This is an optimization exercise on Yosys and OpenROAD, whose aim is a short achievable clock period and few clock cycles, not a production implementation.
Where RTL was checked, it was by simulation tests only, not by an equivalence proof against the original.
Some runs may be left out. An edit can pass the tests and still lose a function that they never use.
Only the layout flow was run in runs 2 to 5; the RTL was not checked for function there.

**flow/run.sh**
```bash
#!/bin/bash
# synth_recipe.tcl (not shown) runs the flow's synth.tcl, then flattens the netlist and writes it again
# the make line also repeats each setting of config.mk as NAME=value (left out here)
make -C /OpenROAD-flow-scripts/flow DESIGN_CONFIG=/design/flow/config.mk WORK_HOME=/design/flow/orfs CLKGATE_MAP_FILE= SYNTH_SCRIPT=/design/flow/synth_recipe.tcl finish
```
**flow/config.mk**
```make
export PLATFORM = sky130hd
export DESIGN_NAME = rv32i_core
export DESIGN_NICKNAME = rv32i_core
export VERILOG_FILES = /design/flow/design.v
export SDC_FILE = /design/flow/constraint.sdc
export NUM_CORES = 8
export LEC_CHECK = 0
export CAP_MARGIN = 30
export CORE_MARGIN = 2
export CORE_UTILIZATION = 40
export GPL_TIMING_DRIVEN = 1
export SETUP_SLACK_MARGIN = 1.0
export SLEW_MARGIN = 20
```
**flow/constraint.sdc**
```tcl
create_clock -name core_clock -period 12.0 [get_ports {Clk}]
set_input_delay 2.4000 -clock core_clock [delete_from_list [all_inputs] [get_ports {Clk}]]
set_output_delay 2.4000 -clock core_clock [all_outputs]
set_load 0.01 [all_outputs]
```
**flow/design.v**
```verilog
module ALU (
    input logic [31:0] inA,
    input logic [31:0] inB,
    input logic [3:0] ALUCtrlOut,
    output logic [31:0] ALUOut,
    output logic Zero
);
    logic signed [31:0] sa, sb;
    always_comb begin
        sa = $signed(inA);
        sb = $signed(inB);
        ALUOut = 0;
        case(ALUCtrlOut)
            4'b0000: ALUOut = sa + sb;
            4'b0001: ALUOut = sa - sb;
            4'b0010: ALUOut = inA & inB;
            4'b0011: ALUOut = inA | inB;
            4'b0100: ALUOut = inA ^ inB;
            4'b0101: ALUOut = inA << inB[4:0];
            4'b0110: ALUOut = inA >> inB[4:0];
            4'b0111: ALUOut = sa >>> inB[4:0];
            4'b1000: ALUOut = (sa < sb) ? 32'h1 : 32'h0;
            4'b1001: ALUOut = (inA < inB) ? 32'h1 : 32'h0;
            default begin end
        endcase
        Zero = (inA - inB == 32'h0) ? 1'b1 : 1'b0;
    end
endmodule
module ALUCtrl (
    input logic [1:0] ALUOp,
    input logic [2:0] funct3,
    input logic [6:0] funct7,
    output logic [3:0] ALUCtrlOut
);
    always_comb begin
        ALUCtrlOut = 4'b0000;
        case(ALUOp)
            2'b00: ALUCtrlOut = 4'b0000;
            2'b01: begin
                case(funct3)
                    3'b000: ALUCtrlOut = 4'b0001;
                    3'b100: ALUCtrlOut = 4'b1000;
                    3'b101: ALUCtrlOut = 4'b1000;
                    3'b110: ALUCtrlOut = 4'b1001;
                    3'b111: ALUCtrlOut = 4'b1001;
                    default begin
                    end
                endcase
            end
            2'b10: begin
                case(funct3)
                    3'b000: ALUCtrlOut = (funct7 == 7'b0100000) ? 4'b0001 : 4'b0000;
                    3'b111: ALUCtrlOut = 4'b0010;
                    3'b110: ALUCtrlOut = 4'b0011;
                    3'b100: ALUCtrlOut = 4'b0100;
                    3'b001: ALUCtrlOut = 4'b0101;
                    3'b101: ALUCtrlOut = (funct7 == 7'b0100000) ? 4'b0111 : 4'b0110;
                    3'b010: ALUCtrlOut = 4'b1000;
                    3'b011: ALUCtrlOut = 4'b1001;
                    default begin
                    end
                endcase
            end
            2'b11: begin
                case(funct3)
                    3'b000: ALUCtrlOut = 4'b0000;
                    3'b111: ALUCtrlOut = 4'b0010;
                    3'b110: ALUCtrlOut = 4'b0011;
                    3'b100: ALUCtrlOut = 4'b0100;
                    3'b001: ALUCtrlOut = 4'b0101;
                    3'b101: ALUCtrlOut = (funct7 == 7'b0100000) ? 4'b0111 : 4'b0110;
                    3'b010: ALUCtrlOut = 4'b1000;
                    3'b011: ALUCtrlOut = 4'b1001;
                    default begin
                    end
                endcase
            end
            default begin
            end
        endcase
    end
endmodule
module BranchConditionUnit (
    input logic Zero, Branch,
    input logic [31:0] ALUResult,
    input logic [2:0] funct3,
    output logic TakeBranch
);
    always_comb begin
        TakeBranch = 1'b0;
        case(funct3)
            3'b000: TakeBranch = Zero & Branch;
            3'b001: TakeBranch = ~Zero & Branch;
            3'b100: TakeBranch = ALUResult[0] & Branch;
            3'b101: TakeBranch = ~ALUResult[0] & Branch;
            3'b110: TakeBranch = ALUResult[0] & Branch;
            3'b111: TakeBranch = ~ALUResult[0] & Branch;
            default begin end
        endcase
    end
endmodule
module CtrlUnit (
    input logic [6:0] OpCode,
    output logic RegWrite, MemRead, MemWrite, Branch, Jump, JumpReg, ALUSrcA, ALUSrcB,
    output logic [1:0] ResultSrc, ALUOp,
    output logic [2:0] immSrc
);
    always_comb begin
        RegWrite = 1'b0;
        MemRead = 1'b0;
        MemWrite = 1'b0;
        Branch = 1'b0;
        Jump = 1'b0;
        JumpReg = 1'b0;
        ALUSrcA = 1'b0;
        ALUSrcB = 1'b0;
        ResultSrc = 2'b00; 
        ALUOp = 2'b00;
        immSrc = 3'b000;
        case(OpCode)
            7'h33: begin
                RegWrite = 1'b1;
                ALUSrcB = 1'b1;
                ALUOp = 2'b10;
            end
            7'h13: begin
                RegWrite = 1'b1;
                ALUOp = 2'b11;
            end
            7'h03: begin
                RegWrite = 1'b1;
                MemRead = 1'b1;
                ResultSrc = 2'b01;
            end
            7'h23: begin
                MemWrite = 1'b1;
                immSrc = 3'b001;
            end
            7'h63: begin
                Branch = 1'b1;
                ALUSrcB = 1'b1;
                ALUOp = 2'b01;
                immSrc = 3'b010;
            end
            7'h6f: begin
                RegWrite = 1'b1;
                Jump = 1'b1;
                ALUSrcA = 1'b1;
                ResultSrc = 2'b10;
                immSrc = 3'b100;
            end
            7'h67: begin
                RegWrite = 1'b1;
                JumpReg = 1'b1;
                ResultSrc = 2'b10;
            end
            7'h37: begin
                RegWrite = 1'b1;
                ResultSrc = 2'b11;
                immSrc = 3'b011;
            end
            7'h17: begin
                RegWrite = 1'b1;
                ALUSrcA = 1'b1;
                immSrc = 3'b011;
            end
            default begin
            end
        endcase
    end
endmodule
module Decoder1 (
    input logic [31:0] Inst,
    output logic [6:0] OpCode,
    output logic [4:0] rd,
    output logic [2:0] funct3,
    output logic [4:0] rs1,
    output logic [4:0] rs2,
    output logic [6:0] funct7,
    output logic [31:0] immI,
    output logic [31:0] immS,
    output logic [31:0] immB,
    output logic [31:0] immU,
    output logic [31:0] immJ
);
    assign OpCode = Inst[6:0];
    assign rd = Inst[11:7];
    assign funct3 = Inst[14:12];
    assign rs1 = Inst[19:15];
    assign rs2 = Inst[24:20];
    assign funct7 = Inst[31:25];
    assign immI = {{20{Inst[31]}}, Inst[31:20]};
    assign immS = {{20{Inst[31]}}, Inst[31:25], Inst[11:7]};
    assign immB = {{19{Inst[31]}}, Inst[31], Inst[7], Inst[30:25], Inst[11:8], 1'b0};
    assign immU = {Inst[31:12], {12{1'b0}}};
    assign immJ = {{11{Inst[31]}}, Inst[31], Inst[19:12], Inst[20], Inst[30:21], 1'b0};
endmodule
module LoadStoreUnit (
    input logic [31:0] rs,
    input logic [1:0] size, whichbit,
    output logic [3:0] wmask,
    output logic [31:0] WMemData
);
    always_comb begin
        WMemData = {4{rs[7:0]}};
        wmask = 4'b0000;
        case(size)
            2'b00: begin
                WMemData = {4{rs[7:0]}};
                case(whichbit)
                    2'b00: wmask = 4'b0001;
                    2'b01: wmask = 4'b0010;
                    2'b10: wmask = 4'b0100;
                    2'b11: wmask = 4'b1000;
                endcase
            end
            2'b01: begin
                WMemData = {2{rs[15:8], rs[7:0]}};
                case(whichbit[1])
                    1'b0: wmask = 4'b0011;
                    1'b1: wmask = 4'b1100;
                endcase
            end
            2'b10: begin
                WMemData = rs;
                wmask = 4'b1111;
            end
            default begin end
        endcase
    end
endmodule
module LoadExtend (
    input  logic SiUned,
    input  logic MemRead,
    input  logic [1:0]  size,
    input  logic [31:0] RawData,
    output logic [31:0] DataRead
);
    always_comb begin
        DataRead = 32'b0;
        if (MemRead) begin
            case(size)
                2'b00: begin
                    case(SiUned)
                        1'b0: DataRead = { {24{RawData[7]}}, RawData[7:0] };
                        1'b1: DataRead = { 24'b0, RawData[7:0] };
                    endcase
                end
                2'b01: begin
                    case(SiUned)
                        1'b0: DataRead = { {16{RawData[15]}}, RawData[15:0] };
                        1'b1: DataRead = { 16'b0, RawData[15:0] };
                    endcase
                end
                2'b10: DataRead = RawData;
                default: DataRead = 32'b0;
            endcase
        end
    end
endmodule
module PC32Bit (
    input logic Clk,
    input logic Rst,
    input logic [31:0] NewPC,
    output logic [31:0] CurPC
);
    always_ff @(posedge Clk or posedge Rst) begin
        if (Rst) begin
            CurPC <= 32'h0;
        end
        else begin
            CurPC <= NewPC;
        end
    end
endmodule
module PCCtrl (
    input logic [31:0] CurPC, immB, immJ, immI, ReadVal1,
    input logic Branch, Jump, JumpReg,
    output logic [31:0] CurPC4, NewPC
);
    logic [1:0] sel;
    always_comb begin
        if (JumpReg)
            sel = 2'b11;
        else if (Jump)
            sel = 2'b10;
        else if (Branch)
            sel = 2'b01;
        else
            sel = 2'b00;
        case(sel)
            2'b00: NewPC = CurPC + 32'h4;
            2'b01: NewPC = CurPC + (immB);
            2'b10: NewPC = CurPC + (immJ);
            2'b11: NewPC = (ReadVal1) + (immI);
            default begin end
        endcase
        CurPC4 = CurPC + 32'h4;
    end
endmodule
module RegisterFile (
    input logic Clk, Rst, RegWrite,
    input logic [31:0] wdata,
    input logic [4:0] rd, rs1, rs2,
    output logic [31:0] ReadVal1, ReadVal2
);
    logic [31:0] regs [31:0];
    assign ReadVal1 = (rs1 != 0) ? regs[rs1] : 32'b0;  
    assign ReadVal2 = (rs2 != 0) ? regs[rs2] : 32'b0;
    always_ff @(posedge Clk or posedge Rst) begin
        if (Rst) begin
            for (int i = 0; i < 32; i++) begin
                regs[i] <= 32'b0;
            end
        end else if (RegWrite && (rd != 0)) begin
            regs[rd] <= wdata;
        end
    end
endmodule
module rv32i_core (
    input  logic Rst,
    input  logic Clk,
    output logic [31:0] imem_addr,
    input  logic [31:0] imem_rdata,
    output logic        dmem_re,
    output logic        dmem_we,
    output logic [1:0]  dmem_size,
    output logic [31:0] dmem_addr,
    output logic [31:0] dmem_wdata,
    input  logic [31:0] dmem_rdata,
    output logic        retire_valid,
    output logic [31:0] retire_pc,
    output logic        retire_we,
    output logic [4:0]  retire_rd,
    output logic [31:0] retire_wdata
);
    logic [31:0] tNewPC, tCurPC, tCurPC4, tInst, timmI, timmB, timmJ, timmU, timmS, tReadVal1, tReadVal2, tA, tB;
    logic [31:0] tALUOut;
    logic [31:0] tWMemData, tDataRead, timm, twdata;
    logic [6:0] tOpCode, tfunct7;
    logic [4:0] trd, trs1, trs2;
    logic [3:0] tALUCtrlOut, twmask;
    logic [2:0] tfunct3, timmSrc;
    logic [1:0] tResultSrc, tALUOp;
    logic tBranch, tJump, tJumpReg, tRegWrite, tMemWrite, tMemRead, tALUSrcA, tALUSrcB, tZero, tTakeBranch;
    always_comb begin
        timm  = 32'b0;
        tA    = 32'b0;
        tB    = 32'b0;
        twdata = 32'b0;
        case(timmSrc)
            3'b000: timm = timmI;
            3'b001: timm = timmS;
            3'b010: timm = timmB;
            3'b011: timm = timmU;
            3'b100: timm = timmJ;
            default: timm = 32'b0;
        endcase
        case(tResultSrc)
            2'b00: twdata = tALUOut;
            2'b01: twdata = tDataRead;
            2'b10: twdata = tCurPC4;
            2'b11: twdata = timm;
            default: twdata = 32'b0;
        endcase
        case(tALUSrcA)
            1'b0: tA = tReadVal1;
            1'b1: tA = tCurPC;
            default: tA = 32'b0;
        endcase
        case(tALUSrcB)
            1'b0: tB = timm;
            1'b1: tB = tReadVal2;
            default: tB = 32'b0;
        endcase
    end
    assign imem_addr = tCurPC;
    assign tInst     = imem_rdata;
    assign dmem_re    = tMemRead & ~Rst;
    assign dmem_we    = tMemWrite & ~Rst;
    assign dmem_size  = tfunct3[1:0];
    assign dmem_addr  = tALUOut;
    assign dmem_wdata = tWMemData;
    assign retire_valid = ~Rst;
    assign retire_pc    = tCurPC;
    assign retire_we    = tRegWrite && (trd != 0);
    assign retire_rd    = trd;
    assign retire_wdata = twdata;
    PC32Bit Programm_Counter(
        .Clk(Clk),
        .Rst(Rst),
        .NewPC(tNewPC),
        .CurPC(tCurPC)
    );
    PCCtrl Next_PC(
        .CurPC(tCurPC),
        .immI(timmI),
        .immB(timmB),
        .immJ(timmJ),
        .ReadVal1(tReadVal1),
        .Branch(tTakeBranch),
        .Jump(tJump),
        .JumpReg(tJumpReg),
        .NewPC(tNewPC),
        .CurPC4(tCurPC4)
    );
    Decoder1 Decode1(
        .Inst(tInst),
        .OpCode(tOpCode),
        .rd(trd),
        .funct3(tfunct3),
        .rs1(trs1),
        .rs2(trs2),
        .funct7(tfunct7),
        .immI(timmI),
        .immS(timmS),
        .immB(timmB),
        .immU(timmU),
        .immJ(timmJ)
    );
    RegisterFile RegFile(
        .Clk(Clk),
        .Rst(Rst),
        .RegWrite(tRegWrite),
        .wdata(twdata),
        .rd(trd),
        .rs1(trs1),
        .rs2(trs2),
        .ReadVal1(tReadVal1),
        .ReadVal2(tReadVal2)
    );
    CtrlUnit CtrlU(
        .OpCode(tOpCode),
        .RegWrite(tRegWrite),
        .MemWrite(tMemWrite),
        .MemRead(tMemRead),
        .Branch(tBranch),
        .Jump(tJump),
        .JumpReg(tJumpReg),
        .ALUSrcA(tALUSrcA),
        .ALUSrcB(tALUSrcB),
        .ResultSrc(tResultSrc),
        .immSrc(timmSrc),
        .ALUOp(tALUOp)
    );
    ALUCtrl ALUControl(
        .ALUOp(tALUOp),
        .funct3(tfunct3),
        .funct7(tfunct7),
        .ALUCtrlOut(tALUCtrlOut)
    );
    ALU ALU1(
        .inA(tA),
        .inB(tB),
        .ALUCtrlOut(tALUCtrlOut),
        .ALUOut(tALUOut),
        .Zero(tZero)
    );
    BranchConditionUnit BCU(
        .Zero(tZero),
        .Branch(tBranch),
        .ALUResult(tALUOut),
        .funct3(tfunct3),
        .TakeBranch(tTakeBranch)
    );
    LoadStoreUnit LSU(
        .rs(tReadVal2),
        .size(tfunct3[1:0]),
        .whichbit(tALUOut[1:0]),
        .wmask(twmask),
        .WMemData(tWMemData)
    );
    LoadExtend LoadExt(
        .SiUned(tfunct3[2]),
        .MemRead(tMemRead),
        .size(tfunct3[1:0]),
        .RawData(dmem_rdata),
        .DataRead(tDataRead)
    );
endmodule
```
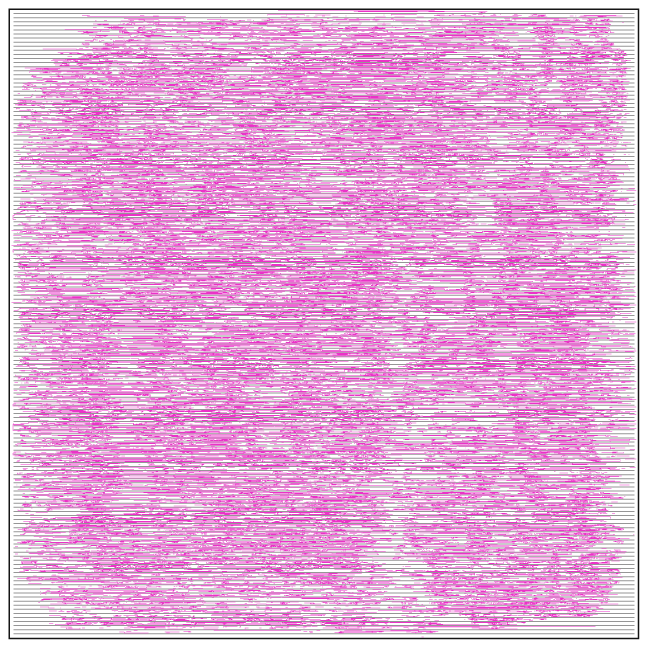
run_1/m1.png
(1.5 px per um) Supply wires on this layer in gray.
longest straight run	104 um
main direction	horizontal

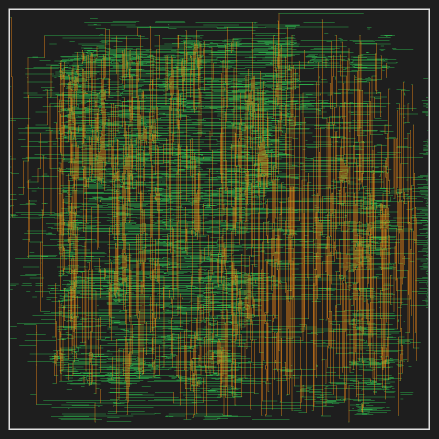
run_1/layers.png
(1 px per um) Two of the layers only.
color	layer	wire length
green	M3	63.9 mm
orange	M4	46.7 mm
number of vias after detailed routing: 77.9k
global router's overall resource usage: 50.1%
routed length per instance: 42.0 um
detailed-route wire length: 454,000 um

==> reports/qor.txt, run 1 <==
status -> no timing/DRC/antenna violations
total number of multi-input combinational cells -> 5,950
RSZ-0062 raised after global routing -> false
final-layout setup total negative slack -> 0 ps
startpoint of the worst-slack reg-to-reg timing path -> RegFile.regs[10][6]$_DFFE_PP0P_
GR Layer Usage met3 -> 18.8%
CP Class -> primary input to output pin
worst slack at placement -> -268 ps
violation count after the first detailed-route iteration -> 12.3k
R2R Path End -> Programm_Counter.CurPC[29]$_DFF_PP0_
CTS-repair resized insts -> 171
RD Place Congestion -> 1.10
final setup violation count -> 0
FFs & Latches -> 1,024
sequential cell area in the final layout -> 25,600 um^2
final clock period utilization by the worst path -> 92.6%
FF-to-FF setup slack -> 3910 ps
cell group occupying the most layout area -> multi-input combinational cells
area fraction in compound gates after synthesis -> 25.4%
commonest cells after routing, fill and taps aside -> sky130_fd_sc_hd__dfrtp_1, sky130_fd_sc_hd__nand2_1, sky130_fd_sc_hd__buf_4, sky130_fd_sc_hd__and3_1, sky130_fd_sc_hd__o21ai_0
met1 demand-to-capacity share in global routing -> 60.7%
final count of pins violating max slew -> 0
max_cap viols -> 0
placed instance count -> 10.5k
cell with the most instances on the worst path -> sky130_fd_sc_hd__buf_4
final HPWL from detailed placement -> 325,000 um
number of gates on the worst path with buffers counted -> 24
cells along the critical path -> clkbuf_2 -> bufbuf_16 -> buf_4 -> and2_4 -> buf_4 -> and3_1 -> a2111o_1 -> nor4_1 -> buf_4 -> a31oi_1 -> ha_1 -> buf_4 -> inv_1 -> a21oi_1 -> buf_4 -> nor2_1 -> nor2_1 -> o21bai_1 -> or2_2 -> xnor2_1 -> o22ai_1 -> a211o_1 -> o211a_4 -> clkdlybuf4s50_1
Netlist cell types -> 100
Inverters -> 154
post-synthesis sequential area ratio -> 37.3%
pin count of the biggest net entering global routing -> 175
number of flip-flops under the largest register name -> 992
residual DRC count -> 0
vias per cell -> 7.22
number of cells on the worst hold path -> 2
M2 GR Usage -> 70.6%
number of hold-repair buffers added at the cts stage -> 0
clock buffer and inverter area fraction after layout -> 4.66%
number of H-tree levels -> 3
Seq cells post-synth -> 1,024
library cell contributing the largest single delay on the critical path -> sky130_fd_sc_hd__nor4_1
multi-input gate area in the final layout -> 40,800 um^2
flip-flop and latch share of the layout cell area -> 30.3%
clock slew at the register clock pins of the worst setup and hold paths -> 60 ps
worst slew pin tran -> 1130 ps
maximum clock frequency -> 89.9 MHz
XOR/XNOR share of the synthesized area -> 1.53%
cell count after synthesis -> 7,968
most frequent standard cell in the layout excluding fill and tap cells -> sky130_fd_sc_hd__dfrtp_1
fraction of synthesis flops using an asynchronous set or reset pin -> 100%
Tightest Hold Check Type -> register to register
cts bufs inserted -> 117
clock latency (worst-skew pair) -> 830 ps
worst setup path endpoint -> retire_wdata[27]
highest-utilization routing layer at the global route stage -> met2
number of ordinary and repair buffers in the finished layout -> 1,181
multiplexer area fraction after synthesis -> 6.48%
Final ANT Viol Nets -> 0
post-route minimum period -> 11,120 ps
initial cell density of the core -> 40.2%
peak per-stage delay on the critical path -> 910 ps
fraction of area in non-clock buffers -> 12.8%
buffer type at the clock tree root -> sky130_fd_sc_hd__clkbuf_16
final hold slack -> 500 ps
Diodes inserted -> 35
Top Registers -> RegFile.regs: 992 flops, Programm_Counter.CurPC: 32 flops
worst endpoint data arrival time -> 8720 ps
endpoint required time on the critical path -> 9600 ps
tightest slew margin relative to the limit -> 24.2%
layout cell share with drive strength beyond 1 -> 21.7%
horizontal extent of the die -> 419 um
worst setup margin -> 883 ps
clock tree from TritonCTS -> yes
placement row count -> 152
well tap count -> 2,233
category of the worst setup path capture point -> output pin
count of synthesis-stage warnings from yosys -> 11
number of enable-type register cells in the synthesized netlist -> 0
CTS Sinks -> 1,024
Crit. Startpoint -> imem_rdata[18]
area overhead of the layout relative to synthesis -> 23.2%
worst-case hold path end point -> RegFile.regs[13][25]$_DFFE_PP0P_
WP buf/inv -> 9
area share of and/or/nand/nor cells after synthesis -> 20.2%
post-route cell area -> 84,700 um^2
main combinational cell family by area after synthesis -> compound AO/OA/AOI/OAI gates
largest fanout on the critical path -> 37
register with the most flip-flops -> RegFile.regs
origin of the worst min-delay path -> RegFile.regs[13][25]$_DFFE_PP0P_
buffer count from post-CTS setup fixing -> 35
clk_buf instances -> 161
number of global-route vias before repair -> 71.8k
area of the core region -> 171,000 um^2
multi-input logic portion of the cell area -> 48.2%
final layout net count -> 8,663
largest delay contributor family on the critical path -> buffers and inverters
number of cells in the finished layout apart from fillers -> 10.8k
Final Hold Vio Count -> 0
ys flop type -> sky130_fd_sc_hd__dfrtp_1
Post-Route Utilization -> 49.5%
die outline area -> 175,000 um^2
adder-cell share of the synthesized area -> 3.12%
layout filler cell count -> 16.4k
post-synthesis net count -> 8,203
Die Height -> 419 um
summed instance area of the synthesized netlist -> 68,700 um^2
maximum clock skew at final layout -> 74.4 ps
drt first pass iters -> 9
Worst setup SP type -> primary input
number of antenna violations at the first check in global routing -> 36
average size of a mapped cell -> 8.63 um^2
worst-case clock buffer depth -> 3
post-place instance area -> 79,000 um^2
worst reg2reg path depth -> 30
total congestion overflow after global routing -> 0
wire length of the first global-routing pass -> 611,000 um
Testbench counts for the RTL of run 1, summed over its fixed seeds: cycles 805,042.
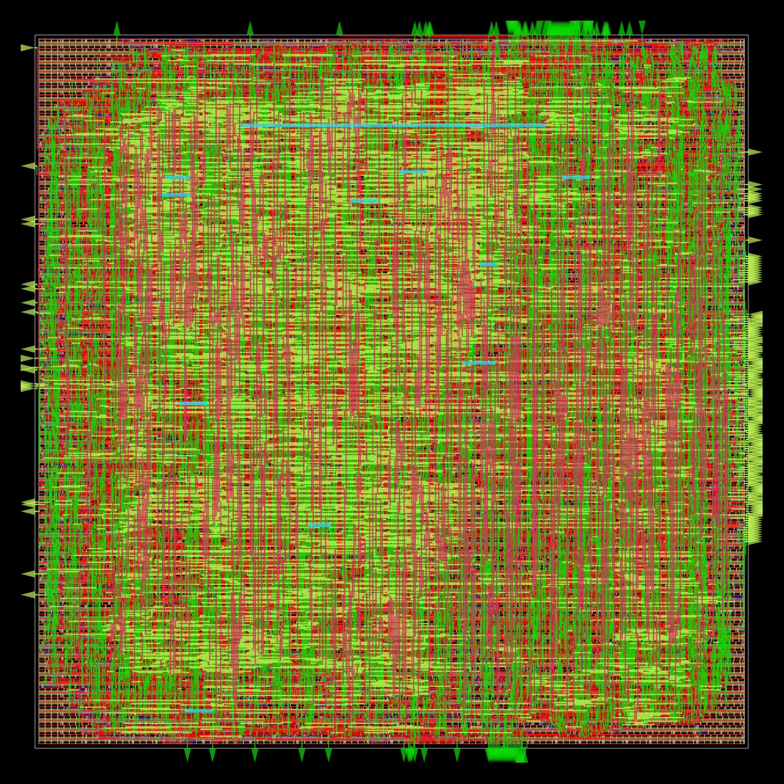
run_1/routed.png
Detail Route met3 WL: 63,900 um
WL met2: 181,000 um
DR top layer: met5
WL met1: 161,000 um

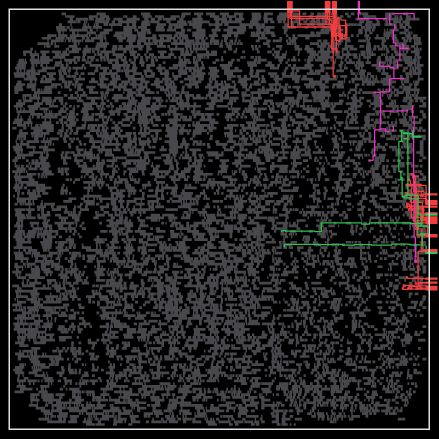
run_1/port_trees.png
(1 px per um)
color	port	bits	direction	end cells	buffers	wire
red	dmem_rdata	32	input	34	32	1,410 um
green	dmem_size	2	output	0	6	660 um
magenta	retire_valid	1	output	1	2	503 um
number of port buffers: 236
number of I/O pins: 237

-- run 1: synth_stat cells (123+ instances only) --
master / instances / area share (%)
sky130_fd_sc_hd__and3_1: 549 / 5.0
sky130_fd_sc_hd__dfrtp_1: 1024 / 37
sky130_fd_sc_hd__nand4_1: 136 / 1.2
sky130_fd_sc_hd__a221oi_1: 128 / 1.6
sky130_fd_sc_hd__a21oi_1: 351 / 2.6
sky130_fd_sc_hd__inv_1: 138 / 0.75
sky130_fd_sc_hd__nand2_1: 862 / 4.7
sky130_fd_sc_hd__nand3_1: 403 / 2.9
sky130_fd_sc_hd__clkbuf_1: 652 / 3.6
sky130_fd_sc_hd__o21ai_0: 489 / 3.6
sky130_fd_sc_hd__mux2_2: 323 / 5.3
sky130_fd_sc_hd__nor2_1: 398 / 2.2
sky130_fd_sc_hd__ha_1: 165 / 3.0
sky130_fd_sc_hd__a22oi_1: 354 / 3.9
sky130_fd_sc_hd__o31ai_1: 199 / 2.2
sky130_fd_sc_hd__o211ai_1: 129 / 1.4
sky130_fd_sc_hd__a2111oi_0: 123 / 1.6
## Run 2: files that changed since run 1, shown whole
==> flow/design.v <==
module rv32i_core (
    input  logic Rst,
    input  logic Clk,
    output logic [31:0] imem_addr,
    input  logic [31:0] imem_rdata,
    output logic        dmem_re,
    output logic        dmem_we,
    output logic [1:0]  dmem_size,
    output logic [31:0] dmem_addr,
    output logic [31:0] dmem_wdata,
    input  logic [31:0] dmem_rdata,
    output logic        retire_valid,
    output logic [31:0] retire_pc,
    output logic        retire_we,
    output logic [4:0]  retire_rd,
    output logic [31:0] retire_wdata
);
    localparam int BI   = 4;             
    localparam int BN   = 1 << BI;       
    localparam int TH   = 15;            
    localparam int TW   = TH - BI - 1;
    logic        stall, redirect;
    logic [31:0] redirect_pc;
    logic [31:0] pc_f;
    logic        v_d;
    logic [31:0] ir_d, pc_d;
    logic        pt_d;
    logic [31:2] ptgt_d;
    logic        v_e;
    logic [31:0] pc_e, pc4_e, tgt_e;
    logic [31:0] a_e, b_e, sd_e;
    logic        fa_m_e, fa_w_e, fb_m_e, fb_w_e, fs_m_e, fs_w_e;
    logic        sub_e, sra_e;
    logic        s_add_e, s_sll_e, s_slt_e, s_sltu_e, s_xor_e, s_srx_e, s_or_e, s_and_e, s_link_e;
    logic        is_br_e, is_jalr_e, is_ld_e, is_st_e, is_ctl_e, we_e;
    logic        c_eq_e, c_lt_e, c_ltu_e, c_inv_e;
    logic        force_tk_e, m_tk_e, m_nt_e;
    logic [4:0]  rd_e;
    logic [2:0]  f3_e;
    logic        v_m, re_m, st_m, we_m, is_ld_m, upd_m, tk_m;
    logic [31:0] pc_m, res_m, addr_m, sd_m, tgt_m;
    logic [4:0]  rd_m;
    logic [2:0]  f3_m;
    logic        v_w, we_w;
    logic [31:0] pc_w, res_w;
    logic [4:0]  rd_w;
    logic [BN-1:0] btb_v;
    logic [TW-1:0] btb_tag [BN];
    logic [31:2]   btb_tgt [BN];
    logic [1:0]    btb_ctr [BN];
    logic [BI-1:0] fidx;
    logic          f_hit;
    logic [31:2]   f_tgt;
    logic [31:0]   pc_f4, pc_next;
    assign fidx  = pc_f[BI+1:2];
    assign f_hit = btb_v[fidx] && (btb_tag[fidx] == pc_f[TH:BI+2]) && btb_ctr[fidx][1];
    assign f_tgt = btb_tgt[fidx];
    assign pc_f4 = pc_f + 32'd4;
    always_comb begin
        if (redirect)   pc_next = redirect_pc;
        else if (stall) pc_next = pc_f;
        else if (f_hit) pc_next = {f_tgt, 2'b00};
        else            pc_next = pc_f4;
    end
    always_ff @(posedge Clk or posedge Rst) begin
        if (Rst) pc_f <= 32'd0;
        else     pc_f <= pc_next;
    end
    assign imem_addr = pc_f;
    always_ff @(posedge Clk or posedge Rst) begin
        if (Rst)           v_d <= 1'b0;
        else if (redirect) v_d <= 1'b0;
        else if (!stall)   v_d <= 1'b1;
    end
    always_ff @(posedge Clk) begin
        if (!stall) begin
            ir_d   <= imem_rdata;
            pc_d   <= pc_f;
            pt_d   <= f_hit;
            ptgt_d <= f_tgt;
        end
    end
    logic [4:0] op;
    logic [4:0] rd, rs1, rs2;
    logic [2:0] f3;
    logic       i30;
    assign op  = ir_d[6:2];
    assign rd  = ir_d[11:7];
    assign f3  = ir_d[14:12];
    assign rs1 = ir_d[19:15];
    assign rs2 = ir_d[24:20];
    assign i30 = ir_d[30];
    logic is_lui, is_auipc, is_jal, is_jalr, is_br, is_ld, is_st, is_alui, is_alur;
    assign is_lui   = (op == 5'b01101);
    assign is_auipc = (op == 5'b00101);
    assign is_jal   = (op == 5'b11011);
    assign is_jalr  = (op == 5'b11001);
    assign is_br    = (op == 5'b11000);
    assign is_ld    = (op == 5'b00000);
    assign is_st    = (op == 5'b01000);
    assign is_alui  = (op == 5'b00100);
    assign is_alur  = (op == 5'b01100);
    logic writes, use1, use2, use_imm;
    assign writes  = (is_lui | is_auipc | is_jal | is_jalr | is_ld | is_alui | is_alur) && (rd != 5'd0);
    assign use1    = is_jalr | is_br | is_ld | is_st | is_alui | is_alur;
    assign use2    = is_br | is_st | is_alur;
    assign use_imm = ~(is_br | is_alur);
    logic [31:0] immI, immS, immB, immU, immJ, imm;
    assign immI = {{20{ir_d[31]}}, ir_d[31:20]};
    assign immS = {{20{ir_d[31]}}, ir_d[31:25], ir_d[11:7]};
    assign immB = {{19{ir_d[31]}}, ir_d[31], ir_d[7], ir_d[30:25], ir_d[11:8], 1'b0};
    assign immU = {ir_d[31:12], 12'b0};
    assign immJ = {{11{ir_d[31]}}, ir_d[31], ir_d[19:12], ir_d[20], ir_d[30:21], 1'b0};
    always_comb begin
        if (is_st)                    imm = immS;
        else if (is_lui | is_auipc)   imm = immU;
        else                          imm = immI;
    end
    logic [31:0] rf [32];
    logic [31:0] rv;
    logic [31:0] rf1, rf2, r1, r2;
    assign rf1 = rv[rs1] ? rf[rs1] : 32'd0;
    assign rf2 = rv[rs2] ? rf[rs2] : 32'd0;
    assign r1 = (v_w && we_w && rd_w == rs1) ? res_w : rf1;
    assign r2 = (v_w && we_w && rd_w == rs2) ? res_w : rf2;
    always_ff @(posedge Clk) begin
        if (v_w && we_w) rf[rd_w] <= res_w;
    end
    always_ff @(posedge Clk or posedge Rst) begin
        if (Rst)              rv <= 32'd0;
        else if (v_w && we_w) rv[rd_w] <= 1'b1;
    end
    logic h1e, h1m, h2e, h2m;
    assign h1e = v_e && we_e && (rd_e == rs1);
    assign h1m = v_m && we_m && (rd_m == rs1);
    assign h2e = v_e && we_e && (rd_e == rs2);
    assign h2m = v_m && we_m && (rd_m == rs2);
    assign stall = v_d && v_e && is_ld_e && ((use1 && h1e) || (use2 && h2e));
    logic [31:0] tgt_d;
    logic        tgt_ok;
    assign tgt_d  = pc_d + (is_jal ? immJ : immB);
    assign tgt_ok = (tgt_d == {ptgt_d, 2'b00});
    always_ff @(posedge Clk or posedge Rst) begin
        if (Rst) v_e <= 1'b0;
        else     v_e <= v_d && !stall && !redirect;
    end
    always_ff @(posedge Clk) begin
        pc_e   <= pc_d;
        pc4_e  <= pc_d + 32'd4;
        tgt_e  <= tgt_d;
        rd_e   <= rd;
        f3_e   <= f3;
        we_e   <= writes;
        is_br_e   <= is_br;
        is_jalr_e <= is_jalr;
        is_ld_e   <= is_ld;
        is_st_e   <= is_st;
        is_ctl_e  <= is_br | is_jal;
        a_e    <= is_auipc ? pc_d : is_lui ? 32'd0 : r1;
        fa_m_e <= use1 && h1e;
        fa_w_e <= use1 && !h1e && h1m;
        b_e    <= use_imm ? imm : r2;
        fb_m_e <= !use_imm && h2e;
        fb_w_e <= !use_imm && !h2e && h2m;
        sd_e   <= r2;
        fs_m_e <= is_st && h2e;
        fs_w_e <= is_st && !h2e && h2m;
        sub_e    <= (is_alur && f3 == 3'b000 && i30);
        sra_e    <= i30;
        s_add_e  <= !(is_alui | is_alur | is_jal | is_jalr) || ((is_alui | is_alur) && f3 == 3'b000);
        s_sll_e  <= (is_alui | is_alur) && f3 == 3'b001;
        s_slt_e  <= (is_alui | is_alur) && f3 == 3'b010;
        s_sltu_e <= (is_alui | is_alur) && f3 == 3'b011;
        s_xor_e  <= (is_alui | is_alur) && f3 == 3'b100;
        s_srx_e  <= (is_alui | is_alur) && f3 == 3'b101;
        s_or_e   <= (is_alui | is_alur) && f3 == 3'b110;
        s_and_e  <= (is_alui | is_alur) && f3 == 3'b111;
        s_link_e <= is_jal | is_jalr;
        c_eq_e  <= (f3[2] == 1'b0);
        c_lt_e  <= (f3[2:1] == 2'b10);
        c_ltu_e <= (f3[2:1] == 2'b11);
        c_inv_e <= f3[0];
        force_tk_e <= is_jal | is_jalr;
        m_tk_e     <= is_jalr | !(pt_d && tgt_ok);
        m_nt_e     <= pt_d;
    end
    logic [31:0] a, b, sd;
    assign a  = fa_m_e ? res_m : fa_w_e ? res_w : a_e;
    assign b  = fb_m_e ? res_m : fb_w_e ? res_w : b_e;
    assign sd = fs_m_e ? res_m : fs_w_e ? res_w : sd_e;
    logic [32:0] sum33;
    logic [31:0] sum;
    assign sum33 = {a, 1'b1} + {b ^ {32{sub_e}}, sub_e};
    assign sum   = sum33[32:1];
    logic eq, lt, ltu;
    assign eq  = (a == b);
    assign lt  = ($signed(a) < $signed(b));
    assign ltu = (a < b);
    logic [31:0] sll, srx;
    assign sll = a << b[4:0];
    logic [31:0] sra_r, srl_r;
    assign sra_r = $signed(a) >>> b[4:0];
    assign srl_r = a >> b[4:0];
    assign srx   = sra_e ? sra_r : srl_r;
    logic [31:0] alu;
    assign alu = ({32{s_add_e}}  & sum)
               | ({32{s_sll_e}}  & sll)
               | ({32{s_slt_e}}  & {31'd0, lt})
               | ({32{s_sltu_e}} & {31'd0, ltu})
               | ({32{s_xor_e}}  & (a ^ b))
               | ({32{s_srx_e}}  & srx)
               | ({32{s_or_e}}   & (a | b))
               | ({32{s_and_e}}  & (a & b))
               | ({32{s_link_e}} & pc4_e);
    logic taken;
    assign taken = is_br_e ? (((c_eq_e & eq) | (c_lt_e & lt) | (c_ltu_e & ltu)) ^ c_inv_e) : force_tk_e;
    assign redirect    = v_e && (taken ? m_tk_e : m_nt_e);
    assign redirect_pc = taken ? (is_jalr_e ? sum : tgt_e) : pc4_e;
    always_ff @(posedge Clk or posedge Rst) begin
        if (Rst) begin
            v_m  <= 1'b0;
            re_m <= 1'b0;
            st_m <= 1'b0;
        end else begin
            v_m  <= v_e;
            re_m <= v_e && is_ld_e;
            st_m <= v_e && is_st_e;
        end
    end
    always_ff @(posedge Clk) begin
        pc_m    <= pc_e;
        we_m    <= we_e;
        rd_m    <= rd_e;
        f3_m    <= f3_e;
        is_ld_m <= is_ld_e;
        res_m   <= alu;
        addr_m  <= sum;
        sd_m    <= sd;
        tgt_m   <= tgt_e;
        upd_m   <= v_e && is_ctl_e;
        tk_m    <= taken;
    end
    assign dmem_re    = re_m;
    assign dmem_we    = st_m;
    assign dmem_size  = f3_m[1:0];
    assign dmem_addr  = addr_m;
    assign dmem_wdata = sd_m;
    logic [31:0] ld;
    always_comb begin
        ld[7:0] = dmem_rdata[7:0];
        if (f3_m[1:0] == 2'b00) ld[15:8] = {8{dmem_rdata[7] & ~f3_m[2]}};
        else                    ld[15:8] = dmem_rdata[15:8];
        if (f3_m[1])            ld[31:16] = dmem_rdata[31:16];
        else if (f3_m[0])       ld[31:16] = {16{dmem_rdata[15] & ~f3_m[2]}};
        else                    ld[31:16] = {16{dmem_rdata[7] & ~f3_m[2]}};
    end
    logic [BI-1:0] midx;
    logic          m_hit;
    assign midx  = pc_m[BI+1:2];
    assign m_hit = btb_v[midx] && (btb_tag[midx] == pc_m[TH:BI+2]);
    always_ff @(posedge Clk or posedge Rst) begin
        if (Rst)                   btb_v <= '0;
        else if (upd_m && tk_m)    btb_v[midx] <= 1'b1;
    end
    always_ff @(posedge Clk) begin
        if (upd_m) begin
            if (m_hit) begin
                if (tk_m) begin
                    if (btb_ctr[midx] != 2'b11) btb_ctr[midx] <= btb_ctr[midx] + 2'b01;
                    btb_tgt[midx] <= tgt_m[31:2];
                end else begin
                    if (btb_ctr[midx] != 2'b00) btb_ctr[midx] <= btb_ctr[midx] - 2'b01;
                end
            end else if (tk_m) begin
                btb_tag[midx] <= pc_m[TH:BI+2];
                btb_tgt[midx] <= tgt_m[31:2];
                btb_ctr[midx] <= 2'b10;
            end
        end
    end
    always_ff @(posedge Clk or posedge Rst) begin
        if (Rst) v_w <= 1'b0;
        else     v_w <= v_m;
    end
    always_ff @(posedge Clk) begin
        pc_w  <= pc_m;
        we_w  <= we_m;
        rd_w  <= rd_m;
        res_w <= is_ld_m ? ld : res_m;
    end
    assign retire_valid = v_w;
    assign retire_pc    = pc_w;
    assign retire_we    = we_w;
    assign retire_rd    = rd_w;
    assign retire_wdata = res_w;
endmodule
==> flow/config.mk <==
export PLATFORM = sky130hd
export DESIGN_NAME = rv32i_core
export DESIGN_NICKNAME = rv32i_core
export VERILOG_FILES = /design/flow/design.v
export SDC_FILE = /design/flow/constraint.sdc
export NUM_CORES = 8
export LEC_CHECK = 0
export ABC_CLOCK_PERIOD_IN_PS = 3500
export CAP_MARGIN = 30
export CORE_MARGIN = 2
export CORE_UTILIZATION = 40
export GPL_TIMING_DRIVEN = 1
export SETUP_SLACK_MARGIN = 5
export SLEW_MARGIN = 20
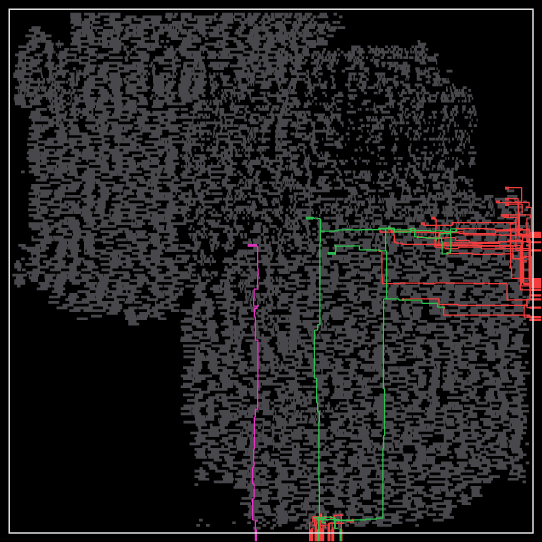
run_2/port_trees.png
(1 px per um)
color	port	bits	direction	end cells	buffers	wire
red	dmem_rdata	32	input	34	32	2,800 um
green	dmem_size	2	output	2	4	1,220 um
magenta	retire_valid	1	output	1	1	316 um
number of port buffers: 234

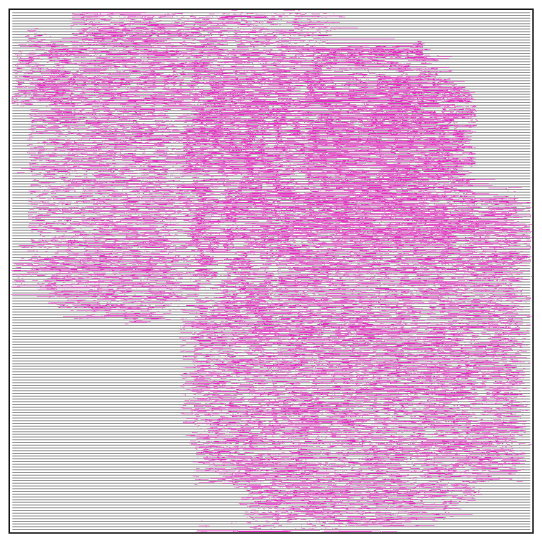
run_2/m1.png
(1 px per um) Supply wires on this layer in gray.
share of all routed wire	39%
nets with wire on the layer	6,911
main direction	horizontal
longest straight run	108 um
wire length on this layer	144 mm

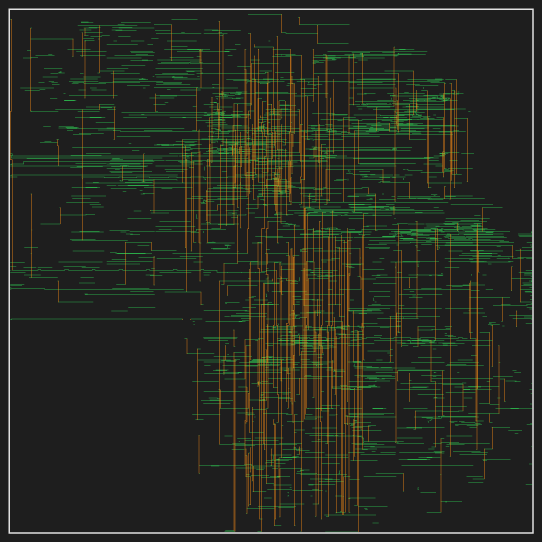
run_2/layers.png
(1 px per um) Two of the layers only.
color	layer	wire length
orange	M4	21.9 mm
green	M3	32.3 mm

==> run 2 against run 1 <==
Critical endpoint is now pc_f[20]$_DFFE_PP0P_. Global-route usage down 23 points. Highest routed layer unchanged. Die area up 56%. Worst setup slack better by 4300 ps. Still clean on timing, DRC and antenna. Fmax up 62%. Synthesized area up 56%.
==> reports/qor.txt, run 2 <==
number of hold-repair buffers added at the cts stage -> 0
die outline area -> 273,000 um^2
post-route minimum period -> 6850 ps
clock slew at the register clock pins of the worst setup and hold paths -> 60 ps
total congestion overflow after global routing -> 0
startpoint of the worst-slack reg-to-reg timing path -> fa_w_e$_DFF_P_
initial cell density of the core -> 40.1%
number of I/O pins -> 237
worst-case clock buffer depth -> 4
count of synthesis-stage warnings from yosys -> 1
RSZ-0062 raised after global routing -> false
DR top layer -> met5
WL met2 -> 173,000 um
WL met1 -> 144,000 um
most common library cells after synthesis -> sky130_fd_sc_hd__edfxtp_1, sky130_fd_sc_hd__mux4_2, sky130_fd_sc_hd__dfxtp_1
library cell contributing the largest single delay on the critical path -> sky130_fd_sc_hd__mux2i_1
cell group occupying the most layout area -> registers
tightest slew margin relative to the limit -> 16.8%
total number of multi-input combinational cells -> 3,809
Die Height -> 522 um
met1 demand-to-capacity share in global routing -> 35.2%
placement row count -> 190
M2 GR Usage -> 42.2%
sequential cell area in the final layout -> 65,400 um^2
number of ordinary and repair buffers in the finished layout -> 481
final clock period utilization by the worst path -> 57.1%
Netlist cell types -> 87
max_cap viols -> 0
buffer count from post-CTS setup fixing -> 0
pin count of the biggest net entering global routing -> 147
global router's overall resource usage -> 26.7%
peak per-stage delay on the critical path -> 600 ps
clock buffer and inverter area fraction after layout -> 6.51%
Top Registers -> rf: 1024 flops, btb_tgt: 480 flops, btb_tag: 160 flops
largest delay contributor family on the critical path -> compound AO/OA/AOI/OAI gates
cell count after synthesis -> 6,722
detailed-route wire length -> 372,000 um
buffer type at the clock tree root -> sky130_fd_sc_hd__clkbuf_16
endpoint required time on the critical path -> 12,750 ps
WP buf/inv -> 3
wire length of the first global-routing pass -> 513,000 um
clock tree from TritonCTS -> yes
RD Place Congestion -> 0.975
number of cells in the finished layout apart from fillers -> 10.8k
worst setup margin -> 5150 ps
number of H-tree levels -> 4
Worst setup SP type -> register
number of antenna violations at the first check in global routing -> 23
number of enable-type register cells in the synthesized netlist -> 1,789
post-place instance area -> 115,000 um^2
clock latency (worst-skew pair) -> 970 ps
well tap count -> 3,552
highest-utilization routing layer at the global route stage -> met2
flip-flop and latch share of the layout cell area -> 53.1%
routed length per instance -> 34.5 um
register with the most flip-flops -> rf
maximum clock skew at final layout -> 112 ps
vias per cell -> 6.21
worst slew pin tran -> 1250 ps
CP Class -> register to register
area overhead of the layout relative to synthesis -> 14.7%
top post-synthesis cells by area -> sky130_fd_sc_hd__edfxtp_1, sky130_fd_sc_hd__mux4_2, sky130_fd_sc_hd__dfxtp_1, sky130_fd_sc_hd__mux2i_1, sky130_fd_sc_hd__dfrtp_1
Final ANT Viol Nets -> 0
Detail Route met3 WL -> 32,300 um
summed instance area of the synthesized netlist -> 107,000 um^2
post-route cell area -> 123,000 um^2
post-synthesis sequential area ratio -> 60.9%
GR Layer Usage met3 -> 5.12%
layout filler cell count -> 23.2k
most frequent standard cell in the layout excluding fill and tap cells -> sky130_fd_sc_hd__edfxtp_1
final HPWL from detailed placement -> 244,000 um
CTS Sinks -> 2,350
number of vias after detailed routing -> 67.0k
Seq cells post-synth -> 2,350
average size of a mapped cell -> 16.0 um^2
largest fanout on the critical path -> 42
layout cell share with drive strength beyond 1 -> 24.2%
number of global-route vias before repair -> 66.1k
status -> no timing/DRC/antenna violations
final count of pins violating max slew -> 0
Crit. Startpoint -> fa_w_e$_DFF_P_
multi-input logic portion of the cell area -> 32.7%
Inverters -> 115
worst slack at placement -> 5320 ps
cell type with the highest aggregate area in the netlist -> sky130_fd_sc_hd__edfxtp_1
==> run 2: cell types whose count changed after synthesis, sizes merged, moves of 318 or more <==
| cell | previous run | this run |
|---|---|---|
| and3 | 549 | 31 |
| mux4 | 11 | 915 |
| dfrtp | 1024 | 86 |
| nand2 | 862 | 412 |
| clkbuf | 654 | 284 |
| nand3 | 403 | 85 |
| a22oi | 354 | 17 |
| dfxtp | 0 | 475 |
| edfxtp | 0 | 1789 |
==> run 2: logic make-up after synthesis <==
logic type                 after synthesis  share of synthesized area, %
buffers and inverters                  563                          2.05
xor gates and xnor gates               197                          1.67
and+or+nand+nor                       1185                          5.01
AOI/OAI and AO/OA                     1025                          6.21
muxes                                 1229                          22.2
adders and majority gates              173                          2.02
DFF                                   2350                          60.9
==> run 2: worst paths after layout <==
kind | to | slack [ps] | depth (start not counted)
min reg2reg | pc_w[31]$_DFF_P_ | 320 | 0
max in group asynchronous | pc_f[4]$_DFFE_PP0P_ | 8790 | 3
max reg2reg | pc_f[20]$_DFFE_PP0P_ | 5150 | 16
min | pc_w[31]$_DFF_P_ | 320 | 0
min in group asynchronous | rv[7]$_DFFE_PP0P_ | 1850 | 2
max | pc_f[20]$_DFFE_PP0P_ | 5150 | 16
run_2/routed.png
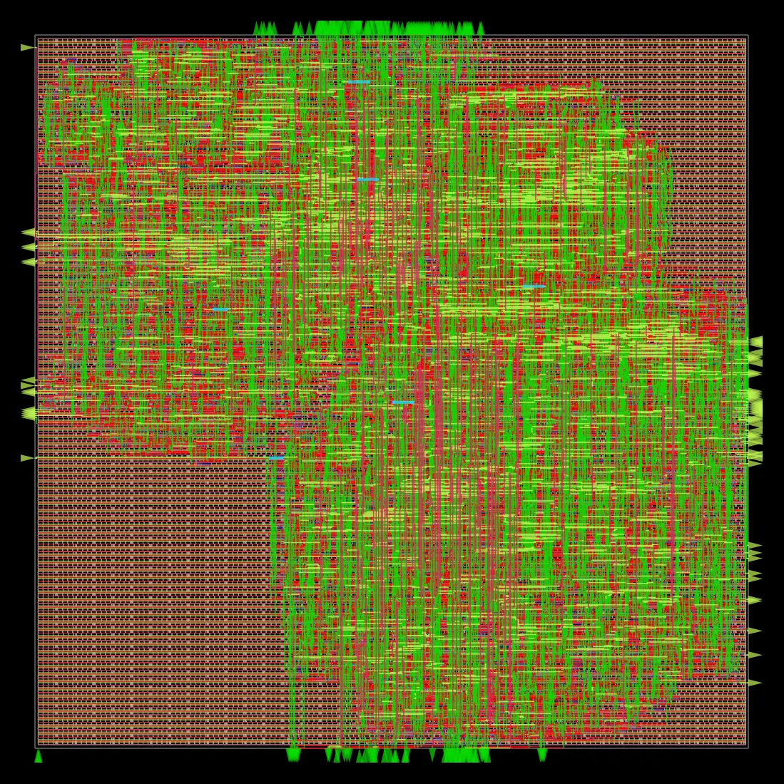

==> run 2 -> run 3 <==
==> flow/flow/run.sh (new file) <==
#!/bin/bash
set -euo pipefail
bash standard.sh SETUP_SLACK_MARGIN=8.5 TNS_END_PERCENT=100 finish > standard_flow.log 2>&1
==> flow/standard.sh (new file) <==
#!/bin/bash
# synth_recipe.tcl (not shown) runs the flow's synth.tcl, then flattens the netlist and writes it again
# the make line also repeats each setting of config.mk as NAME=value (left out here)
make -C /OpenROAD-flow-scripts/flow DESIGN_CONFIG=/design/flow/config.mk WORK_HOME=/design/flow/orfs CLKGATE_MAP_FILE= SYNTH_SCRIPT=/design/flow/synth_recipe.tcl "${@:-finish}"
--- a/flow/config.mk
+++ b/flow/config.mk
@@ -10,5 +10,4 @@
 export CORE_MARGIN = 2
 export CORE_UTILIZATION = 40
 export GPL_TIMING_DRIVEN = 1
-export SETUP_SLACK_MARGIN = 5
 export SLEW_MARGIN = 20
removed: flow/run.sh
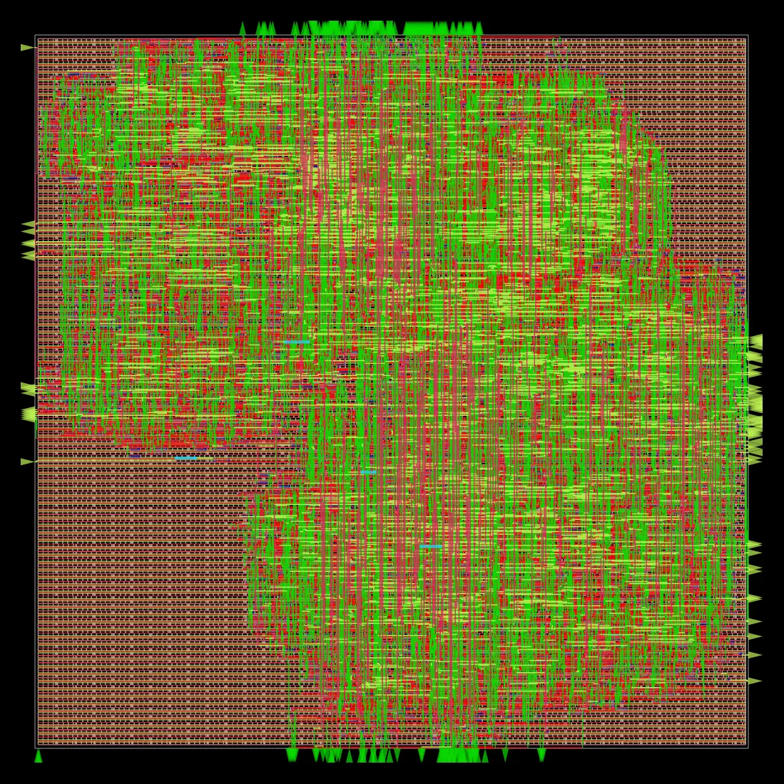
run_3/routed.png
Detail Route met3 WL: 40,400 um
WL met2: 185,000 um

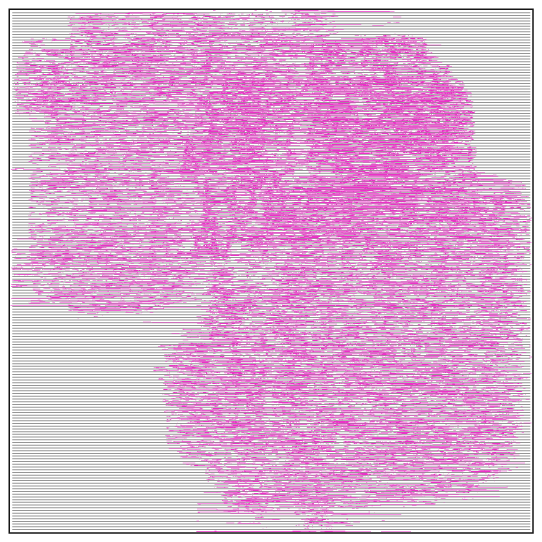
run_3/m1.png
(1 px per um) Supply wires on this layer in gray.
nets with wire on the layer	7,336
main direction	horizontal
longest straight run	130 um
met1 demand-to-capacity share in global routing: 37.8%
detailed-route wire length: 405,000 um

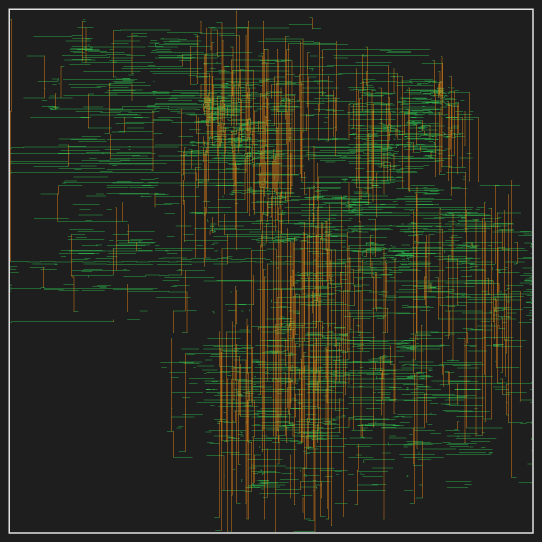
run_3/layers.png
(1 px per um) Two of the layers only.
color	layer	wire length
green	M3	40.4 mm
orange	M4	30.5 mm

==> run 3 against run 2 <==
Still clean. Via count up 6.8%. Flip-flop and latch count is the same. Critical path type unchanged.
==> reports/qor.txt, run 3 <==
status -> no timing/DRC/antenna violations
pin count of the biggest net entering global routing -> 109
Worst setup SP type -> register
R2R Path End -> pc_f[2]$_DFFE_PP0P_
final hold slack -> 321 ps
worst slew pin tran -> 1030 ps
Tightest Hold Check Type -> register to register
register with the most flip-flops -> rf
worst reg2reg path depth -> 17
count of synthesis-stage warnings from yosys -> 1
initial cell density of the core -> 40.1%
commonest cells after routing, fill and taps aside -> sky130_fd_sc_hd__edfxtp_1, sky130_fd_sc_hd__mux4_2, sky130_fd_sc_hd__buf_4, sky130_fd_sc_hd__nand2_1, sky130_fd_sc_hd__dfxtp_1
number of hold-repair buffers added at the cts stage -> 0
worst-case clock buffer depth -> 4
CP Class -> register to register
worst setup margin -> 7280 ps
well tap count -> 3,552
worst-case hold path end point -> pc_w[0]$_DFF_P_
Diodes inserted -> 31
cells along the critical path -> buf_16 -> mux2i_4 -> nor2_2 -> a21oi_4 -> ha_4 -> or4_4 -> nor4_4 -> buf_4 -> o311ai_4 -> a31o_4 -> a311oi_4 -> a21oi_2 -> nor3b_4 -> buf_12 -> mux2_8 -> a211oi_4 -> a21oi_1
area fraction of the dominant cell type after synthesis -> 50.0%
number of cells in the finished layout apart from fillers -> 11.3k
post-synthesis net count -> 6,961
fraction of area in non-clock buffers -> 8.09%
top post-synthesis cells by area -> sky130_fd_sc_hd__edfxtp_1, sky130_fd_sc_hd__mux4_2, sky130_fd_sc_hd__dfxtp_1, sky130_fd_sc_hd__mux2i_1, sky130_fd_sc_hd__dfrtp_1
RSZ-0062 raised after global routing -> true
startpoint of the worst-slack reg-to-reg timing path -> fb_w_e$_DFF_P_
final clock period utilization by the worst path -> 39.3%
maximum clock frequency -> 212 MHz
tightest slew margin relative to the limit -> 31.7%
drt first pass iters -> 8
cell count after synthesis -> 6,722
final layout net count -> 7,700
post-synthesis sequential area ratio -> 60.9%
worst setup path endpoint -> pc_f[2]$_DFFE_PP0P_
Netlist cell types -> 87
cts bufs inserted -> 248
number of port buffers -> 234
Post-Route Utilization -> 49.7%
final HPWL from detailed placement -> 243,000 um
Seq cells post-synth -> 2,350
FFs & Latches -> 2,350
post-route cell area -> 133,000 um^2
placement row count -> 190
vias per cell -> 6.36
endpoint required time on the critical path -> 12,790 ps
buffer type at the clock tree root -> sky130_fd_sc_hd__clkbuf_16
library cell contributing the largest single delay on the critical path -> sky130_fd_sc_hd__or4_4
area overhead of the layout relative to synthesis -> 23.9%
category of the worst setup path capture point -> register
number of global-route vias before repair -> 69.7k
final count of pins violating max slew -> 0
number of cells on the worst hold path -> 0
wire length of the first global-routing pass -> 553,000 um
clock buffer and inverter area fraction after layout -> 6.15%
total congestion overflow after global routing -> 0
fraction of synthesis flops using an asynchronous set or reset pin -> 3.66%
number of enable-type register cells in the synthesized netlist -> 1,789
final setup violation count -> 0
RD Place Congestion -> 0.976
worst slack at placement -> 5680 ps
number of ordinary and repair buffers in the finished layout -> 929
largest fanout on the critical path -> 8
origin of the worst min-delay path -> tgt_m[0]$_DFF_P_
flip-flop and latch share of the layout cell area -> 49.4%
post-route minimum period -> 4720 ps
Die Height -> 522 um
layout filler cell count -> 22.2k
global router's overall resource usage -> 29.1%
library cell with the highest instance count after synthesis -> sky130_fd_sc_hd__edfxtp_1
Final ANT Viol Nets -> 0
number of vias after detailed routing -> 71.6k
cell type with the highest aggregate area in the netlist -> sky130_fd_sc_hd__edfxtp_1
Inverters -> 115
multi-input gate area in the final layout -> 43,400 um^2
cell group occupying the most layout area -> registers
violation count after the first detailed-route iteration -> 9,992
number of antenna violations at the first check in global routing -> 46
clock latency (worst-skew pair) -> 950 ps
area of the core region -> 268,000 um^2
number of H-tree levels -> 4
multi-input logic portion of the cell area -> 32.6%
peak per-stage delay on the critical path -> 570 ps
layout cell share with drive strength beyond 1 -> 37.8%
worst endpoint data arrival time -> 5520 ps
die outline area -> 273,000 um^2
number of flip-flops under the largest register name -> 1,024
maximum clock skew at final layout -> 108 ps
Top Registers -> rf: 1024 flops, btb_tgt: 480 flops, btb_tag: 160 flops
Final Hold Vio Count -> 0
max_cap viols -> 0
clock slew at the register clock pins of the worst setup and hold paths -> 60 ps
FF-to-FF setup slack -> 7280 ps
final-layout setup total negative slack -> 0 ps
residual DRC count -> 0
post-place instance area -> 115,000 um^2
ys flop type -> sky130_fd_sc_hd__edfxtp_1
Crit. Startpoint -> fb_w_e$_DFF_P_
sequential cell area in the final layout -> 65,700 um^2
total number of multi-input combinational cells -> 3,817
clk_buf instances -> 319
placed instance count -> 10.3k
CTS Sinks -> 2,350
routed length per instance -> 36.0 um
most common library cells after synthesis -> sky130_fd_sc_hd__edfxtp_1, sky130_fd_sc_hd__mux4_2, sky130_fd_sc_hd__dfxtp_1
most frequent standard cell in the layout excluding fill and tap cells -> sky130_fd_sc_hd__edfxtp_1
horizontal extent of the die -> 522 um
summed instance area of the synthesized netlist -> 107,000 um^2
clock tree from TritonCTS -> yes
average size of a mapped cell -> 16.0 um^2
number of I/O pins -> 237
run 3: cell counts after synthesis:
Identical to the previous run, type by type.
run 3: what timing repair did:
item	in CTS	in global routing
endpoints found under the setup margin	730	574
resized for setup	1643	244
gates cloned	48	13
buffers inserted	319	101
pin swaps	109	111
run 3: worst max-delay path, delay by kind of cell (launching register included):
| family | cells | cell delay [ps] |
|---|---|---|
| fa+ha+maj | 1 | 260 |
| compound gates | 7 | 1520 |
| flops | 1 | 460 |
| mux | 2 | 670 |
| buf+inv | 3 | 540 |
| simple gates | 4 | 1170 |
run 3: cell families (layout without fill, tap and decap cells):
group / after synthesis / after routing / synth area share [%]
other: 0 / 31 / 0
AOI/OAI and AO/OA: 1025 / 1026 / 6.21
DFF: 2350 / 2350 / 60.9
adders and majority gates: 173 / 173 / 2.02
xor gates and xnor gates: 197 / 197 / 1.67
and+or+nand+nor: 1185 / 1185 / 5.01
muxes: 1229 / 1236 / 22.2
buffers and inverters: 563 / 1503 / 2.05
run 3: per-layer routing:
layer	vias up	track usage, %	share of wire, %
met4	8	18.3	7.5
met2	4491	44.8	46
met3	1043	5.81	10
met5	-	0	0.013
li1	28600	-	-
met1	37500	37.8	37
run_3/port_trees.png
(1 px per um)
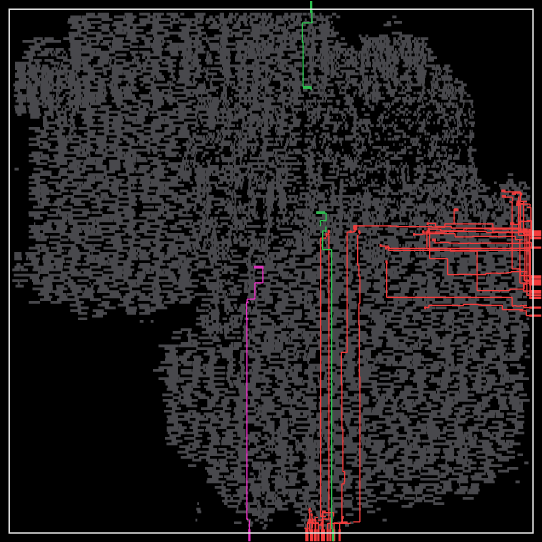

==> run 3 -> run 4 <==
--- a/flow/design.v
+++ b/flow/design.v
@@ -19,22 +19,24 @@
     localparam int BN   = 1 << BI;       
     localparam int TH   = 15;            
     localparam int TW   = TH - BI - 1;
+    localparam int GH   = 15;            
     logic        stall, redirect;
-    logic [31:0] redirect_pc;
     logic [31:0] pc_f;
     logic        v_d;
     logic [31:0] ir_d, pc_d;
     logic        pt_d;
-    logic [31:2] ptgt_d;
+    logic [GH:2] ptgt_d;
     logic        v_e;
     logic [31:0] pc_e, pc4_e, tgt_e;
+    logic [GH:2] ptgt_e;
+    logic        pt_e;
     logic [31:0] a_e, b_e, sd_e;
     logic        fa_m_e, fa_w_e, fb_m_e, fb_w_e, fs_m_e, fs_w_e;
     logic        sub_e, sra_e;
     logic        s_add_e, s_sll_e, s_slt_e, s_sltu_e, s_xor_e, s_srx_e, s_or_e, s_and_e, s_link_e;
     logic        is_br_e, is_jalr_e, is_ld_e, is_st_e, is_ctl_e, we_e;
     logic        c_eq_e, c_lt_e, c_ltu_e, c_inv_e;
-    logic        force_tk_e, m_tk_e, m_nt_e;
+    logic        force_tk_e, m_nt_e;
     logic [4:0]  rd_e;
     logic [2:0]  f3_e;
     logic        v_m, re_m, st_m, we_m, is_ld_m, upd_m, tk_m;
@@ -46,21 +48,21 @@
     logic [4:0]  rd_w;
     logic [BN-1:0] btb_v;
     logic [TW-1:0] btb_tag [BN];
-    logic [31:2]   btb_tgt [BN];
+    logic [GH:2]   btb_tgt [BN];
     logic [1:0]    btb_ctr [BN];
     logic [BI-1:0] fidx;
     logic          f_hit;
-    logic [31:2]   f_tgt;
+    logic [GH:2]   f_tgt;
     logic [31:0]   pc_f4, pc_next;
     assign fidx  = pc_f[BI+1:2];
     assign f_hit = btb_v[fidx] && (btb_tag[fidx] == pc_f[TH:BI+2]) && btb_ctr[fidx][1];
     assign f_tgt = btb_tgt[fidx];
     assign pc_f4 = pc_f + 32'd4;
+    logic [31:0] pc_seq;
     always_comb begin
-        if (redirect)   pc_next = redirect_pc;
-        else if (stall) pc_next = pc_f;
-        else if (f_hit) pc_next = {f_tgt, 2'b00};
-        else            pc_next = pc_f4;
+        if (stall)      pc_seq = pc_f;
+        else if (f_hit) pc_seq = {pc_f[31:GH+1], f_tgt, 2'b00};
+        else            pc_seq = pc_f4;
     end
     always_ff @(posedge Clk or posedge Rst) begin
         if (Rst) pc_f <= 32'd0;
@@ -68,9 +70,8 @@
     end
     assign imem_addr = pc_f;
     always_ff @(posedge Clk or posedge Rst) begin
-        if (Rst)           v_d <= 1'b0;
-        else if (redirect) v_d <= 1'b0;
-        else if (!stall)   v_d <= 1'b1;
+        if (Rst) v_d <= 1'b0;
+        else     v_d <= !redirect && (stall ? v_d : 1'b1);
     end
     always_ff @(posedge Clk) begin
         if (!stall) begin
@@ -137,9 +138,7 @@
     assign h2m = v_m && we_m && (rd_m == rs2);
     assign stall = v_d && v_e && is_ld_e && ((use1 && h1e) || (use2 && h2e));
     logic [31:0] tgt_d;
-    logic        tgt_ok;
     assign tgt_d  = pc_d + (is_jal ? immJ : immB);
-    assign tgt_ok = (tgt_d == {ptgt_d, 2'b00});
     always_ff @(posedge Clk or posedge Rst) begin
         if (Rst) v_e <= 1'b0;
         else     v_e <= v_d && !stall && !redirect;
@@ -181,8 +180,9 @@
         c_ltu_e <= (f3[2:1] == 2'b11);
         c_inv_e <= f3[0];
         force_tk_e <= is_jal | is_jalr;
-        m_tk_e     <= is_jalr | !(pt_d && tgt_ok);
         m_nt_e     <= pt_d;
+        pt_e       <= pt_d && !is_jalr;
+        ptgt_e     <= ptgt_d;
     end
     logic [31:0] a, b, sd;
     assign a  = fa_m_e ? res_m : fa_w_e ? res_w : a_e;
@@ -214,8 +214,15 @@
                | ({32{s_link_e}} & pc4_e);
     logic taken;
     assign taken = is_br_e ? (((c_eq_e & eq) | (c_lt_e & lt) | (c_ltu_e & ltu)) ^ c_inv_e) : force_tk_e;
-    assign redirect    = v_e && (taken ? m_tk_e : m_nt_e);
-    assign redirect_pc = taken ? (is_jalr_e ? sum : tgt_e) : pc4_e;
+    logic tgt_ok, red_t, red_n;
+    assign tgt_ok = pt_e && (tgt_e == {pc_e[31:GH+1], ptgt_e, 2'b00});
+    assign red_t  = v_e && !tgt_ok;
+    assign red_n  = v_e && m_nt_e;
+    logic [31:0] next_t, next_n;
+    assign next_t = red_t ? (is_jalr_e ? sum : tgt_e) : pc_seq;
+    assign next_n = red_n ? pc4_e : pc_seq;
+    assign pc_next  = taken ? next_t : next_n;
+    assign redirect = taken ? red_t : red_n;
     always_ff @(posedge Clk or posedge Rst) begin
         if (Rst) begin
             v_m  <= 1'b0;
@@ -267,13 +274,13 @@
             if (m_hit) begin
                 if (tk_m) begin
                     if (btb_ctr[midx] != 2'b11) btb_ctr[midx] <= btb_ctr[midx] + 2'b01;
-                    btb_tgt[midx] <= tgt_m[31:2];
+                    btb_tgt[midx] <= tgt_m[GH:2];
                 end else begin
                     if (btb_ctr[midx] != 2'b00) btb_ctr[midx] <= btb_ctr[midx] - 2'b01;
                 end
             end else if (tk_m) begin
                 btb_tag[midx] <= pc_m[TH:BI+2];
-                btb_tgt[midx] <= tgt_m[31:2];
+                btb_tgt[midx] <= tgt_m[GH:2];
                 btb_ctr[midx] <= 2'b10;
             end
         end
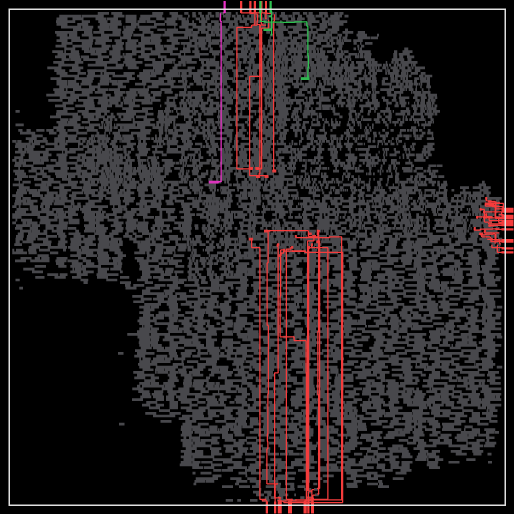
run_4/port_trees.png
(1 px per um)
color	port	bits	direction	end cells	buffers	wire
red	dmem_rdata	32	input	34	32	5,030 um
magenta	retire_valid	1	output	1	1	177 um
green	dmem_size	2	output	2	2	149 um

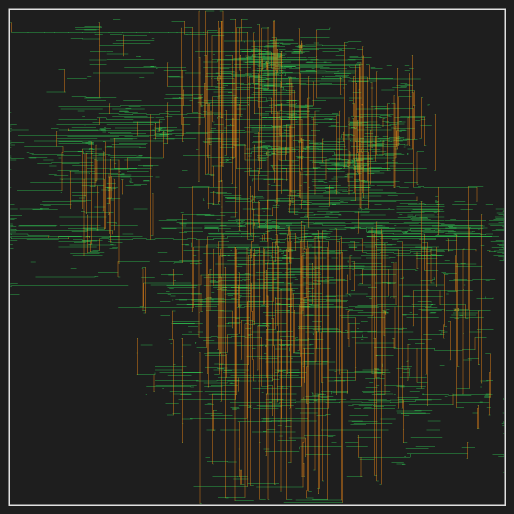
run_4/layers.png
(1 px per um) Two of the layers only.
color	layer	wire length
green	M3	32.6 mm
orange	M4	26.6 mm
routed length per instance: 34.7 um
global router's overall resource usage: 28.7%
detailed-route wire length: 356,000 um
number of vias after detailed routing: 64.3k

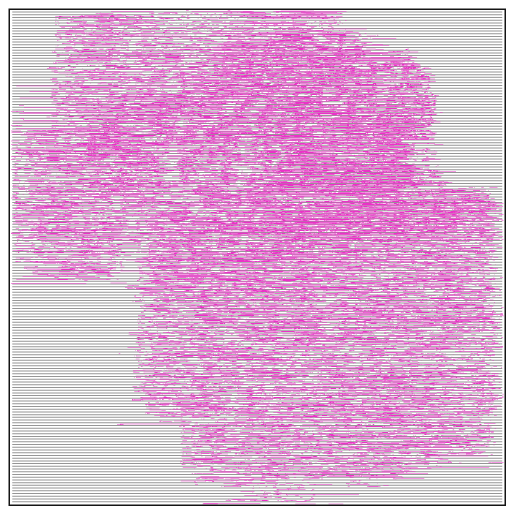
run_4/m1.png
(1 px per um) Supply wires on this layer in gray.
main direction	horizontal
nets with wire on the layer	6,757
share of all routed wire	38%
longest straight run	102 um

==> run 4 against run 3 <==
Non-clock buffer count fell by 32. Clock skew fell by 40 ps. First-iteration DRC count fell by 16%. Utilization rose by 0.24 points. Synthesized area fell by 10%. Worst hold slack got worse by 5.6 ps. Flip-flop and latch count fell by 274. Critical endpoint is now pc_f[31]$_DFF_PP0_. Highest routed layer unchanged.
==> reports/qor.txt, run 4 <==
status -> no timing/DRC/antenna violations
initial cell density of the core -> 40.1%
pin count of the biggest net entering global routing -> 73
most common library cells after synthesis -> sky130_fd_sc_hd__edfxtp_1, sky130_fd_sc_hd__mux4_2, sky130_fd_sc_hd__dfxtp_1
buffer count from post-CTS setup fixing -> 353
maximum clock frequency -> 226 MHz
startpoint of the worst-slack reg-to-reg timing path -> fb_w_e$_DFF_P_
clock latency (worst-skew pair) -> 890 ps
final hold slack -> 315 ps
flip-flop and latch share of the layout cell area -> 48.0%
final count of pins violating max slew -> 0
commonest cells after routing, fill and taps aside -> sky130_fd_sc_hd__edfxtp_1, sky130_fd_sc_hd__mux4_2, sky130_fd_sc_hd__buf_4, sky130_fd_sc_hd__nand2_1, sky130_fd_sc_hd__dfxtp_1
adder-cell share of the synthesized area -> 2.22%
GR Layer Usage met3 -> 5.64%
number of antenna violations at the first check in global routing -> 36
worst setup margin -> 7570 ps
area fraction of the dominant cell type after synthesis -> 47.4%
Post-Route Utilization -> 50.0%
area fraction in compound gates after synthesis -> 6.43%
FFs & Latches -> 2,076
clk_buf instances -> 263
final setup violation count -> 0
worst-case hold path end point -> pc_m[13]$_DFF_P_
post-route minimum period -> 4430 ps
multi-input logic portion of the cell area -> 33.5%
cell type with the highest aggregate area in the netlist -> sky130_fd_sc_hd__edfxtp_1
cell count after synthesis -> 6,172
RSZ-0062 raised after global routing -> true
worst slew pin tran -> 1010 ps
number of flip-flops under the largest register name -> 1,024
CTS Sinks -> 2,076
Crit. Startpoint -> fb_w_e$_DFF_P_
buffer type at the clock tree root -> sky130_fd_sc_hd__clkbuf_16
WL met1 -> 134,000 um
Top Registers -> rf: 1024 flops, btb_tgt: 224 flops, btb_tag: 160 flops
most frequent standard cell in the layout excluding fill and tap cells -> sky130_fd_sc_hd__edfxtp_1
largest fanout on the critical path -> 8
number of cells in the finished layout apart from fillers -> 10.3k
placed instance count -> 9,381
highest-utilization routing layer at the global route stage -> met2
clock tree from TritonCTS -> yes
Netlist cell types -> 92
library cell with the highest instance count after synthesis -> sky130_fd_sc_hd__edfxtp_1
well tap count -> 3,185
layout cell share with drive strength beyond 1 -> 38.0%
Worst setup SP type -> register
fraction of synthesis flops using an asynchronous set or reset pin -> 4.14%
number of I/O pins -> 237
vias per cell -> 6.26
average size of a mapped cell -> 15.6 um^2
layout filler cell count -> 19.8k
Inverters -> 117
number of ordinary and repair buffers in the finished layout -> 897
area share of and/or/nand/nor cells after synthesis -> 4.94%
wire length of the first global-routing pass -> 492,000 um
Final Hold Vio Count -> 0
violation count after the first detailed-route iteration -> 8,397
post-route cell area -> 120,000 um^2
clock buffer and inverter area fraction after layout -> 6.19%
post-synthesis net count -> 6,408
category of the worst setup path capture point -> register
ys flop type -> sky130_fd_sc_hd__edfxtp_1
endpoint required time on the critical path -> 12,770 ps
post-place instance area -> 103,000 um^2
worst endpoint data arrival time -> 5200 ps
Die Height -> 494 um
top post-synthesis cells by area -> sky130_fd_sc_hd__edfxtp_1, sky130_fd_sc_hd__mux4_2, sky130_fd_sc_hd__dfxtp_1, sky130_fd_sc_hd__mux2i_1, sky130_fd_sc_hd__dfrtp_1
worst slack at placement -> 6150 ps
clock slew at the register clock pins of the worst setup and hold paths -> 60 ps
main combinational cell family by area after synthesis -> multiplexers
area overhead of the layout relative to synthesis -> 24.6%
count of synthesis-stage warnings from yosys -> 1
cell group occupying the most layout area -> registers
total number of multi-input combinational cells -> 3,573
register with the most flip-flops -> rf
max_cap viols -> 0
final layout net count -> 7,115
final HPWL from detailed placement -> 210,000 um
residual DRC count -> 0
tightest slew margin relative to the limit -> 31.0%
cts bufs inserted -> 214
summed instance area of the synthesized netlist -> 96,200 um^2
Final ANT Viol Nets -> 0
FF-to-FF setup slack -> 7570 ps
XOR/XNOR share of the synthesized area -> 2.05%
CP Class -> register to register
maximum clock skew at final layout -> 67.6 ps
horizontal extent of the die -> 494 um
met1 demand-to-capacity share in global routing -> 37.5%
die outline area -> 244,000 um^2
R2R Path End -> pc_f[31]$_DFF_PP0_
multi-input gate area in the final layout -> 40,100 um^2
RD Place Congestion -> 0.972
sequential cell area in the final layout -> 57,500 um^2
final clock period utilization by the worst path -> 36.9%
number of global-route vias before repair -> 64.1k
Detail Route met3 WL -> 32,600 um
WL met2 -> 163,000 um
post-synthesis sequential area ratio -> 59.4%
M2 GR Usage -> 43.9%
total congestion overflow after global routing -> 0
placement row count -> 180
worst-case clock buffer depth -> 3
final-layout setup total negative slack -> 0 ps
origin of the worst min-delay path -> pc_e[13]$_DFF_P_
number of enable-type register cells in the synthesized netlist -> 1,517
number of cells on the worst hold path -> 0
number of H-tree levels -> 4
area of the core region -> 240,000 um^2
fraction of area in non-clock buffers -> 8.61%
number of port buffers -> 234
Seq cells post-synth -> 2,076
DR top layer -> met5
worst setup path endpoint -> pc_f[31]$_DFF_PP0_
multiplexer area fraction after synthesis -> 22.8%
number of hold-repair buffers added at the cts stage -> 0
Diodes inserted -> 11
drt first pass iters -> 6
worst reg2reg path depth -> 17
Tightest Hold Check Type -> register to register
CTS-repair resized insts -> 1,594
run 4: critical path, stage by stage, from the launching register on:
cell	delay [ps]
sky130_fd_sc_hd__dfxtp_4	460
sky130_fd_sc_hd__buf_12	170
sky130_fd_sc_hd__buf_4	110
sky130_fd_sc_hd__mux2i_1	340
sky130_fd_sc_hd__nor2_1	130
sky130_fd_sc_hd__a21oi_4	270
sky130_fd_sc_hd__ha_2	430
sky130_fd_sc_hd__nor4_2	290
sky130_fd_sc_hd__nand3_2	240
sky130_fd_sc_hd__a221oi_4	300
sky130_fd_sc_hd__a211oi_4	100
sky130_fd_sc_hd__a311oi_2	260
sky130_fd_sc_hd__mux2i_2	110
sky130_fd_sc_hd__buf_6	160
sky130_fd_sc_hd__a21oi_4	220
sky130_fd_sc_hd__nand2b_4	320
sky130_fd_sc_hd__nor2_2	50
sky130_fd_sc_hd__a311o_1	310
run_4/routed.png
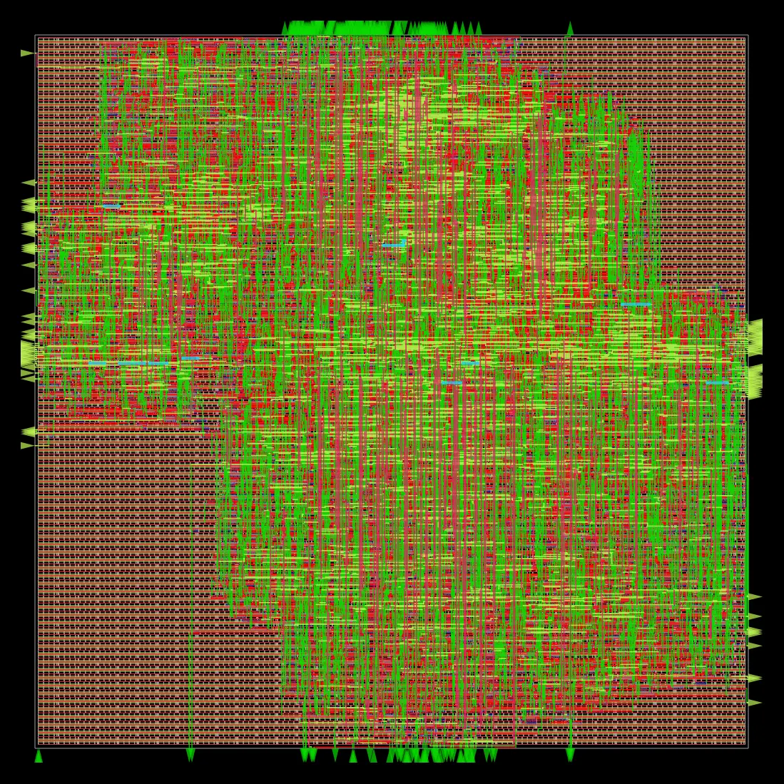

==> run 4 -> run 5 <==
--- a/flow/design.v
+++ b/flow/design.v
@@ -155,13 +155,13 @@
         is_ld_e   <= is_ld;
         is_st_e   <= is_st;
         is_ctl_e  <= is_br | is_jal;
-        a_e    <= is_auipc ? pc_d : is_lui ? 32'd0 : r1;
+        a_e    <= (use1 && (h1e || h1m)) ? 32'd0 : is_auipc ? pc_d : is_lui ? 32'd0 : r1;
         fa_m_e <= use1 && h1e;
         fa_w_e <= use1 && !h1e && h1m;
-        b_e    <= use_imm ? imm : r2;
+        b_e    <= use_imm ? imm : (h2e || h2m) ? 32'd0 : r2;
         fb_m_e <= !use_imm && h2e;
         fb_w_e <= !use_imm && !h2e && h2m;
-        sd_e   <= r2;
+        sd_e   <= (h2e || h2m) ? 32'd0 : r2;
         fs_m_e <= is_st && h2e;
         fs_w_e <= is_st && !h2e && h2m;
         sub_e    <= (is_alur && f3 == 3'b000 && i30);
@@ -185,9 +185,9 @@
         ptgt_e     <= ptgt_d;
     end
     logic [31:0] a, b, sd;
-    assign a  = fa_m_e ? res_m : fa_w_e ? res_w : a_e;
-    assign b  = fb_m_e ? res_m : fb_w_e ? res_w : b_e;
-    assign sd = fs_m_e ? res_m : fs_w_e ? res_w : sd_e;
+    assign a  = ({32{fa_m_e}} & res_m) | ({32{fa_w_e}} & res_w) | a_e;
+    assign b  = ({32{fb_m_e}} & res_m) | ({32{fb_w_e}} & res_w) | b_e;
+    assign sd = ({32{fs_m_e}} & res_m) | ({32{fs_w_e}} & res_w) | sd_e;
     logic [32:0] sum33;
     logic [31:0] sum;
     assign sum33 = {a, 1'b1} + {b ^ {32{sub_e}}, sub_e};
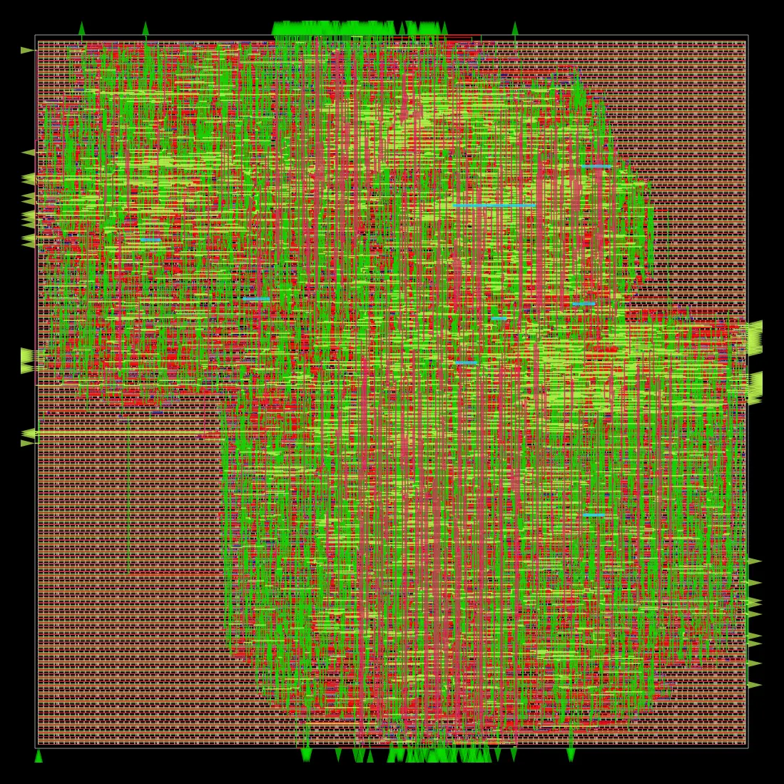
run_5/routed.png
WL met2: 165,000 um
routed length per instance: 36.0 um
Detail Route met3 WL: 38,900 um
number of vias after detailed routing: 66.0k

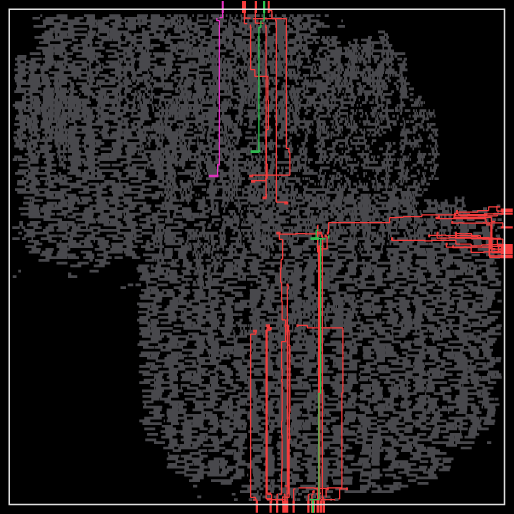
run_5/port_trees.png
(1 px per um)
color	port	bits	direction	end cells	buffers	wire
red	dmem_rdata	32	input	34	32	4,680 um
green	dmem_size	2	output	2	3	443 um
magenta	retire_valid	1	output	1	1	172 um

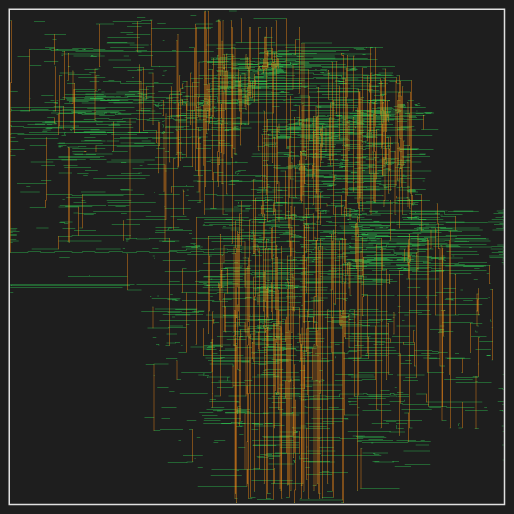
run_5/layers.png
(1 px per um) Two of the layers only.
color	layer	wire length
green	M3	38.9 mm
orange	M4	31.6 mm

==> run 5 against run 4 <==
Critical endpoint is now pc_f[4]$_DFF_PP0_. Sequential share of layout area decreased by 0.27 points. Non-clock buffer count increased by 35. First-iteration DRC count increased by 8.7%.
==> reports/qor.txt, run 5 <==
status -> no timing/DRC/antenna violations
area of the core region -> 238,000 um^2
violation count after the first detailed-route iteration -> 9,129
met1 demand-to-capacity share in global routing -> 38.0%
number of global-route vias before repair -> 64.5k
Die Height -> 494 um
die outline area -> 244,000 um^2
XOR/XNOR share of the synthesized area -> 2.00%
largest fanout on the critical path -> 6
maximum clock frequency -> 244 MHz
number of hold-repair buffers added at the cts stage -> 0
highest-utilization routing layer at the global route stage -> met2
global router's overall resource usage -> 29.7%
Worst setup SP type -> register
post-route cell area -> 120,000 um^2
Post-Route Utilization -> 50.6%
placement row count -> 179
worst setup margin -> 7910 ps
worst reg2reg path depth -> 20
max_cap viols -> 0
detailed-route wire length -> 369,000 um
Final Hold Vio Count -> 0
CTS-repair resized insts -> 1,597
final layout net count -> 7,113
cell type with the highest aggregate area in the netlist -> sky130_fd_sc_hd__edfxtp_1
Seq cells post-synth -> 2,076
WL met1 -> 134,000 um
worst endpoint data arrival time -> 4820 ps
FF-to-FF setup slack -> 7910 ps
number of gates on the worst path with buffers counted -> 20
cell with the most instances on the worst path -> sky130_fd_sc_hd__buf_6
summed instance area of the synthesized netlist -> 95,900 um^2
post-route minimum period -> 4090 ps
number of port buffers -> 234
adder-cell share of the synthesized area -> 2.22%
largest delay contributor family on the critical path -> buffers and inverters
placed instance count -> 9,317
most common library cells after synthesis -> sky130_fd_sc_hd__edfxtp_1, sky130_fd_sc_hd__mux4_2, sky130_fd_sc_hd__dfxtp_1
clock tree from TritonCTS -> yes
library cell with the highest instance count after synthesis -> sky130_fd_sc_hd__edfxtp_1
area fraction in compound gates after synthesis -> 7.46%
final HPWL from detailed placement -> 215,000 um
multiplexer area fraction after synthesis -> 21.4%
RD Place Congestion -> 1.00
cells along the critical path -> buf_6 -> buf_4 -> buf_6 -> a221oi_4 -> buf_6 -> inv_2 -> ha_4 -> nor4_4 -> nand4_1 -> a21oi_2 -> o21bai_1 -> o2111ai_2 -> and4_4 -> nor3_4 -> buf_12 -> clkinv_8 -> nor2_4 -> buf_6 -> buf_8 -> a221o_1
drt first pass iters -> 8
clock latency (worst-skew pair) -> 880 ps
buffer count from post-CTS setup fixing -> 381
pin count of the biggest net entering global routing -> 84
RSZ-0062 raised after global routing -> true
layout cell share with drive strength beyond 1 -> 38.1%
number of flip-flops under the largest register name -> 1,024
maximum clock skew at final layout -> 92.1 ps
number of I/O pins -> 237
worst slack at placement -> 6520 ps
average size of a mapped cell -> 15.6 um^2
R2R Path End -> pc_f[4]$_DFF_PP0_
DR top layer -> met5
final setup violation count -> 0
cts bufs inserted -> 213
cell count after synthesis -> 6,147
final count of pins violating max slew -> 0
most frequent standard cell in the layout excluding fill and tap cells -> sky130_fd_sc_hd__edfxtp_1
number of cells on the worst hold path -> 0
vias per cell -> 6.44
area fraction of the dominant cell type after synthesis -> 47.5%
clock slew at the register clock pins of the worst setup and hold paths -> 70 ps
register with the most flip-flops -> rf
layout filler cell count -> 19.6k
area share of and/or/nand/nor cells after synthesis -> 5.13%
wire length of the first global-routing pass -> 506,000 um
final-layout setup total negative slack -> 0 ps
post-synthesis net count -> 6,383
residual DRC count -> 0
startpoint of the worst-slack reg-to-reg timing path -> fb_m_e$_DFF_P_
worst-case clock buffer depth -> 3
endpoint required time on the critical path -> 12,730 ps
horizontal extent of the die -> 494 um
buffer type at the clock tree root -> sky130_fd_sc_hd__clkbuf_16
Tightest Hold Check Type -> register to register
worst-case hold path end point -> pc_m[8]$_DFF_P_
final hold slack -> 314 ps
top post-synthesis cells by area -> sky130_fd_sc_hd__edfxtp_1, sky130_fd_sc_hd__mux4_2, sky130_fd_sc_hd__dfxtp_1, sky130_fd_sc_hd__dfrtp_1, sky130_fd_sc_hd__ha_1
GR Layer Usage met3 -> 6.93%
worst slew pin tran -> 998 ps
total congestion overflow after global routing -> 0
Netlist cell types -> 86
final clock period utilization by the worst path -> 34.1%
Crit. Startpoint -> fb_m_e$_DFF_P_
CP Class -> register to register
ys flop type -> sky130_fd_sc_hd__edfxtp_1
number of antenna violations at the first check in global routing -> 30
Top Registers -> rf: 1024 flops, btb_tgt: 224 flops, btb_tag: 160 flops
fraction of synthesis flops using an asynchronous set or reset pin -> 4.14%
M2 GR Usage -> 44.5%
commonest cells after routing, fill and taps aside -> sky130_fd_sc_hd__edfxtp_1, sky130_fd_sc_hd__mux4_2, sky130_fd_sc_hd__buf_4, sky130_fd_sc_hd__dfxtp_1, sky130_fd_sc_hd__nor2_1
origin of the worst min-delay path -> pc_e[8]$_DFF_P_
count of synthesis-stage warnings from yosys -> 1
worst setup path endpoint -> pc_f[4]$_DFF_PP0_
Final ANT Viol Nets -> 0
post-synthesis sequential area ratio -> 59.6%
CTS Sinks -> 2,076
area overhead of the layout relative to synthesis -> 25.6%
post-place instance area -> 103,000 um^2
run 5: cell count changes after synthesis, moves of 10 or more:
cell and delta:
sky130_fd_sc_hd__a211oi_1 +10, sky130_fd_sc_hd__a21boi_0 +11, sky130_fd_sc_hd__a21oi_1 +16, sky130_fd_sc_hd__a221o_1 +75, sky130_fd_sc_hd__a31oi_1 +39, sky130_fd_sc_hd__buf_2 -18, sky130_fd_sc_hd__clkbuf_1 +22, sky130_fd_sc_hd__mux2_2 -35
sky130_fd_sc_hd__mux2i_1 -76, sky130_fd_sc_hd__nand2_1 -108, sky130_fd_sc_hd__nor3_1 +79, sky130_fd_sc_hd__o21a_1 -12, sky130_fd_sc_hd__o21ai_0 -48, sky130_fd_sc_hd__o21ai_1 -21
run 5: cell type report:
type	count	area, um^2	area share [%]
Antenna cell	16	40.0	0.0332
Inverter	121	502	0.416
Timing Repair Buffer	932	11000	9.15
Multi-Input combinational cell	3533	40300	33.5
Clock inverter	124	1260	1.05
Sequential cell	2076	57500	47.7
Tap cell	3167	3960	3.29
Clock buffer	277	5890	4.89
run_5/m1.png
(1 px per um) Supply wires on this layer in gray.
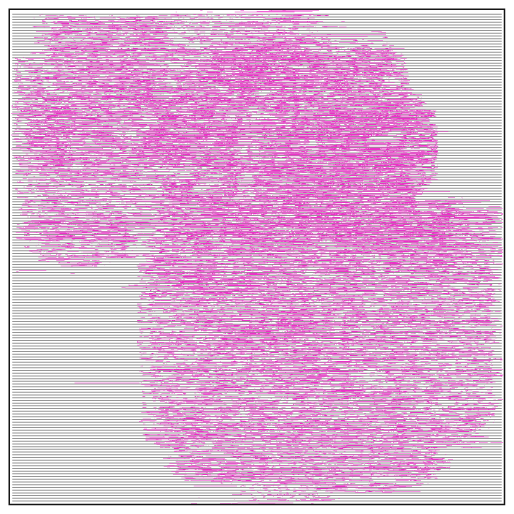

==> run 5 -> run 6 <==
--- a/flow/design.v
+++ b/flow/design.v
@@ -21,6 +21,8 @@
     localparam int TW   = TH - BI - 1;
     localparam int GH   = 15;            
     logic        stall, redirect;
+    logic        rdr_m;              
+    logic [31:0] rpc_m;              
     logic [31:0] pc_f;
     logic        v_d;
     logic [31:0] ir_d, pc_d;
@@ -71,7 +73,7 @@
     assign imem_addr = pc_f;
     always_ff @(posedge Clk or posedge Rst) begin
         if (Rst) v_d <= 1'b0;
-        else     v_d <= !redirect && (stall ? v_d : 1'b1);
+        else     v_d <= !rdr_m && (stall ? v_d : 1'b1);
     end
     always_ff @(posedge Clk) begin
         if (!stall) begin
@@ -141,7 +143,7 @@
     assign tgt_d  = pc_d + (is_jal ? immJ : immB);
     always_ff @(posedge Clk or posedge Rst) begin
         if (Rst) v_e <= 1'b0;
-        else     v_e <= v_d && !stall && !redirect;
+        else     v_e <= v_d && !stall && !rdr_m;
     end
     always_ff @(posedge Clk) begin
         pc_e   <= pc_d;
@@ -214,24 +216,29 @@
                | ({32{s_link_e}} & pc4_e);
     logic taken;
     assign taken = is_br_e ? (((c_eq_e & eq) | (c_lt_e & lt) | (c_ltu_e & ltu)) ^ c_inv_e) : force_tk_e;
-    logic tgt_ok, red_t, red_n;
+    logic ve, tgt_ok, red_t, red_n;
+    assign ve     = v_e && !rdr_m;
     assign tgt_ok = pt_e && (tgt_e == {pc_e[31:GH+1], ptgt_e, 2'b00});
-    assign red_t  = v_e && !tgt_ok;
-    assign red_n  = v_e && m_nt_e;
-    logic [31:0] next_t, next_n;
-    assign next_t = red_t ? (is_jalr_e ? sum : tgt_e) : pc_seq;
-    assign next_n = red_n ? pc4_e : pc_seq;
-    assign pc_next  = taken ? next_t : next_n;
+    assign red_t  = ve && !tgt_ok;
+    assign red_n  = ve && m_nt_e;
     assign redirect = taken ? red_t : red_n;
     always_ff @(posedge Clk or posedge Rst) begin
+        if (Rst) rdr_m <= 1'b0;
+        else     rdr_m <= redirect;
+    end
+    always_ff @(posedge Clk) begin
+        rpc_m <= taken ? (is_jalr_e ? sum : tgt_e) : pc4_e;
+    end
+    assign pc_next = rdr_m ? rpc_m : pc_seq;
+    always_ff @(posedge Clk or posedge Rst) begin
         if (Rst) begin
             v_m  <= 1'b0;
             re_m <= 1'b0;
             st_m <= 1'b0;
         end else begin
-            v_m  <= v_e;
-            re_m <= v_e && is_ld_e;
-            st_m <= v_e && is_st_e;
+            v_m  <= ve;
+            re_m <= ve && is_ld_e;
+            st_m <= ve && is_st_e;
         end
     end
     always_ff @(posedge Clk) begin
@@ -244,7 +251,7 @@
         addr_m  <= sum;
         sd_m    <= sd;
         tgt_m   <= tgt_e;
-        upd_m   <= v_e && is_ctl_e;
+        upd_m   <= ve && is_ctl_e;
         tk_m    <= taken;
     end
     assign dmem_re    = re_m;
--- a/flow/config.mk
+++ b/flow/config.mk
@@ -8,6 +8,6 @@
 export ABC_CLOCK_PERIOD_IN_PS = 3500
 export CAP_MARGIN = 30
 export CORE_MARGIN = 2
-export CORE_UTILIZATION = 40
+export CORE_UTILIZATION = 50
 export GPL_TIMING_DRIVEN = 1
 export SLEW_MARGIN = 20
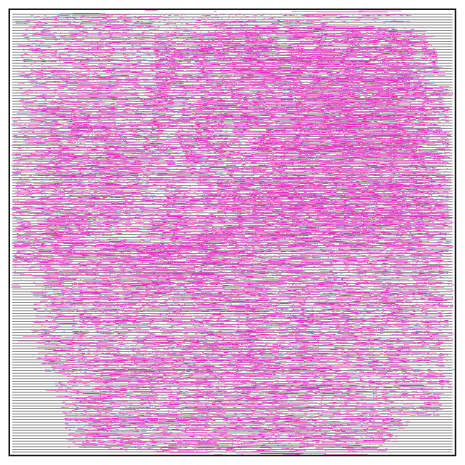
run_6/m1.png
(1 px per um) Supply wires on this layer in gray.
share of all routed wire	37%
nets with wire on the layer	6,814
longest straight run	125 um
wire length on this layer	138 mm
main direction	horizontal
detailed-route wire length: 367,000 um
number of vias after detailed routing: 66.4k

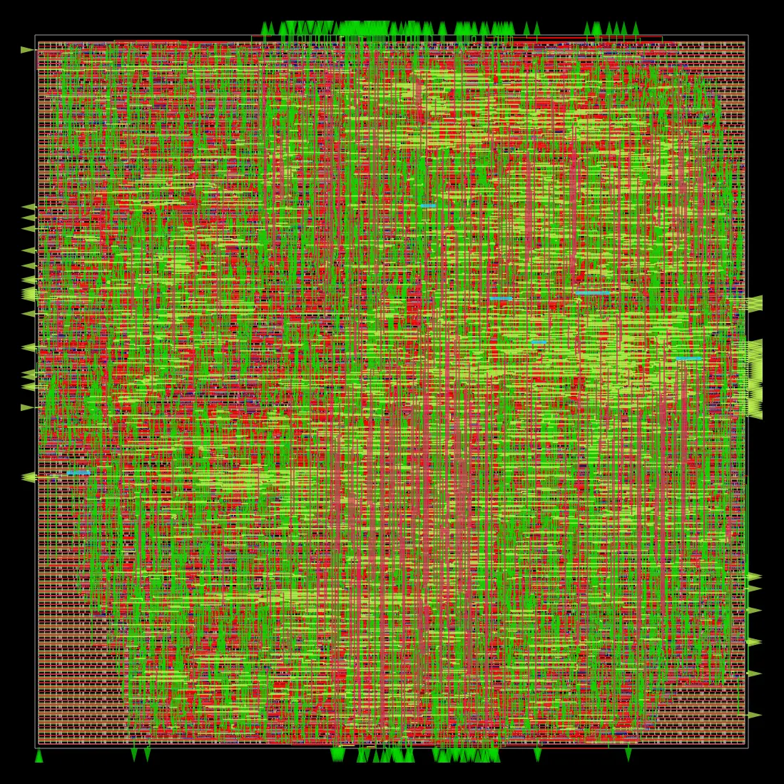
run_6/routed.png
WL met2: 163,000 um
routed length per instance: 37.9 um

==> run 6 against run 5 <==
Utilization grew 12 points. Flip-flop and latch count increased by 33. Sequential share of layout area rose by 0.30 points. Critical path depth fell by 18. Global-route usage rose by 6.7 points. Clock skew fell by 51 ps. Count of clock-buffer cells in the layout rose by 24. Via count rose by 0.65%. Worst setup slack improved by 36 ps. Final area grew 0.53%.
==> reports/qor.txt, run 6 <==
final HPWL from detailed placement -> 215,000 um
summed instance area of the synthesized netlist -> 97,200 um^2
fraction of area in non-clock buffers -> 9.17%
drt first pass iters -> 9
area fraction of the dominant cell type after synthesis -> 46.9%
clock latency (worst-skew pair) -> 890 ps
total number of multi-input combinational cells -> 3,559
vias per cell -> 6.86
area overhead of the layout relative to synthesis -> 24.6%
worst reg2reg path depth -> 17
sequential cell area in the final layout -> 58,200 um^2
well tap count -> 2,526
clock slew at the register clock pins of the worst setup and hold paths -> 60 ps
worst slew pin tran -> 1030 ps
post-route minimum period -> 4060 ps
Netlist cell types -> 90
Worst setup SP type -> register
Post-Route Utilization -> 62.8%
fraction of synthesis flops using an asynchronous set or reset pin -> 4.13%
Die Height -> 445 um
area of the core region -> 193,000 um^2
initial cell density of the core -> 50.4%
FF-to-FF setup slack -> 8080 ps
FFs & Latches -> 2,109
post-synthesis sequential area ratio -> 59.5%
largest fanout on the critical path -> 2
multi-input logic portion of the cell area -> 33.8%
tightest slew margin relative to the limit -> 31.0%
worst setup margin -> 7940 ps
number of port buffers -> 234
status -> no timing/DRC/antenna violations
adder-cell share of the synthesized area -> 2.20%
most frequent standard cell in the layout excluding fill and tap cells -> sky130_fd_sc_hd__edfxtp_1
CP Class -> register to output pin
maximum clock frequency -> 247 MHz
residual DRC count -> 0
area share of and/or/nand/nor cells after synthesis -> 5.47%
cell type with the highest aggregate area in the netlist -> sky130_fd_sc_hd__edfxtp_1
Diodes inserted -> 15
Final Hold Vio Count -> 0
final-layout setup total negative slack -> 0 ps
ys flop type -> sky130_fd_sc_hd__edfxtp_1
buffer count from post-CTS setup fixing -> 352
post-route cell area -> 121,000 um^2
number of cells on the worst hold path -> 0
max_cap viols -> 0
buffer type at the clock tree root -> sky130_fd_sc_hd__clkbuf_16
number of antenna violations at the first check in global routing -> 24
number of enable-type register cells in the synthesized netlist -> 1,517
multiplexer area fraction after synthesis -> 21.9%
cell count after synthesis -> 6,217
final count of pins violating max slew -> 0
worst slack at placement -> 6480 ps
worst setup path endpoint -> imem_addr[4]
origin of the worst min-delay path -> f3_e[2]$_DFF_P_
violation count after the first detailed-route iteration -> 9,665
Tightest Hold Check Type -> register to register
placed instance count -> 8,740
pin count of the biggest net entering global routing -> 85
flip-flop and latch share of the layout cell area -> 48.0%
CTS Sinks -> 2,109
RD Place Congestion -> 1.00
average size of a mapped cell -> 15.6 um^2
global router's overall resource usage -> 36.4%
clock buffer and inverter area fraction after layout -> 5.96%
clk_buf instances -> 301
worst-case clock buffer depth -> 3
Inverters -> 124
worst endpoint data arrival time -> 1660 ps
commonest cells after routing, fill and taps aside -> sky130_fd_sc_hd__edfxtp_1, sky130_fd_sc_hd__mux4_2, sky130_fd_sc_hd__buf_4, sky130_fd_sc_hd__dfxtp_1, sky130_fd_sc_hd__nor2_1
category of the worst setup path capture point -> output pin
top post-synthesis cells by area -> sky130_fd_sc_hd__edfxtp_1, sky130_fd_sc_hd__mux4_2, sky130_fd_sc_hd__dfxtp_1, sky130_fd_sc_hd__dfrtp_1, sky130_fd_sc_hd__ha_1
cts bufs inserted -> 214
library cell with the highest instance count after synthesis -> sky130_fd_sc_hd__edfxtp_1
register with the most flip-flops -> rf
count of synthesis-stage warnings from yosys -> 1
horizontal extent of the die -> 445 um
number of hold-repair buffers added at the cts stage -> 0
Top Registers -> rf: 1024 flops, btb_tgt: 224 flops, btb_tag: 160 flops
area fraction in compound gates after synthesis -> 6.75%
post-place instance area -> 103,000 um^2
total congestion overflow after global routing -> 0
Seq cells post-synth -> 2,109
final layout net count -> 7,199
number of flip-flops under the largest register name -> 1,024
cell group occupying the most layout area -> registers
R2R Path End -> rpc_m[28]$_DFF_P_
post-synthesis net count -> 6,453
final hold slack -> 313 ps
main combinational cell family by area after synthesis -> multiplexers
Final ANT Viol Nets -> 0
final setup violation count -> 0
Crit. Startpoint -> pc_f[4]$_DFFE_PP0P_
placement row count -> 161
number of global-route vias before repair -> 64.2k
number of H-tree levels -> 4
clock tree from TritonCTS -> yes
CTS-repair resized insts -> 1,521
final clock period utilization by the worst path -> 33.8%
number of ordinary and repair buffers in the finished layout -> 955
die outline area -> 198,000 um^2
maximum clock skew at final layout -> 41.4 ps
number of I/O pins -> 237
startpoint of the worst-slack reg-to-reg timing path -> fb_m_e$_DFF_P_
most common library cells after synthesis -> sky130_fd_sc_hd__edfxtp_1, sky130_fd_sc_hd__mux4_2, sky130_fd_sc_hd__dfxtp_1
multi-input gate area in the final layout -> 40,900 um^2
number of cells in the finished layout apart from fillers -> 9,689
RSZ-0062 raised after global routing -> true
layout cell share with drive strength beyond 1 -> 38.3%
layout filler cell count -> 13.9k
worst-case hold path end point -> f3_m[2]$_DFF_P_
wire length of the first global-routing pass -> 500,000 um
endpoint required time on the critical path -> 9600 ps
XOR/XNOR share of the synthesized area -> 1.89%
Testbench counts for the RTL of run 6, summed over its fixed seeds: cycles 870,632.
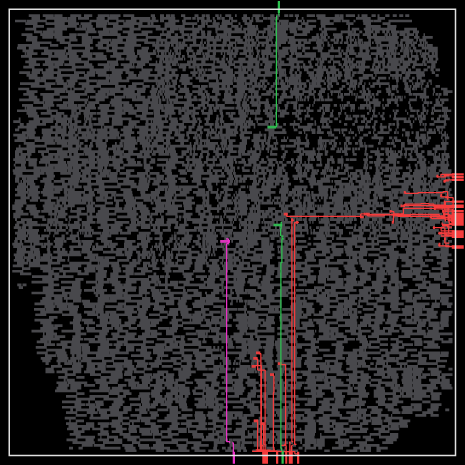
run_6/port_trees.png
(1 px per um)
color	port	bits	direction	end cells	buffers	wire
red	dmem_rdata	32	input	34	32	2,130 um
magenta	retire_valid	1	output	1	1	225 um
green	dmem_size	2	output	2	3	356 um

-- run 6: cell count changes after synthesis, moves of 18 or more --
| cell | previous run | this run |
|---|---|---|
| sky130_fd_sc_hd__dfxtp_1 | 473 | 505 |
| sky130_fd_sc_hd__nor2_1 | 403 | 382 |
| sky130_fd_sc_hd__or3_1 | 7 | 25 |
| sky130_fd_sc_hd__buf_2 | 18 | 38 |
| sky130_fd_sc_hd__buf_1 | 100 | 81 |
| sky130_fd_sc_hd__mux2i_1 | 141 | 208 |
-- run 6: metal layers --
metal / vias up / global-route usage [%] / share of wire, %
li1: 26500 / - / -
met1: 34500 / 50.3 / 37
met2: 4454 / 54.0 / 44
met3: 920 / 7.63 / 11
met4: 12 / 20.3 / 7.0
met5: - / 0 / 0.020
-- run 6: critical path, stage by stage, from the launching register on --
cell	delay, ps
sky130_fd_sc_hd__dfrtp_4	510
sky130_fd_sc_hd__buf_16	150
sky130_fd_sc_hd__buf_6	120
run_6/layers.png
(1 px per um) Two of the layers only.
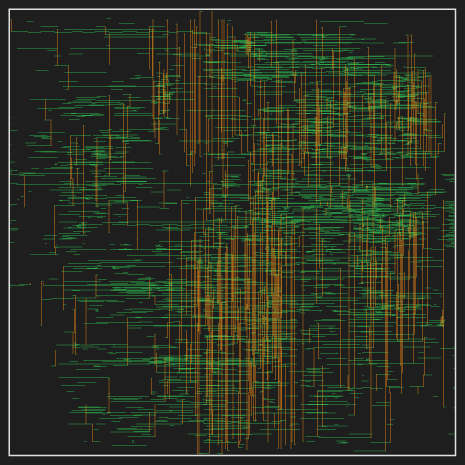

==> run 6 -> run 7 <==
--- a/flow/config.mk
+++ b/flow/config.mk
@@ -8,6 +8,6 @@
 export ABC_CLOCK_PERIOD_IN_PS = 3500
 export CAP_MARGIN = 30
 export CORE_MARGIN = 2
-export CORE_UTILIZATION = 50
+export CORE_UTILIZATION = 40
 export GPL_TIMING_DRIVEN = 1
 export SLEW_MARGIN = 20
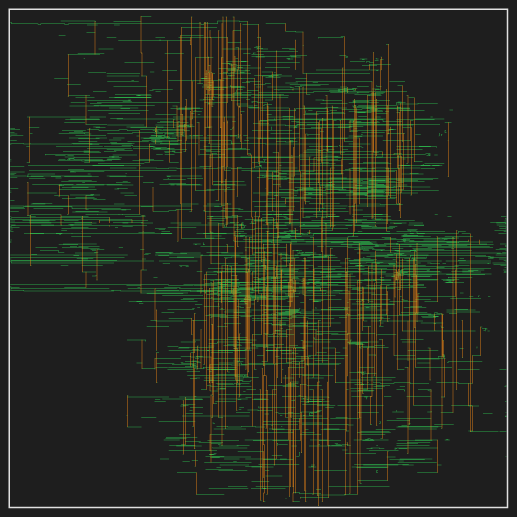
run_7/layers.png
(1 px per um) Two of the layers only.
color	layer	wire length
orange	M4	25.1 mm
green	M3	38.8 mm

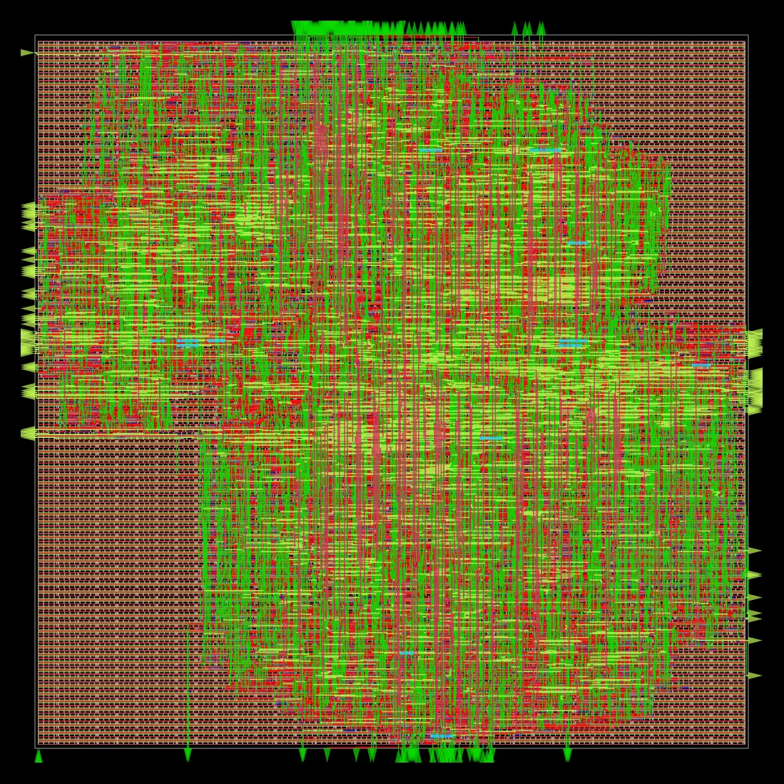
run_7/routed.png
routed length per instance: 35.3 um
global router's overall resource usage: 28.8%

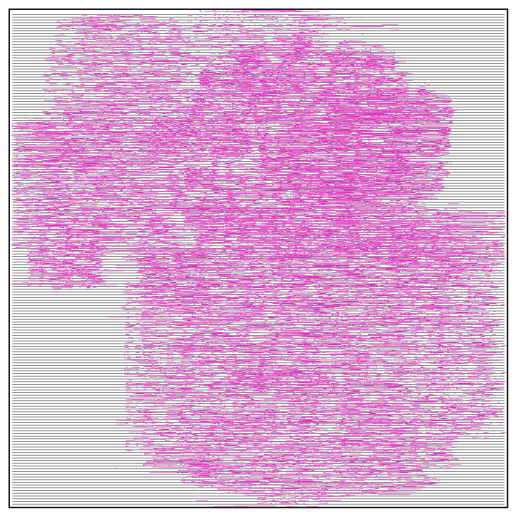
run_7/m1.png
(1 px per um) Supply wires on this layer in gray.
share of all routed wire	37%
main direction	horizontal
nets with wire on the layer	6,836
longest straight run	94.3 um
wire length on this layer	137 mm

==> run 7 against run 6 <==
First-iteration DRC count is 3.2% lower. Fmax down 0.13%. Flip-flop and latch count did not move. Sequential share of layout area shrank 0.17 points. Final area rose by 0.36%. Global-route usage decreased by 7.5 points. Still clean on timing, DRC and antenna.
==> reports/qor.txt, run 7 <==
status -> no timing/DRC/antenna violations
clock slew at the register clock pins of the worst setup and hold paths -> 60 ps
post-synthesis sequential area ratio -> 59.5%
final layout net count -> 7,208
multiplexer area fraction after synthesis -> 21.9%
maximum clock skew at final layout -> 63.4 ps
average size of a mapped cell -> 15.6 um^2
Tightest Hold Check Type -> register to register
tightest slew margin relative to the limit -> 29.4%
area share of and/or/nand/nor cells after synthesis -> 5.47%
Final ANT Viol Nets -> 0
post-synthesis net count -> 6,453
layout cell share with drive strength beyond 1 -> 38.5%
residual DRC count -> 0
worst setup margin -> 7940 ps
Post-Route Utilization -> 50.4%
register with the most flip-flops -> rf
summed instance area of the synthesized netlist -> 97,200 um^2
violation count after the first detailed-route iteration -> 9,352
count of synthesis-stage warnings from yosys -> 1
total congestion overflow after global routing -> 0
number of flip-flops under the largest register name -> 1,024
number of H-tree levels -> 4
final hold slack -> 326 ps
post-route minimum period -> 4060 ps
worst reg2reg path depth -> 18
area of the core region -> 241,000 um^2
number of I/O pins -> 237
number of cells in the finished layout apart from fillers -> 10.4k
die outline area -> 247,000 um^2
final clock period utilization by the worst path -> 33.8%
worst slew pin tran -> 1060 ps
detailed-route wire length -> 366,000 um
CTS Sinks -> 2,109
buffer type at the clock tree root -> sky130_fd_sc_hd__clkbuf_16
cell type with the highest aggregate area in the netlist -> sky130_fd_sc_hd__edfxtp_1
library cell with the highest instance count after synthesis -> sky130_fd_sc_hd__edfxtp_1
cts bufs inserted -> 216
area fraction in compound gates after synthesis -> 6.75%
RSZ-0062 raised after global routing -> true
origin of the worst min-delay path -> pc_e[2]$_DFF_P_
most common library cells after synthesis -> sky130_fd_sc_hd__edfxtp_1, sky130_fd_sc_hd__mux4_2, sky130_fd_sc_hd__dfxtp_1
worst setup path endpoint -> imem_addr[2]
Final Hold Vio Count -> 0
startpoint of the worst-slack reg-to-reg timing path -> res_w[22]$_DFF_P_
R2R Path End -> rpc_m[23]$_DFF_P_
XOR/XNOR share of the synthesized area -> 1.89%
commonest cells after routing, fill and taps aside -> sky130_fd_sc_hd__edfxtp_1, sky130_fd_sc_hd__mux4_2, sky130_fd_sc_hd__buf_4, sky130_fd_sc_hd__dfxtp_1, sky130_fd_sc_hd__nor2_1
most frequent standard cell in the layout excluding fill and tap cells -> sky130_fd_sc_hd__edfxtp_1
Die Height -> 497 um
final count of pins violating max slew -> 0
clock tree from TritonCTS -> yes
category of the worst setup path capture point -> output pin
vias per cell -> 6.36
top post-synthesis cells by area -> sky130_fd_sc_hd__edfxtp_1, sky130_fd_sc_hd__mux4_2, sky130_fd_sc_hd__dfxtp_1, sky130_fd_sc_hd__dfrtp_1, sky130_fd_sc_hd__ha_1
area fraction of the dominant cell type after synthesis -> 46.9%
number of antenna violations at the first check in global routing -> 27
GR Layer Usage met3 -> 6.55%
met1 demand-to-capacity share in global routing -> 38.2%
largest fanout on the critical path -> 2
worst endpoint data arrival time -> 1660 ps
wire length of the first global-routing pass -> 502,000 um
post-place instance area -> 104,000 um^2
number of cells on the worst hold path -> 0
final HPWL from detailed placement -> 216,000 um
horizontal extent of the die -> 497 um
FF-to-FF setup slack -> 8010 ps
pin count of the biggest net entering global routing -> 85
drt first pass iters -> 8
area overhead of the layout relative to synthesis -> 25.1%
highest-utilization routing layer at the global route stage -> met2
clock latency (worst-skew pair) -> 890 ps
placement row count -> 180
placed instance count -> 9,400
Netlist cell types -> 90
final setup violation count -> 0
number of enable-type register cells in the synthesized netlist -> 1,517
number of global-route vias before repair -> 64.3k
max_cap viols -> 0
Worst setup SP type -> register
worst-case hold path end point -> pc_m[2]$_DFF_P_
Seq cells post-synth -> 2,109
Top Registers -> rf: 1024 flops, btb_tgt: 224 flops, btb_tag: 160 flops
ys flop type -> sky130_fd_sc_hd__edfxtp_1
RD Place Congestion -> 0.998
CP Class -> register to output pin
adder-cell share of the synthesized area -> 2.20%
worst slack at placement -> 6520 ps
cell count after synthesis -> 6,217
M2 GR Usage -> 44.0%
final-layout setup total negative slack -> 0 ps
fraction of synthesis flops using an asynchronous set or reset pin -> 4.13%
post-route cell area -> 122,000 um^2
number of port buffers -> 234
number of hold-repair buffers added at the cts stage -> 0
number of vias after detailed routing -> 65.9k
worst-case clock buffer depth -> 3
maximum clock frequency -> 246 MHz
endpoint required time on the critical path -> 9600 ps
initial cell density of the core -> 40.3%
Crit. Startpoint -> pc_f[2]$_DFFE_PP0P_
main combinational cell family by area after synthesis -> multiplexers
-- run 7: logic make-up after synthesis --
kind of cell,count (synthesis)
AOI/OAI and AO/OA,959
muxes,1070
adders and majority gates,170
DFF,2109
xor gates and xnor gates,210
and+or+nand+nor,1144
buffers and inverters,555
-- run 7: repair_timing --
action                     in CTS  in global routing
gates resized for setup      1514                353
setup buffers                 366                108
setup endpoints to repair     668                417
gates cloned                   48                 13
pin swaps                     100                125
-- run 7: layout make-up --
cell class                      count  area [um^2]
Antenna cell                       18         45.0
Clock buffer                      277         5940
Clock inverter                    133         1410
Fill cell                       19900       119000
Inverter                          122          513
Multi-Input combinational cell   3558        40600
Sequential cell                  2109        58200
Tap cell                         3185         3990
Timing Repair Buffer              963        10800
Timing Repair inverter              2         17.5
-- run 7: worst max-delay path, stage by stage, from the launching register on --
cell and delay [ps]:
sky130_fd_sc_hd__dfrtp_4 520, sky130_fd_sc_hd__buf_16 150, sky130_fd_sc_hd__buf_6 110
-- run 7: layer usage --
layer  vias to the layer above  share of wire, %  wire, um
met5                         -             0.046       167
met4                        26               6.8     25100
met3                       819                11     38800
met2                      4017                45    165000
met1                     34500                37    137000
li1                      26600                 -         -
run_7/port_trees.png
(1 px per um)
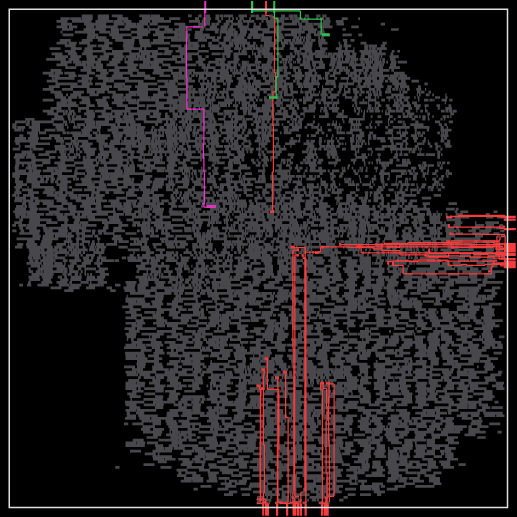

==> run 7 -> run 8 <==
--- a/flow/config.mk
+++ b/flow/config.mk
@@ -9,5 +9,7 @@
 export CAP_MARGIN = 30
 export CORE_MARGIN = 2
 export CORE_UTILIZATION = 40
+export CTS_CLUSTER_DIAMETER = 100
+export CTS_CLUSTER_SIZE = 30
 export GPL_TIMING_DRIVEN = 1
 export SLEW_MARGIN = 20
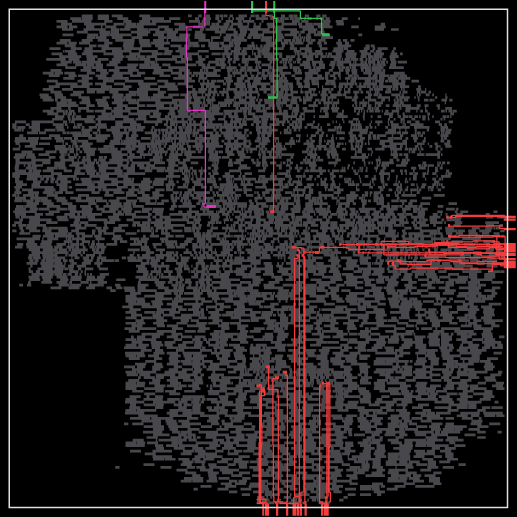
run_8/port_trees.png
(1 px per um)
color	port	bits	direction	end cells	buffers	wire
green	dmem_size	2	output	2	2	194 um
magenta	retire_valid	1	output	1	1	248 um
red	dmem_rdata	32	input	34	32	4,640 um

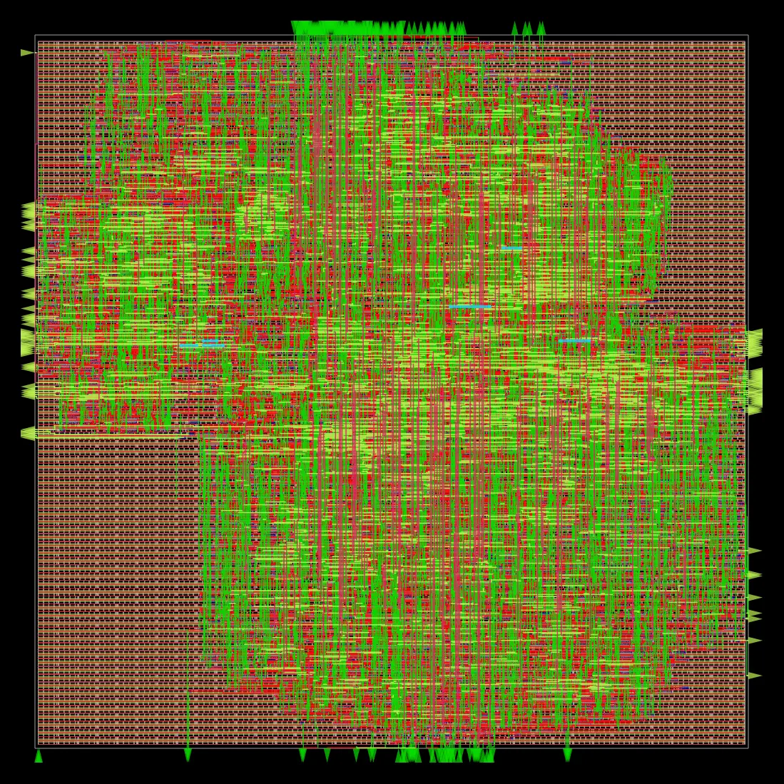
run_8/routed.png
routed length per instance: 35.7 um
number of vias after detailed routing: 64.8k
global router's overall resource usage: 28.6%

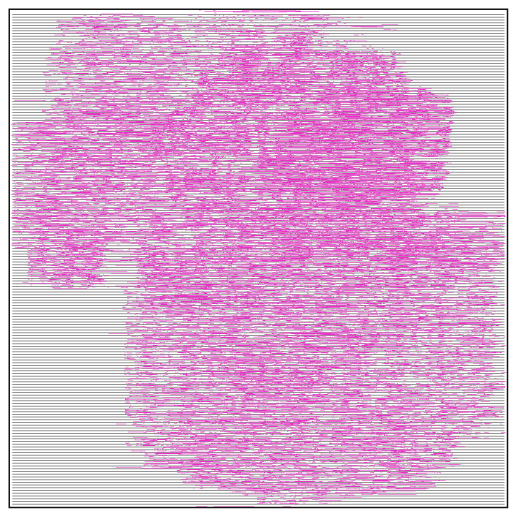
run_8/m1.png
(1 px per um) Supply wires on this layer in gray.
nets with wire on the layer	6,727
share of all routed wire	38%
wire length on this layer	138 mm
main direction	horizontal
longest straight run	132 um

==> run 8 against run 7 <==
Utilization is 1.8 points lower. Register-to-register slack improved by 60 ps. Critical path depth did not move. Clock skew up 7.3 ps. Sequential share of layout area rose by 1.7 points. Die area is the same. Count of clock-buffer cells in the layout shrank 147. Wire length fell by 1.0%. Cell count is 2.1% lower. Non-clock buffer count rose by 12. Critical endpoint unchanged.
==> reports/qor.txt, run 8 <==
average size of a mapped cell -> 15.6 um^2
cell type with the highest aggregate area in the netlist -> sky130_fd_sc_hd__edfxtp_1
Top Registers -> rf: 1024 flops, btb_tgt: 224 flops, btb_tag: 160 flops
library cell contributing the largest single delay on the critical path -> sky130_fd_sc_hd__dfrtp_4
post-route minimum period -> 4000 ps
number of H-tree levels -> 3
number of ordinary and repair buffers in the finished layout -> 975
worst-case hold path end point -> pc_m[7]$_DFF_P_
clock latency (worst-skew pair) -> 820 ps
R2R Path End -> rpc_m[1]$_DFF_P_
Seq cells post-synth -> 2,109
most frequent standard cell in the layout excluding fill and tap cells -> sky130_fd_sc_hd__edfxtp_1
count of synthesis-stage warnings from yosys -> 1
Tightest Hold Check Type -> register to register
worst-case clock buffer depth -> 3
status -> no timing/DRC/antenna violations
Worst setup SP type -> register
FF-to-FF setup slack -> 8070 ps
number of gates on the worst path with buffers counted -> 2
Netlist cell types -> 90
endpoint required time on the critical path -> 9600 ps
drt first pass iters -> 9
WL met1 -> 138,000 um
adder-cell share of the synthesized area -> 2.20%
summed instance area of the synthesized netlist -> 97,200 um^2
maximum clock skew at final layout -> 70.7 ps
ys flop type -> sky130_fd_sc_hd__edfxtp_1
clk_buf instances -> 130
clock tree from TritonCTS -> yes
Detail Route met3 WL -> 37,300 um
category of the worst setup path capture point -> output pin
area overhead of the layout relative to synthesis -> 20.7%
RD Place Congestion -> 0.998
total number of multi-input combinational cells -> 3,558
final hold slack -> 333 ps
clock buffer and inverter area fraction after layout -> 2.52%
number of enable-type register cells in the synthesized netlist -> 1,517
top post-synthesis cells by area -> sky130_fd_sc_hd__edfxtp_1, sky130_fd_sc_hd__mux4_2, sky130_fd_sc_hd__dfxtp_1, sky130_fd_sc_hd__dfrtp_1, sky130_fd_sc_hd__ha_1
worst setup path endpoint -> imem_addr[2]
library cell with the highest instance count after synthesis -> sky130_fd_sc_hd__edfxtp_1
post-place instance area -> 104,000 um^2
most common library cells after synthesis -> sky130_fd_sc_hd__edfxtp_1, sky130_fd_sc_hd__mux4_2, sky130_fd_sc_hd__dfxtp_1
worst setup margin -> 8000 ps
cts bufs inserted -> 89
number of cells in the finished layout apart from fillers -> 10.1k
final layout net count -> 7,093
number of port buffers -> 234
worst slack at placement -> 6520 ps
main combinational cell family by area after synthesis -> multiplexers
number of flip-flops under the largest register name -> 1,024
number of antenna violations at the first check in global routing -> 26
DR top layer -> met5
post-route cell area -> 117,000 um^2
Final Hold Vio Count -> 0
final clock period utilization by the worst path -> 33.3%
WP buf/inv -> 2
register with the most flip-flops -> rf
startpoint of the worst-slack reg-to-reg timing path -> fb_w_e$_DFF_P_
wire length of the first global-routing pass -> 498,000 um
worst reg2reg path depth -> 19
origin of the worst min-delay path -> pc_e[7]$_DFF_P_
Diodes inserted -> 30
residual DRC count -> 0
area share of and/or/nand/nor cells after synthesis -> 5.47%
buffer type at the clock tree root -> sky130_fd_sc_hd__clkbuf_16
post-synthesis sequential area ratio -> 59.5%
number of hold-repair buffers added at the cts stage -> 0
peak per-stage delay on the critical path -> 550 ps
fraction of synthesis flops using an asynchronous set or reset pin -> 4.13%
layout filler cell count -> 20.3k
detailed-route wire length -> 363,000 um
final setup violation count -> 0
placed instance count -> 9,400
CP Class -> register to output pin
layout cell share with drive strength beyond 1 -> 36.6%
commonest cells after routing, fill and taps aside -> sky130_fd_sc_hd__edfxtp_1, sky130_fd_sc_hd__mux4_2, sky130_fd_sc_hd__buf_4, sky130_fd_sc_hd__dfxtp_1, sky130_fd_sc_hd__nor2_1
horizontal extent of the die -> 497 um
XOR/XNOR share of the synthesized area -> 1.89%
well tap count -> 3,185
multiplexer area fraction after synthesis -> 21.9%
FFs & Latches -> 2,109
cell group occupying the most layout area -> registers
area fraction of the dominant cell type after synthesis -> 46.9%
fraction of area in non-clock buffers -> 9.22%
total congestion overflow after global routing -> 0
pin count of the biggest net entering global routing -> 85
WL met2 -> 163,000 um
Post-Route Utilization -> 48.7%
number of I/O pins -> 237
cell count after synthesis -> 6,217
==> run 8: cell counts after synthesis <==
Identical to the previous run, type by type.
==> run 8: metal layers <==
| layer | track usage, % | up-vias |
|---|---|---|
| met5 | 0 | - |
| met4 | 15.9 | 12 |
| met3 | 6.07 | 722 |
| met2 | 43.5 | 3796 |
| met1 | 38.3 | 34000 |
| li1 | - | 26200 |
==> run 8: cells by family after synthesis <==
family | count (synthesis)
xor+xnor | 210
buf+inv | 555
fa+ha+maj | 170
flops | 2109
compound gates | 959
mux | 1070
simple gates | 1144
==> run 8: worst register-to-register path, delay by kind of cell (launching register included) <==
kind | cells | cell delay [ps]
AOI/OAI and AO/OA | 5 | 1380
and+or+nand+nor | 4 | 400
muxes | 1 | 290
buffers and inverters | 8 | 1080
DFF | 1 | 380
adders and majority gates | 1 | 290
==> run 8: repair_timing <==
item | 4_1_cts | 5_1_grt
gates resized for setup | 1578 | 296
cloned | 48 | 7
buffers inserted | 393 | 100
pin swaps | 138 | 134
setup endpoints to repair | 679 | 398

re-timing with driven ports:
How much do the figures lean on ideal ports? The routed layouts below were timed once more, with nothing changed but the port constraints.
Step 1 sets driving cells, clkbuf_16 on the clock port and buf_2 on the other inputs (assumed; they add their load-dependent delay and slew).
Step 2 adds t to the input delays and takes it off the output delays; t is the mean of the earliest and latest rising clock arrival at the registers after step 1. Input paths then give back, and output paths get back, about the clock's delay inside the block.
a / b / c = ideal ports / drivers / drivers and shift; a / b = the first two.
run | shift t [ns] | setup slack, ns | cell pins on the clock port's net
run 1 | 0.886 | 0.883 / 0.857 / 0.857 | 1
run 2 | 1.014 | 5.147 / 5.147 / 5.147 | 1
run 3 | 0.992 | 7.280 / 7.280 / 7.280 | 1
run 4 | 0.962 | 7.574 / 7.574 / 7.574 | 1
run 5 | 0.926 | 7.908 / 7.870 / 7.689 | 1
run 6 | 0.966 | 7.944 / 7.845 / 7.623 | 1
run 7 | 0.969 | 7.939 / 7.831 / 7.582 | 1
run 8 | 0.875 | 8.001 / 7.911 / 7.892 | 1
After both steps every run listed still meets setup and hold. The setup slack of run 7, which loses most, moves by -0.108 ns with the drivers and by -0.357 ns with both steps.
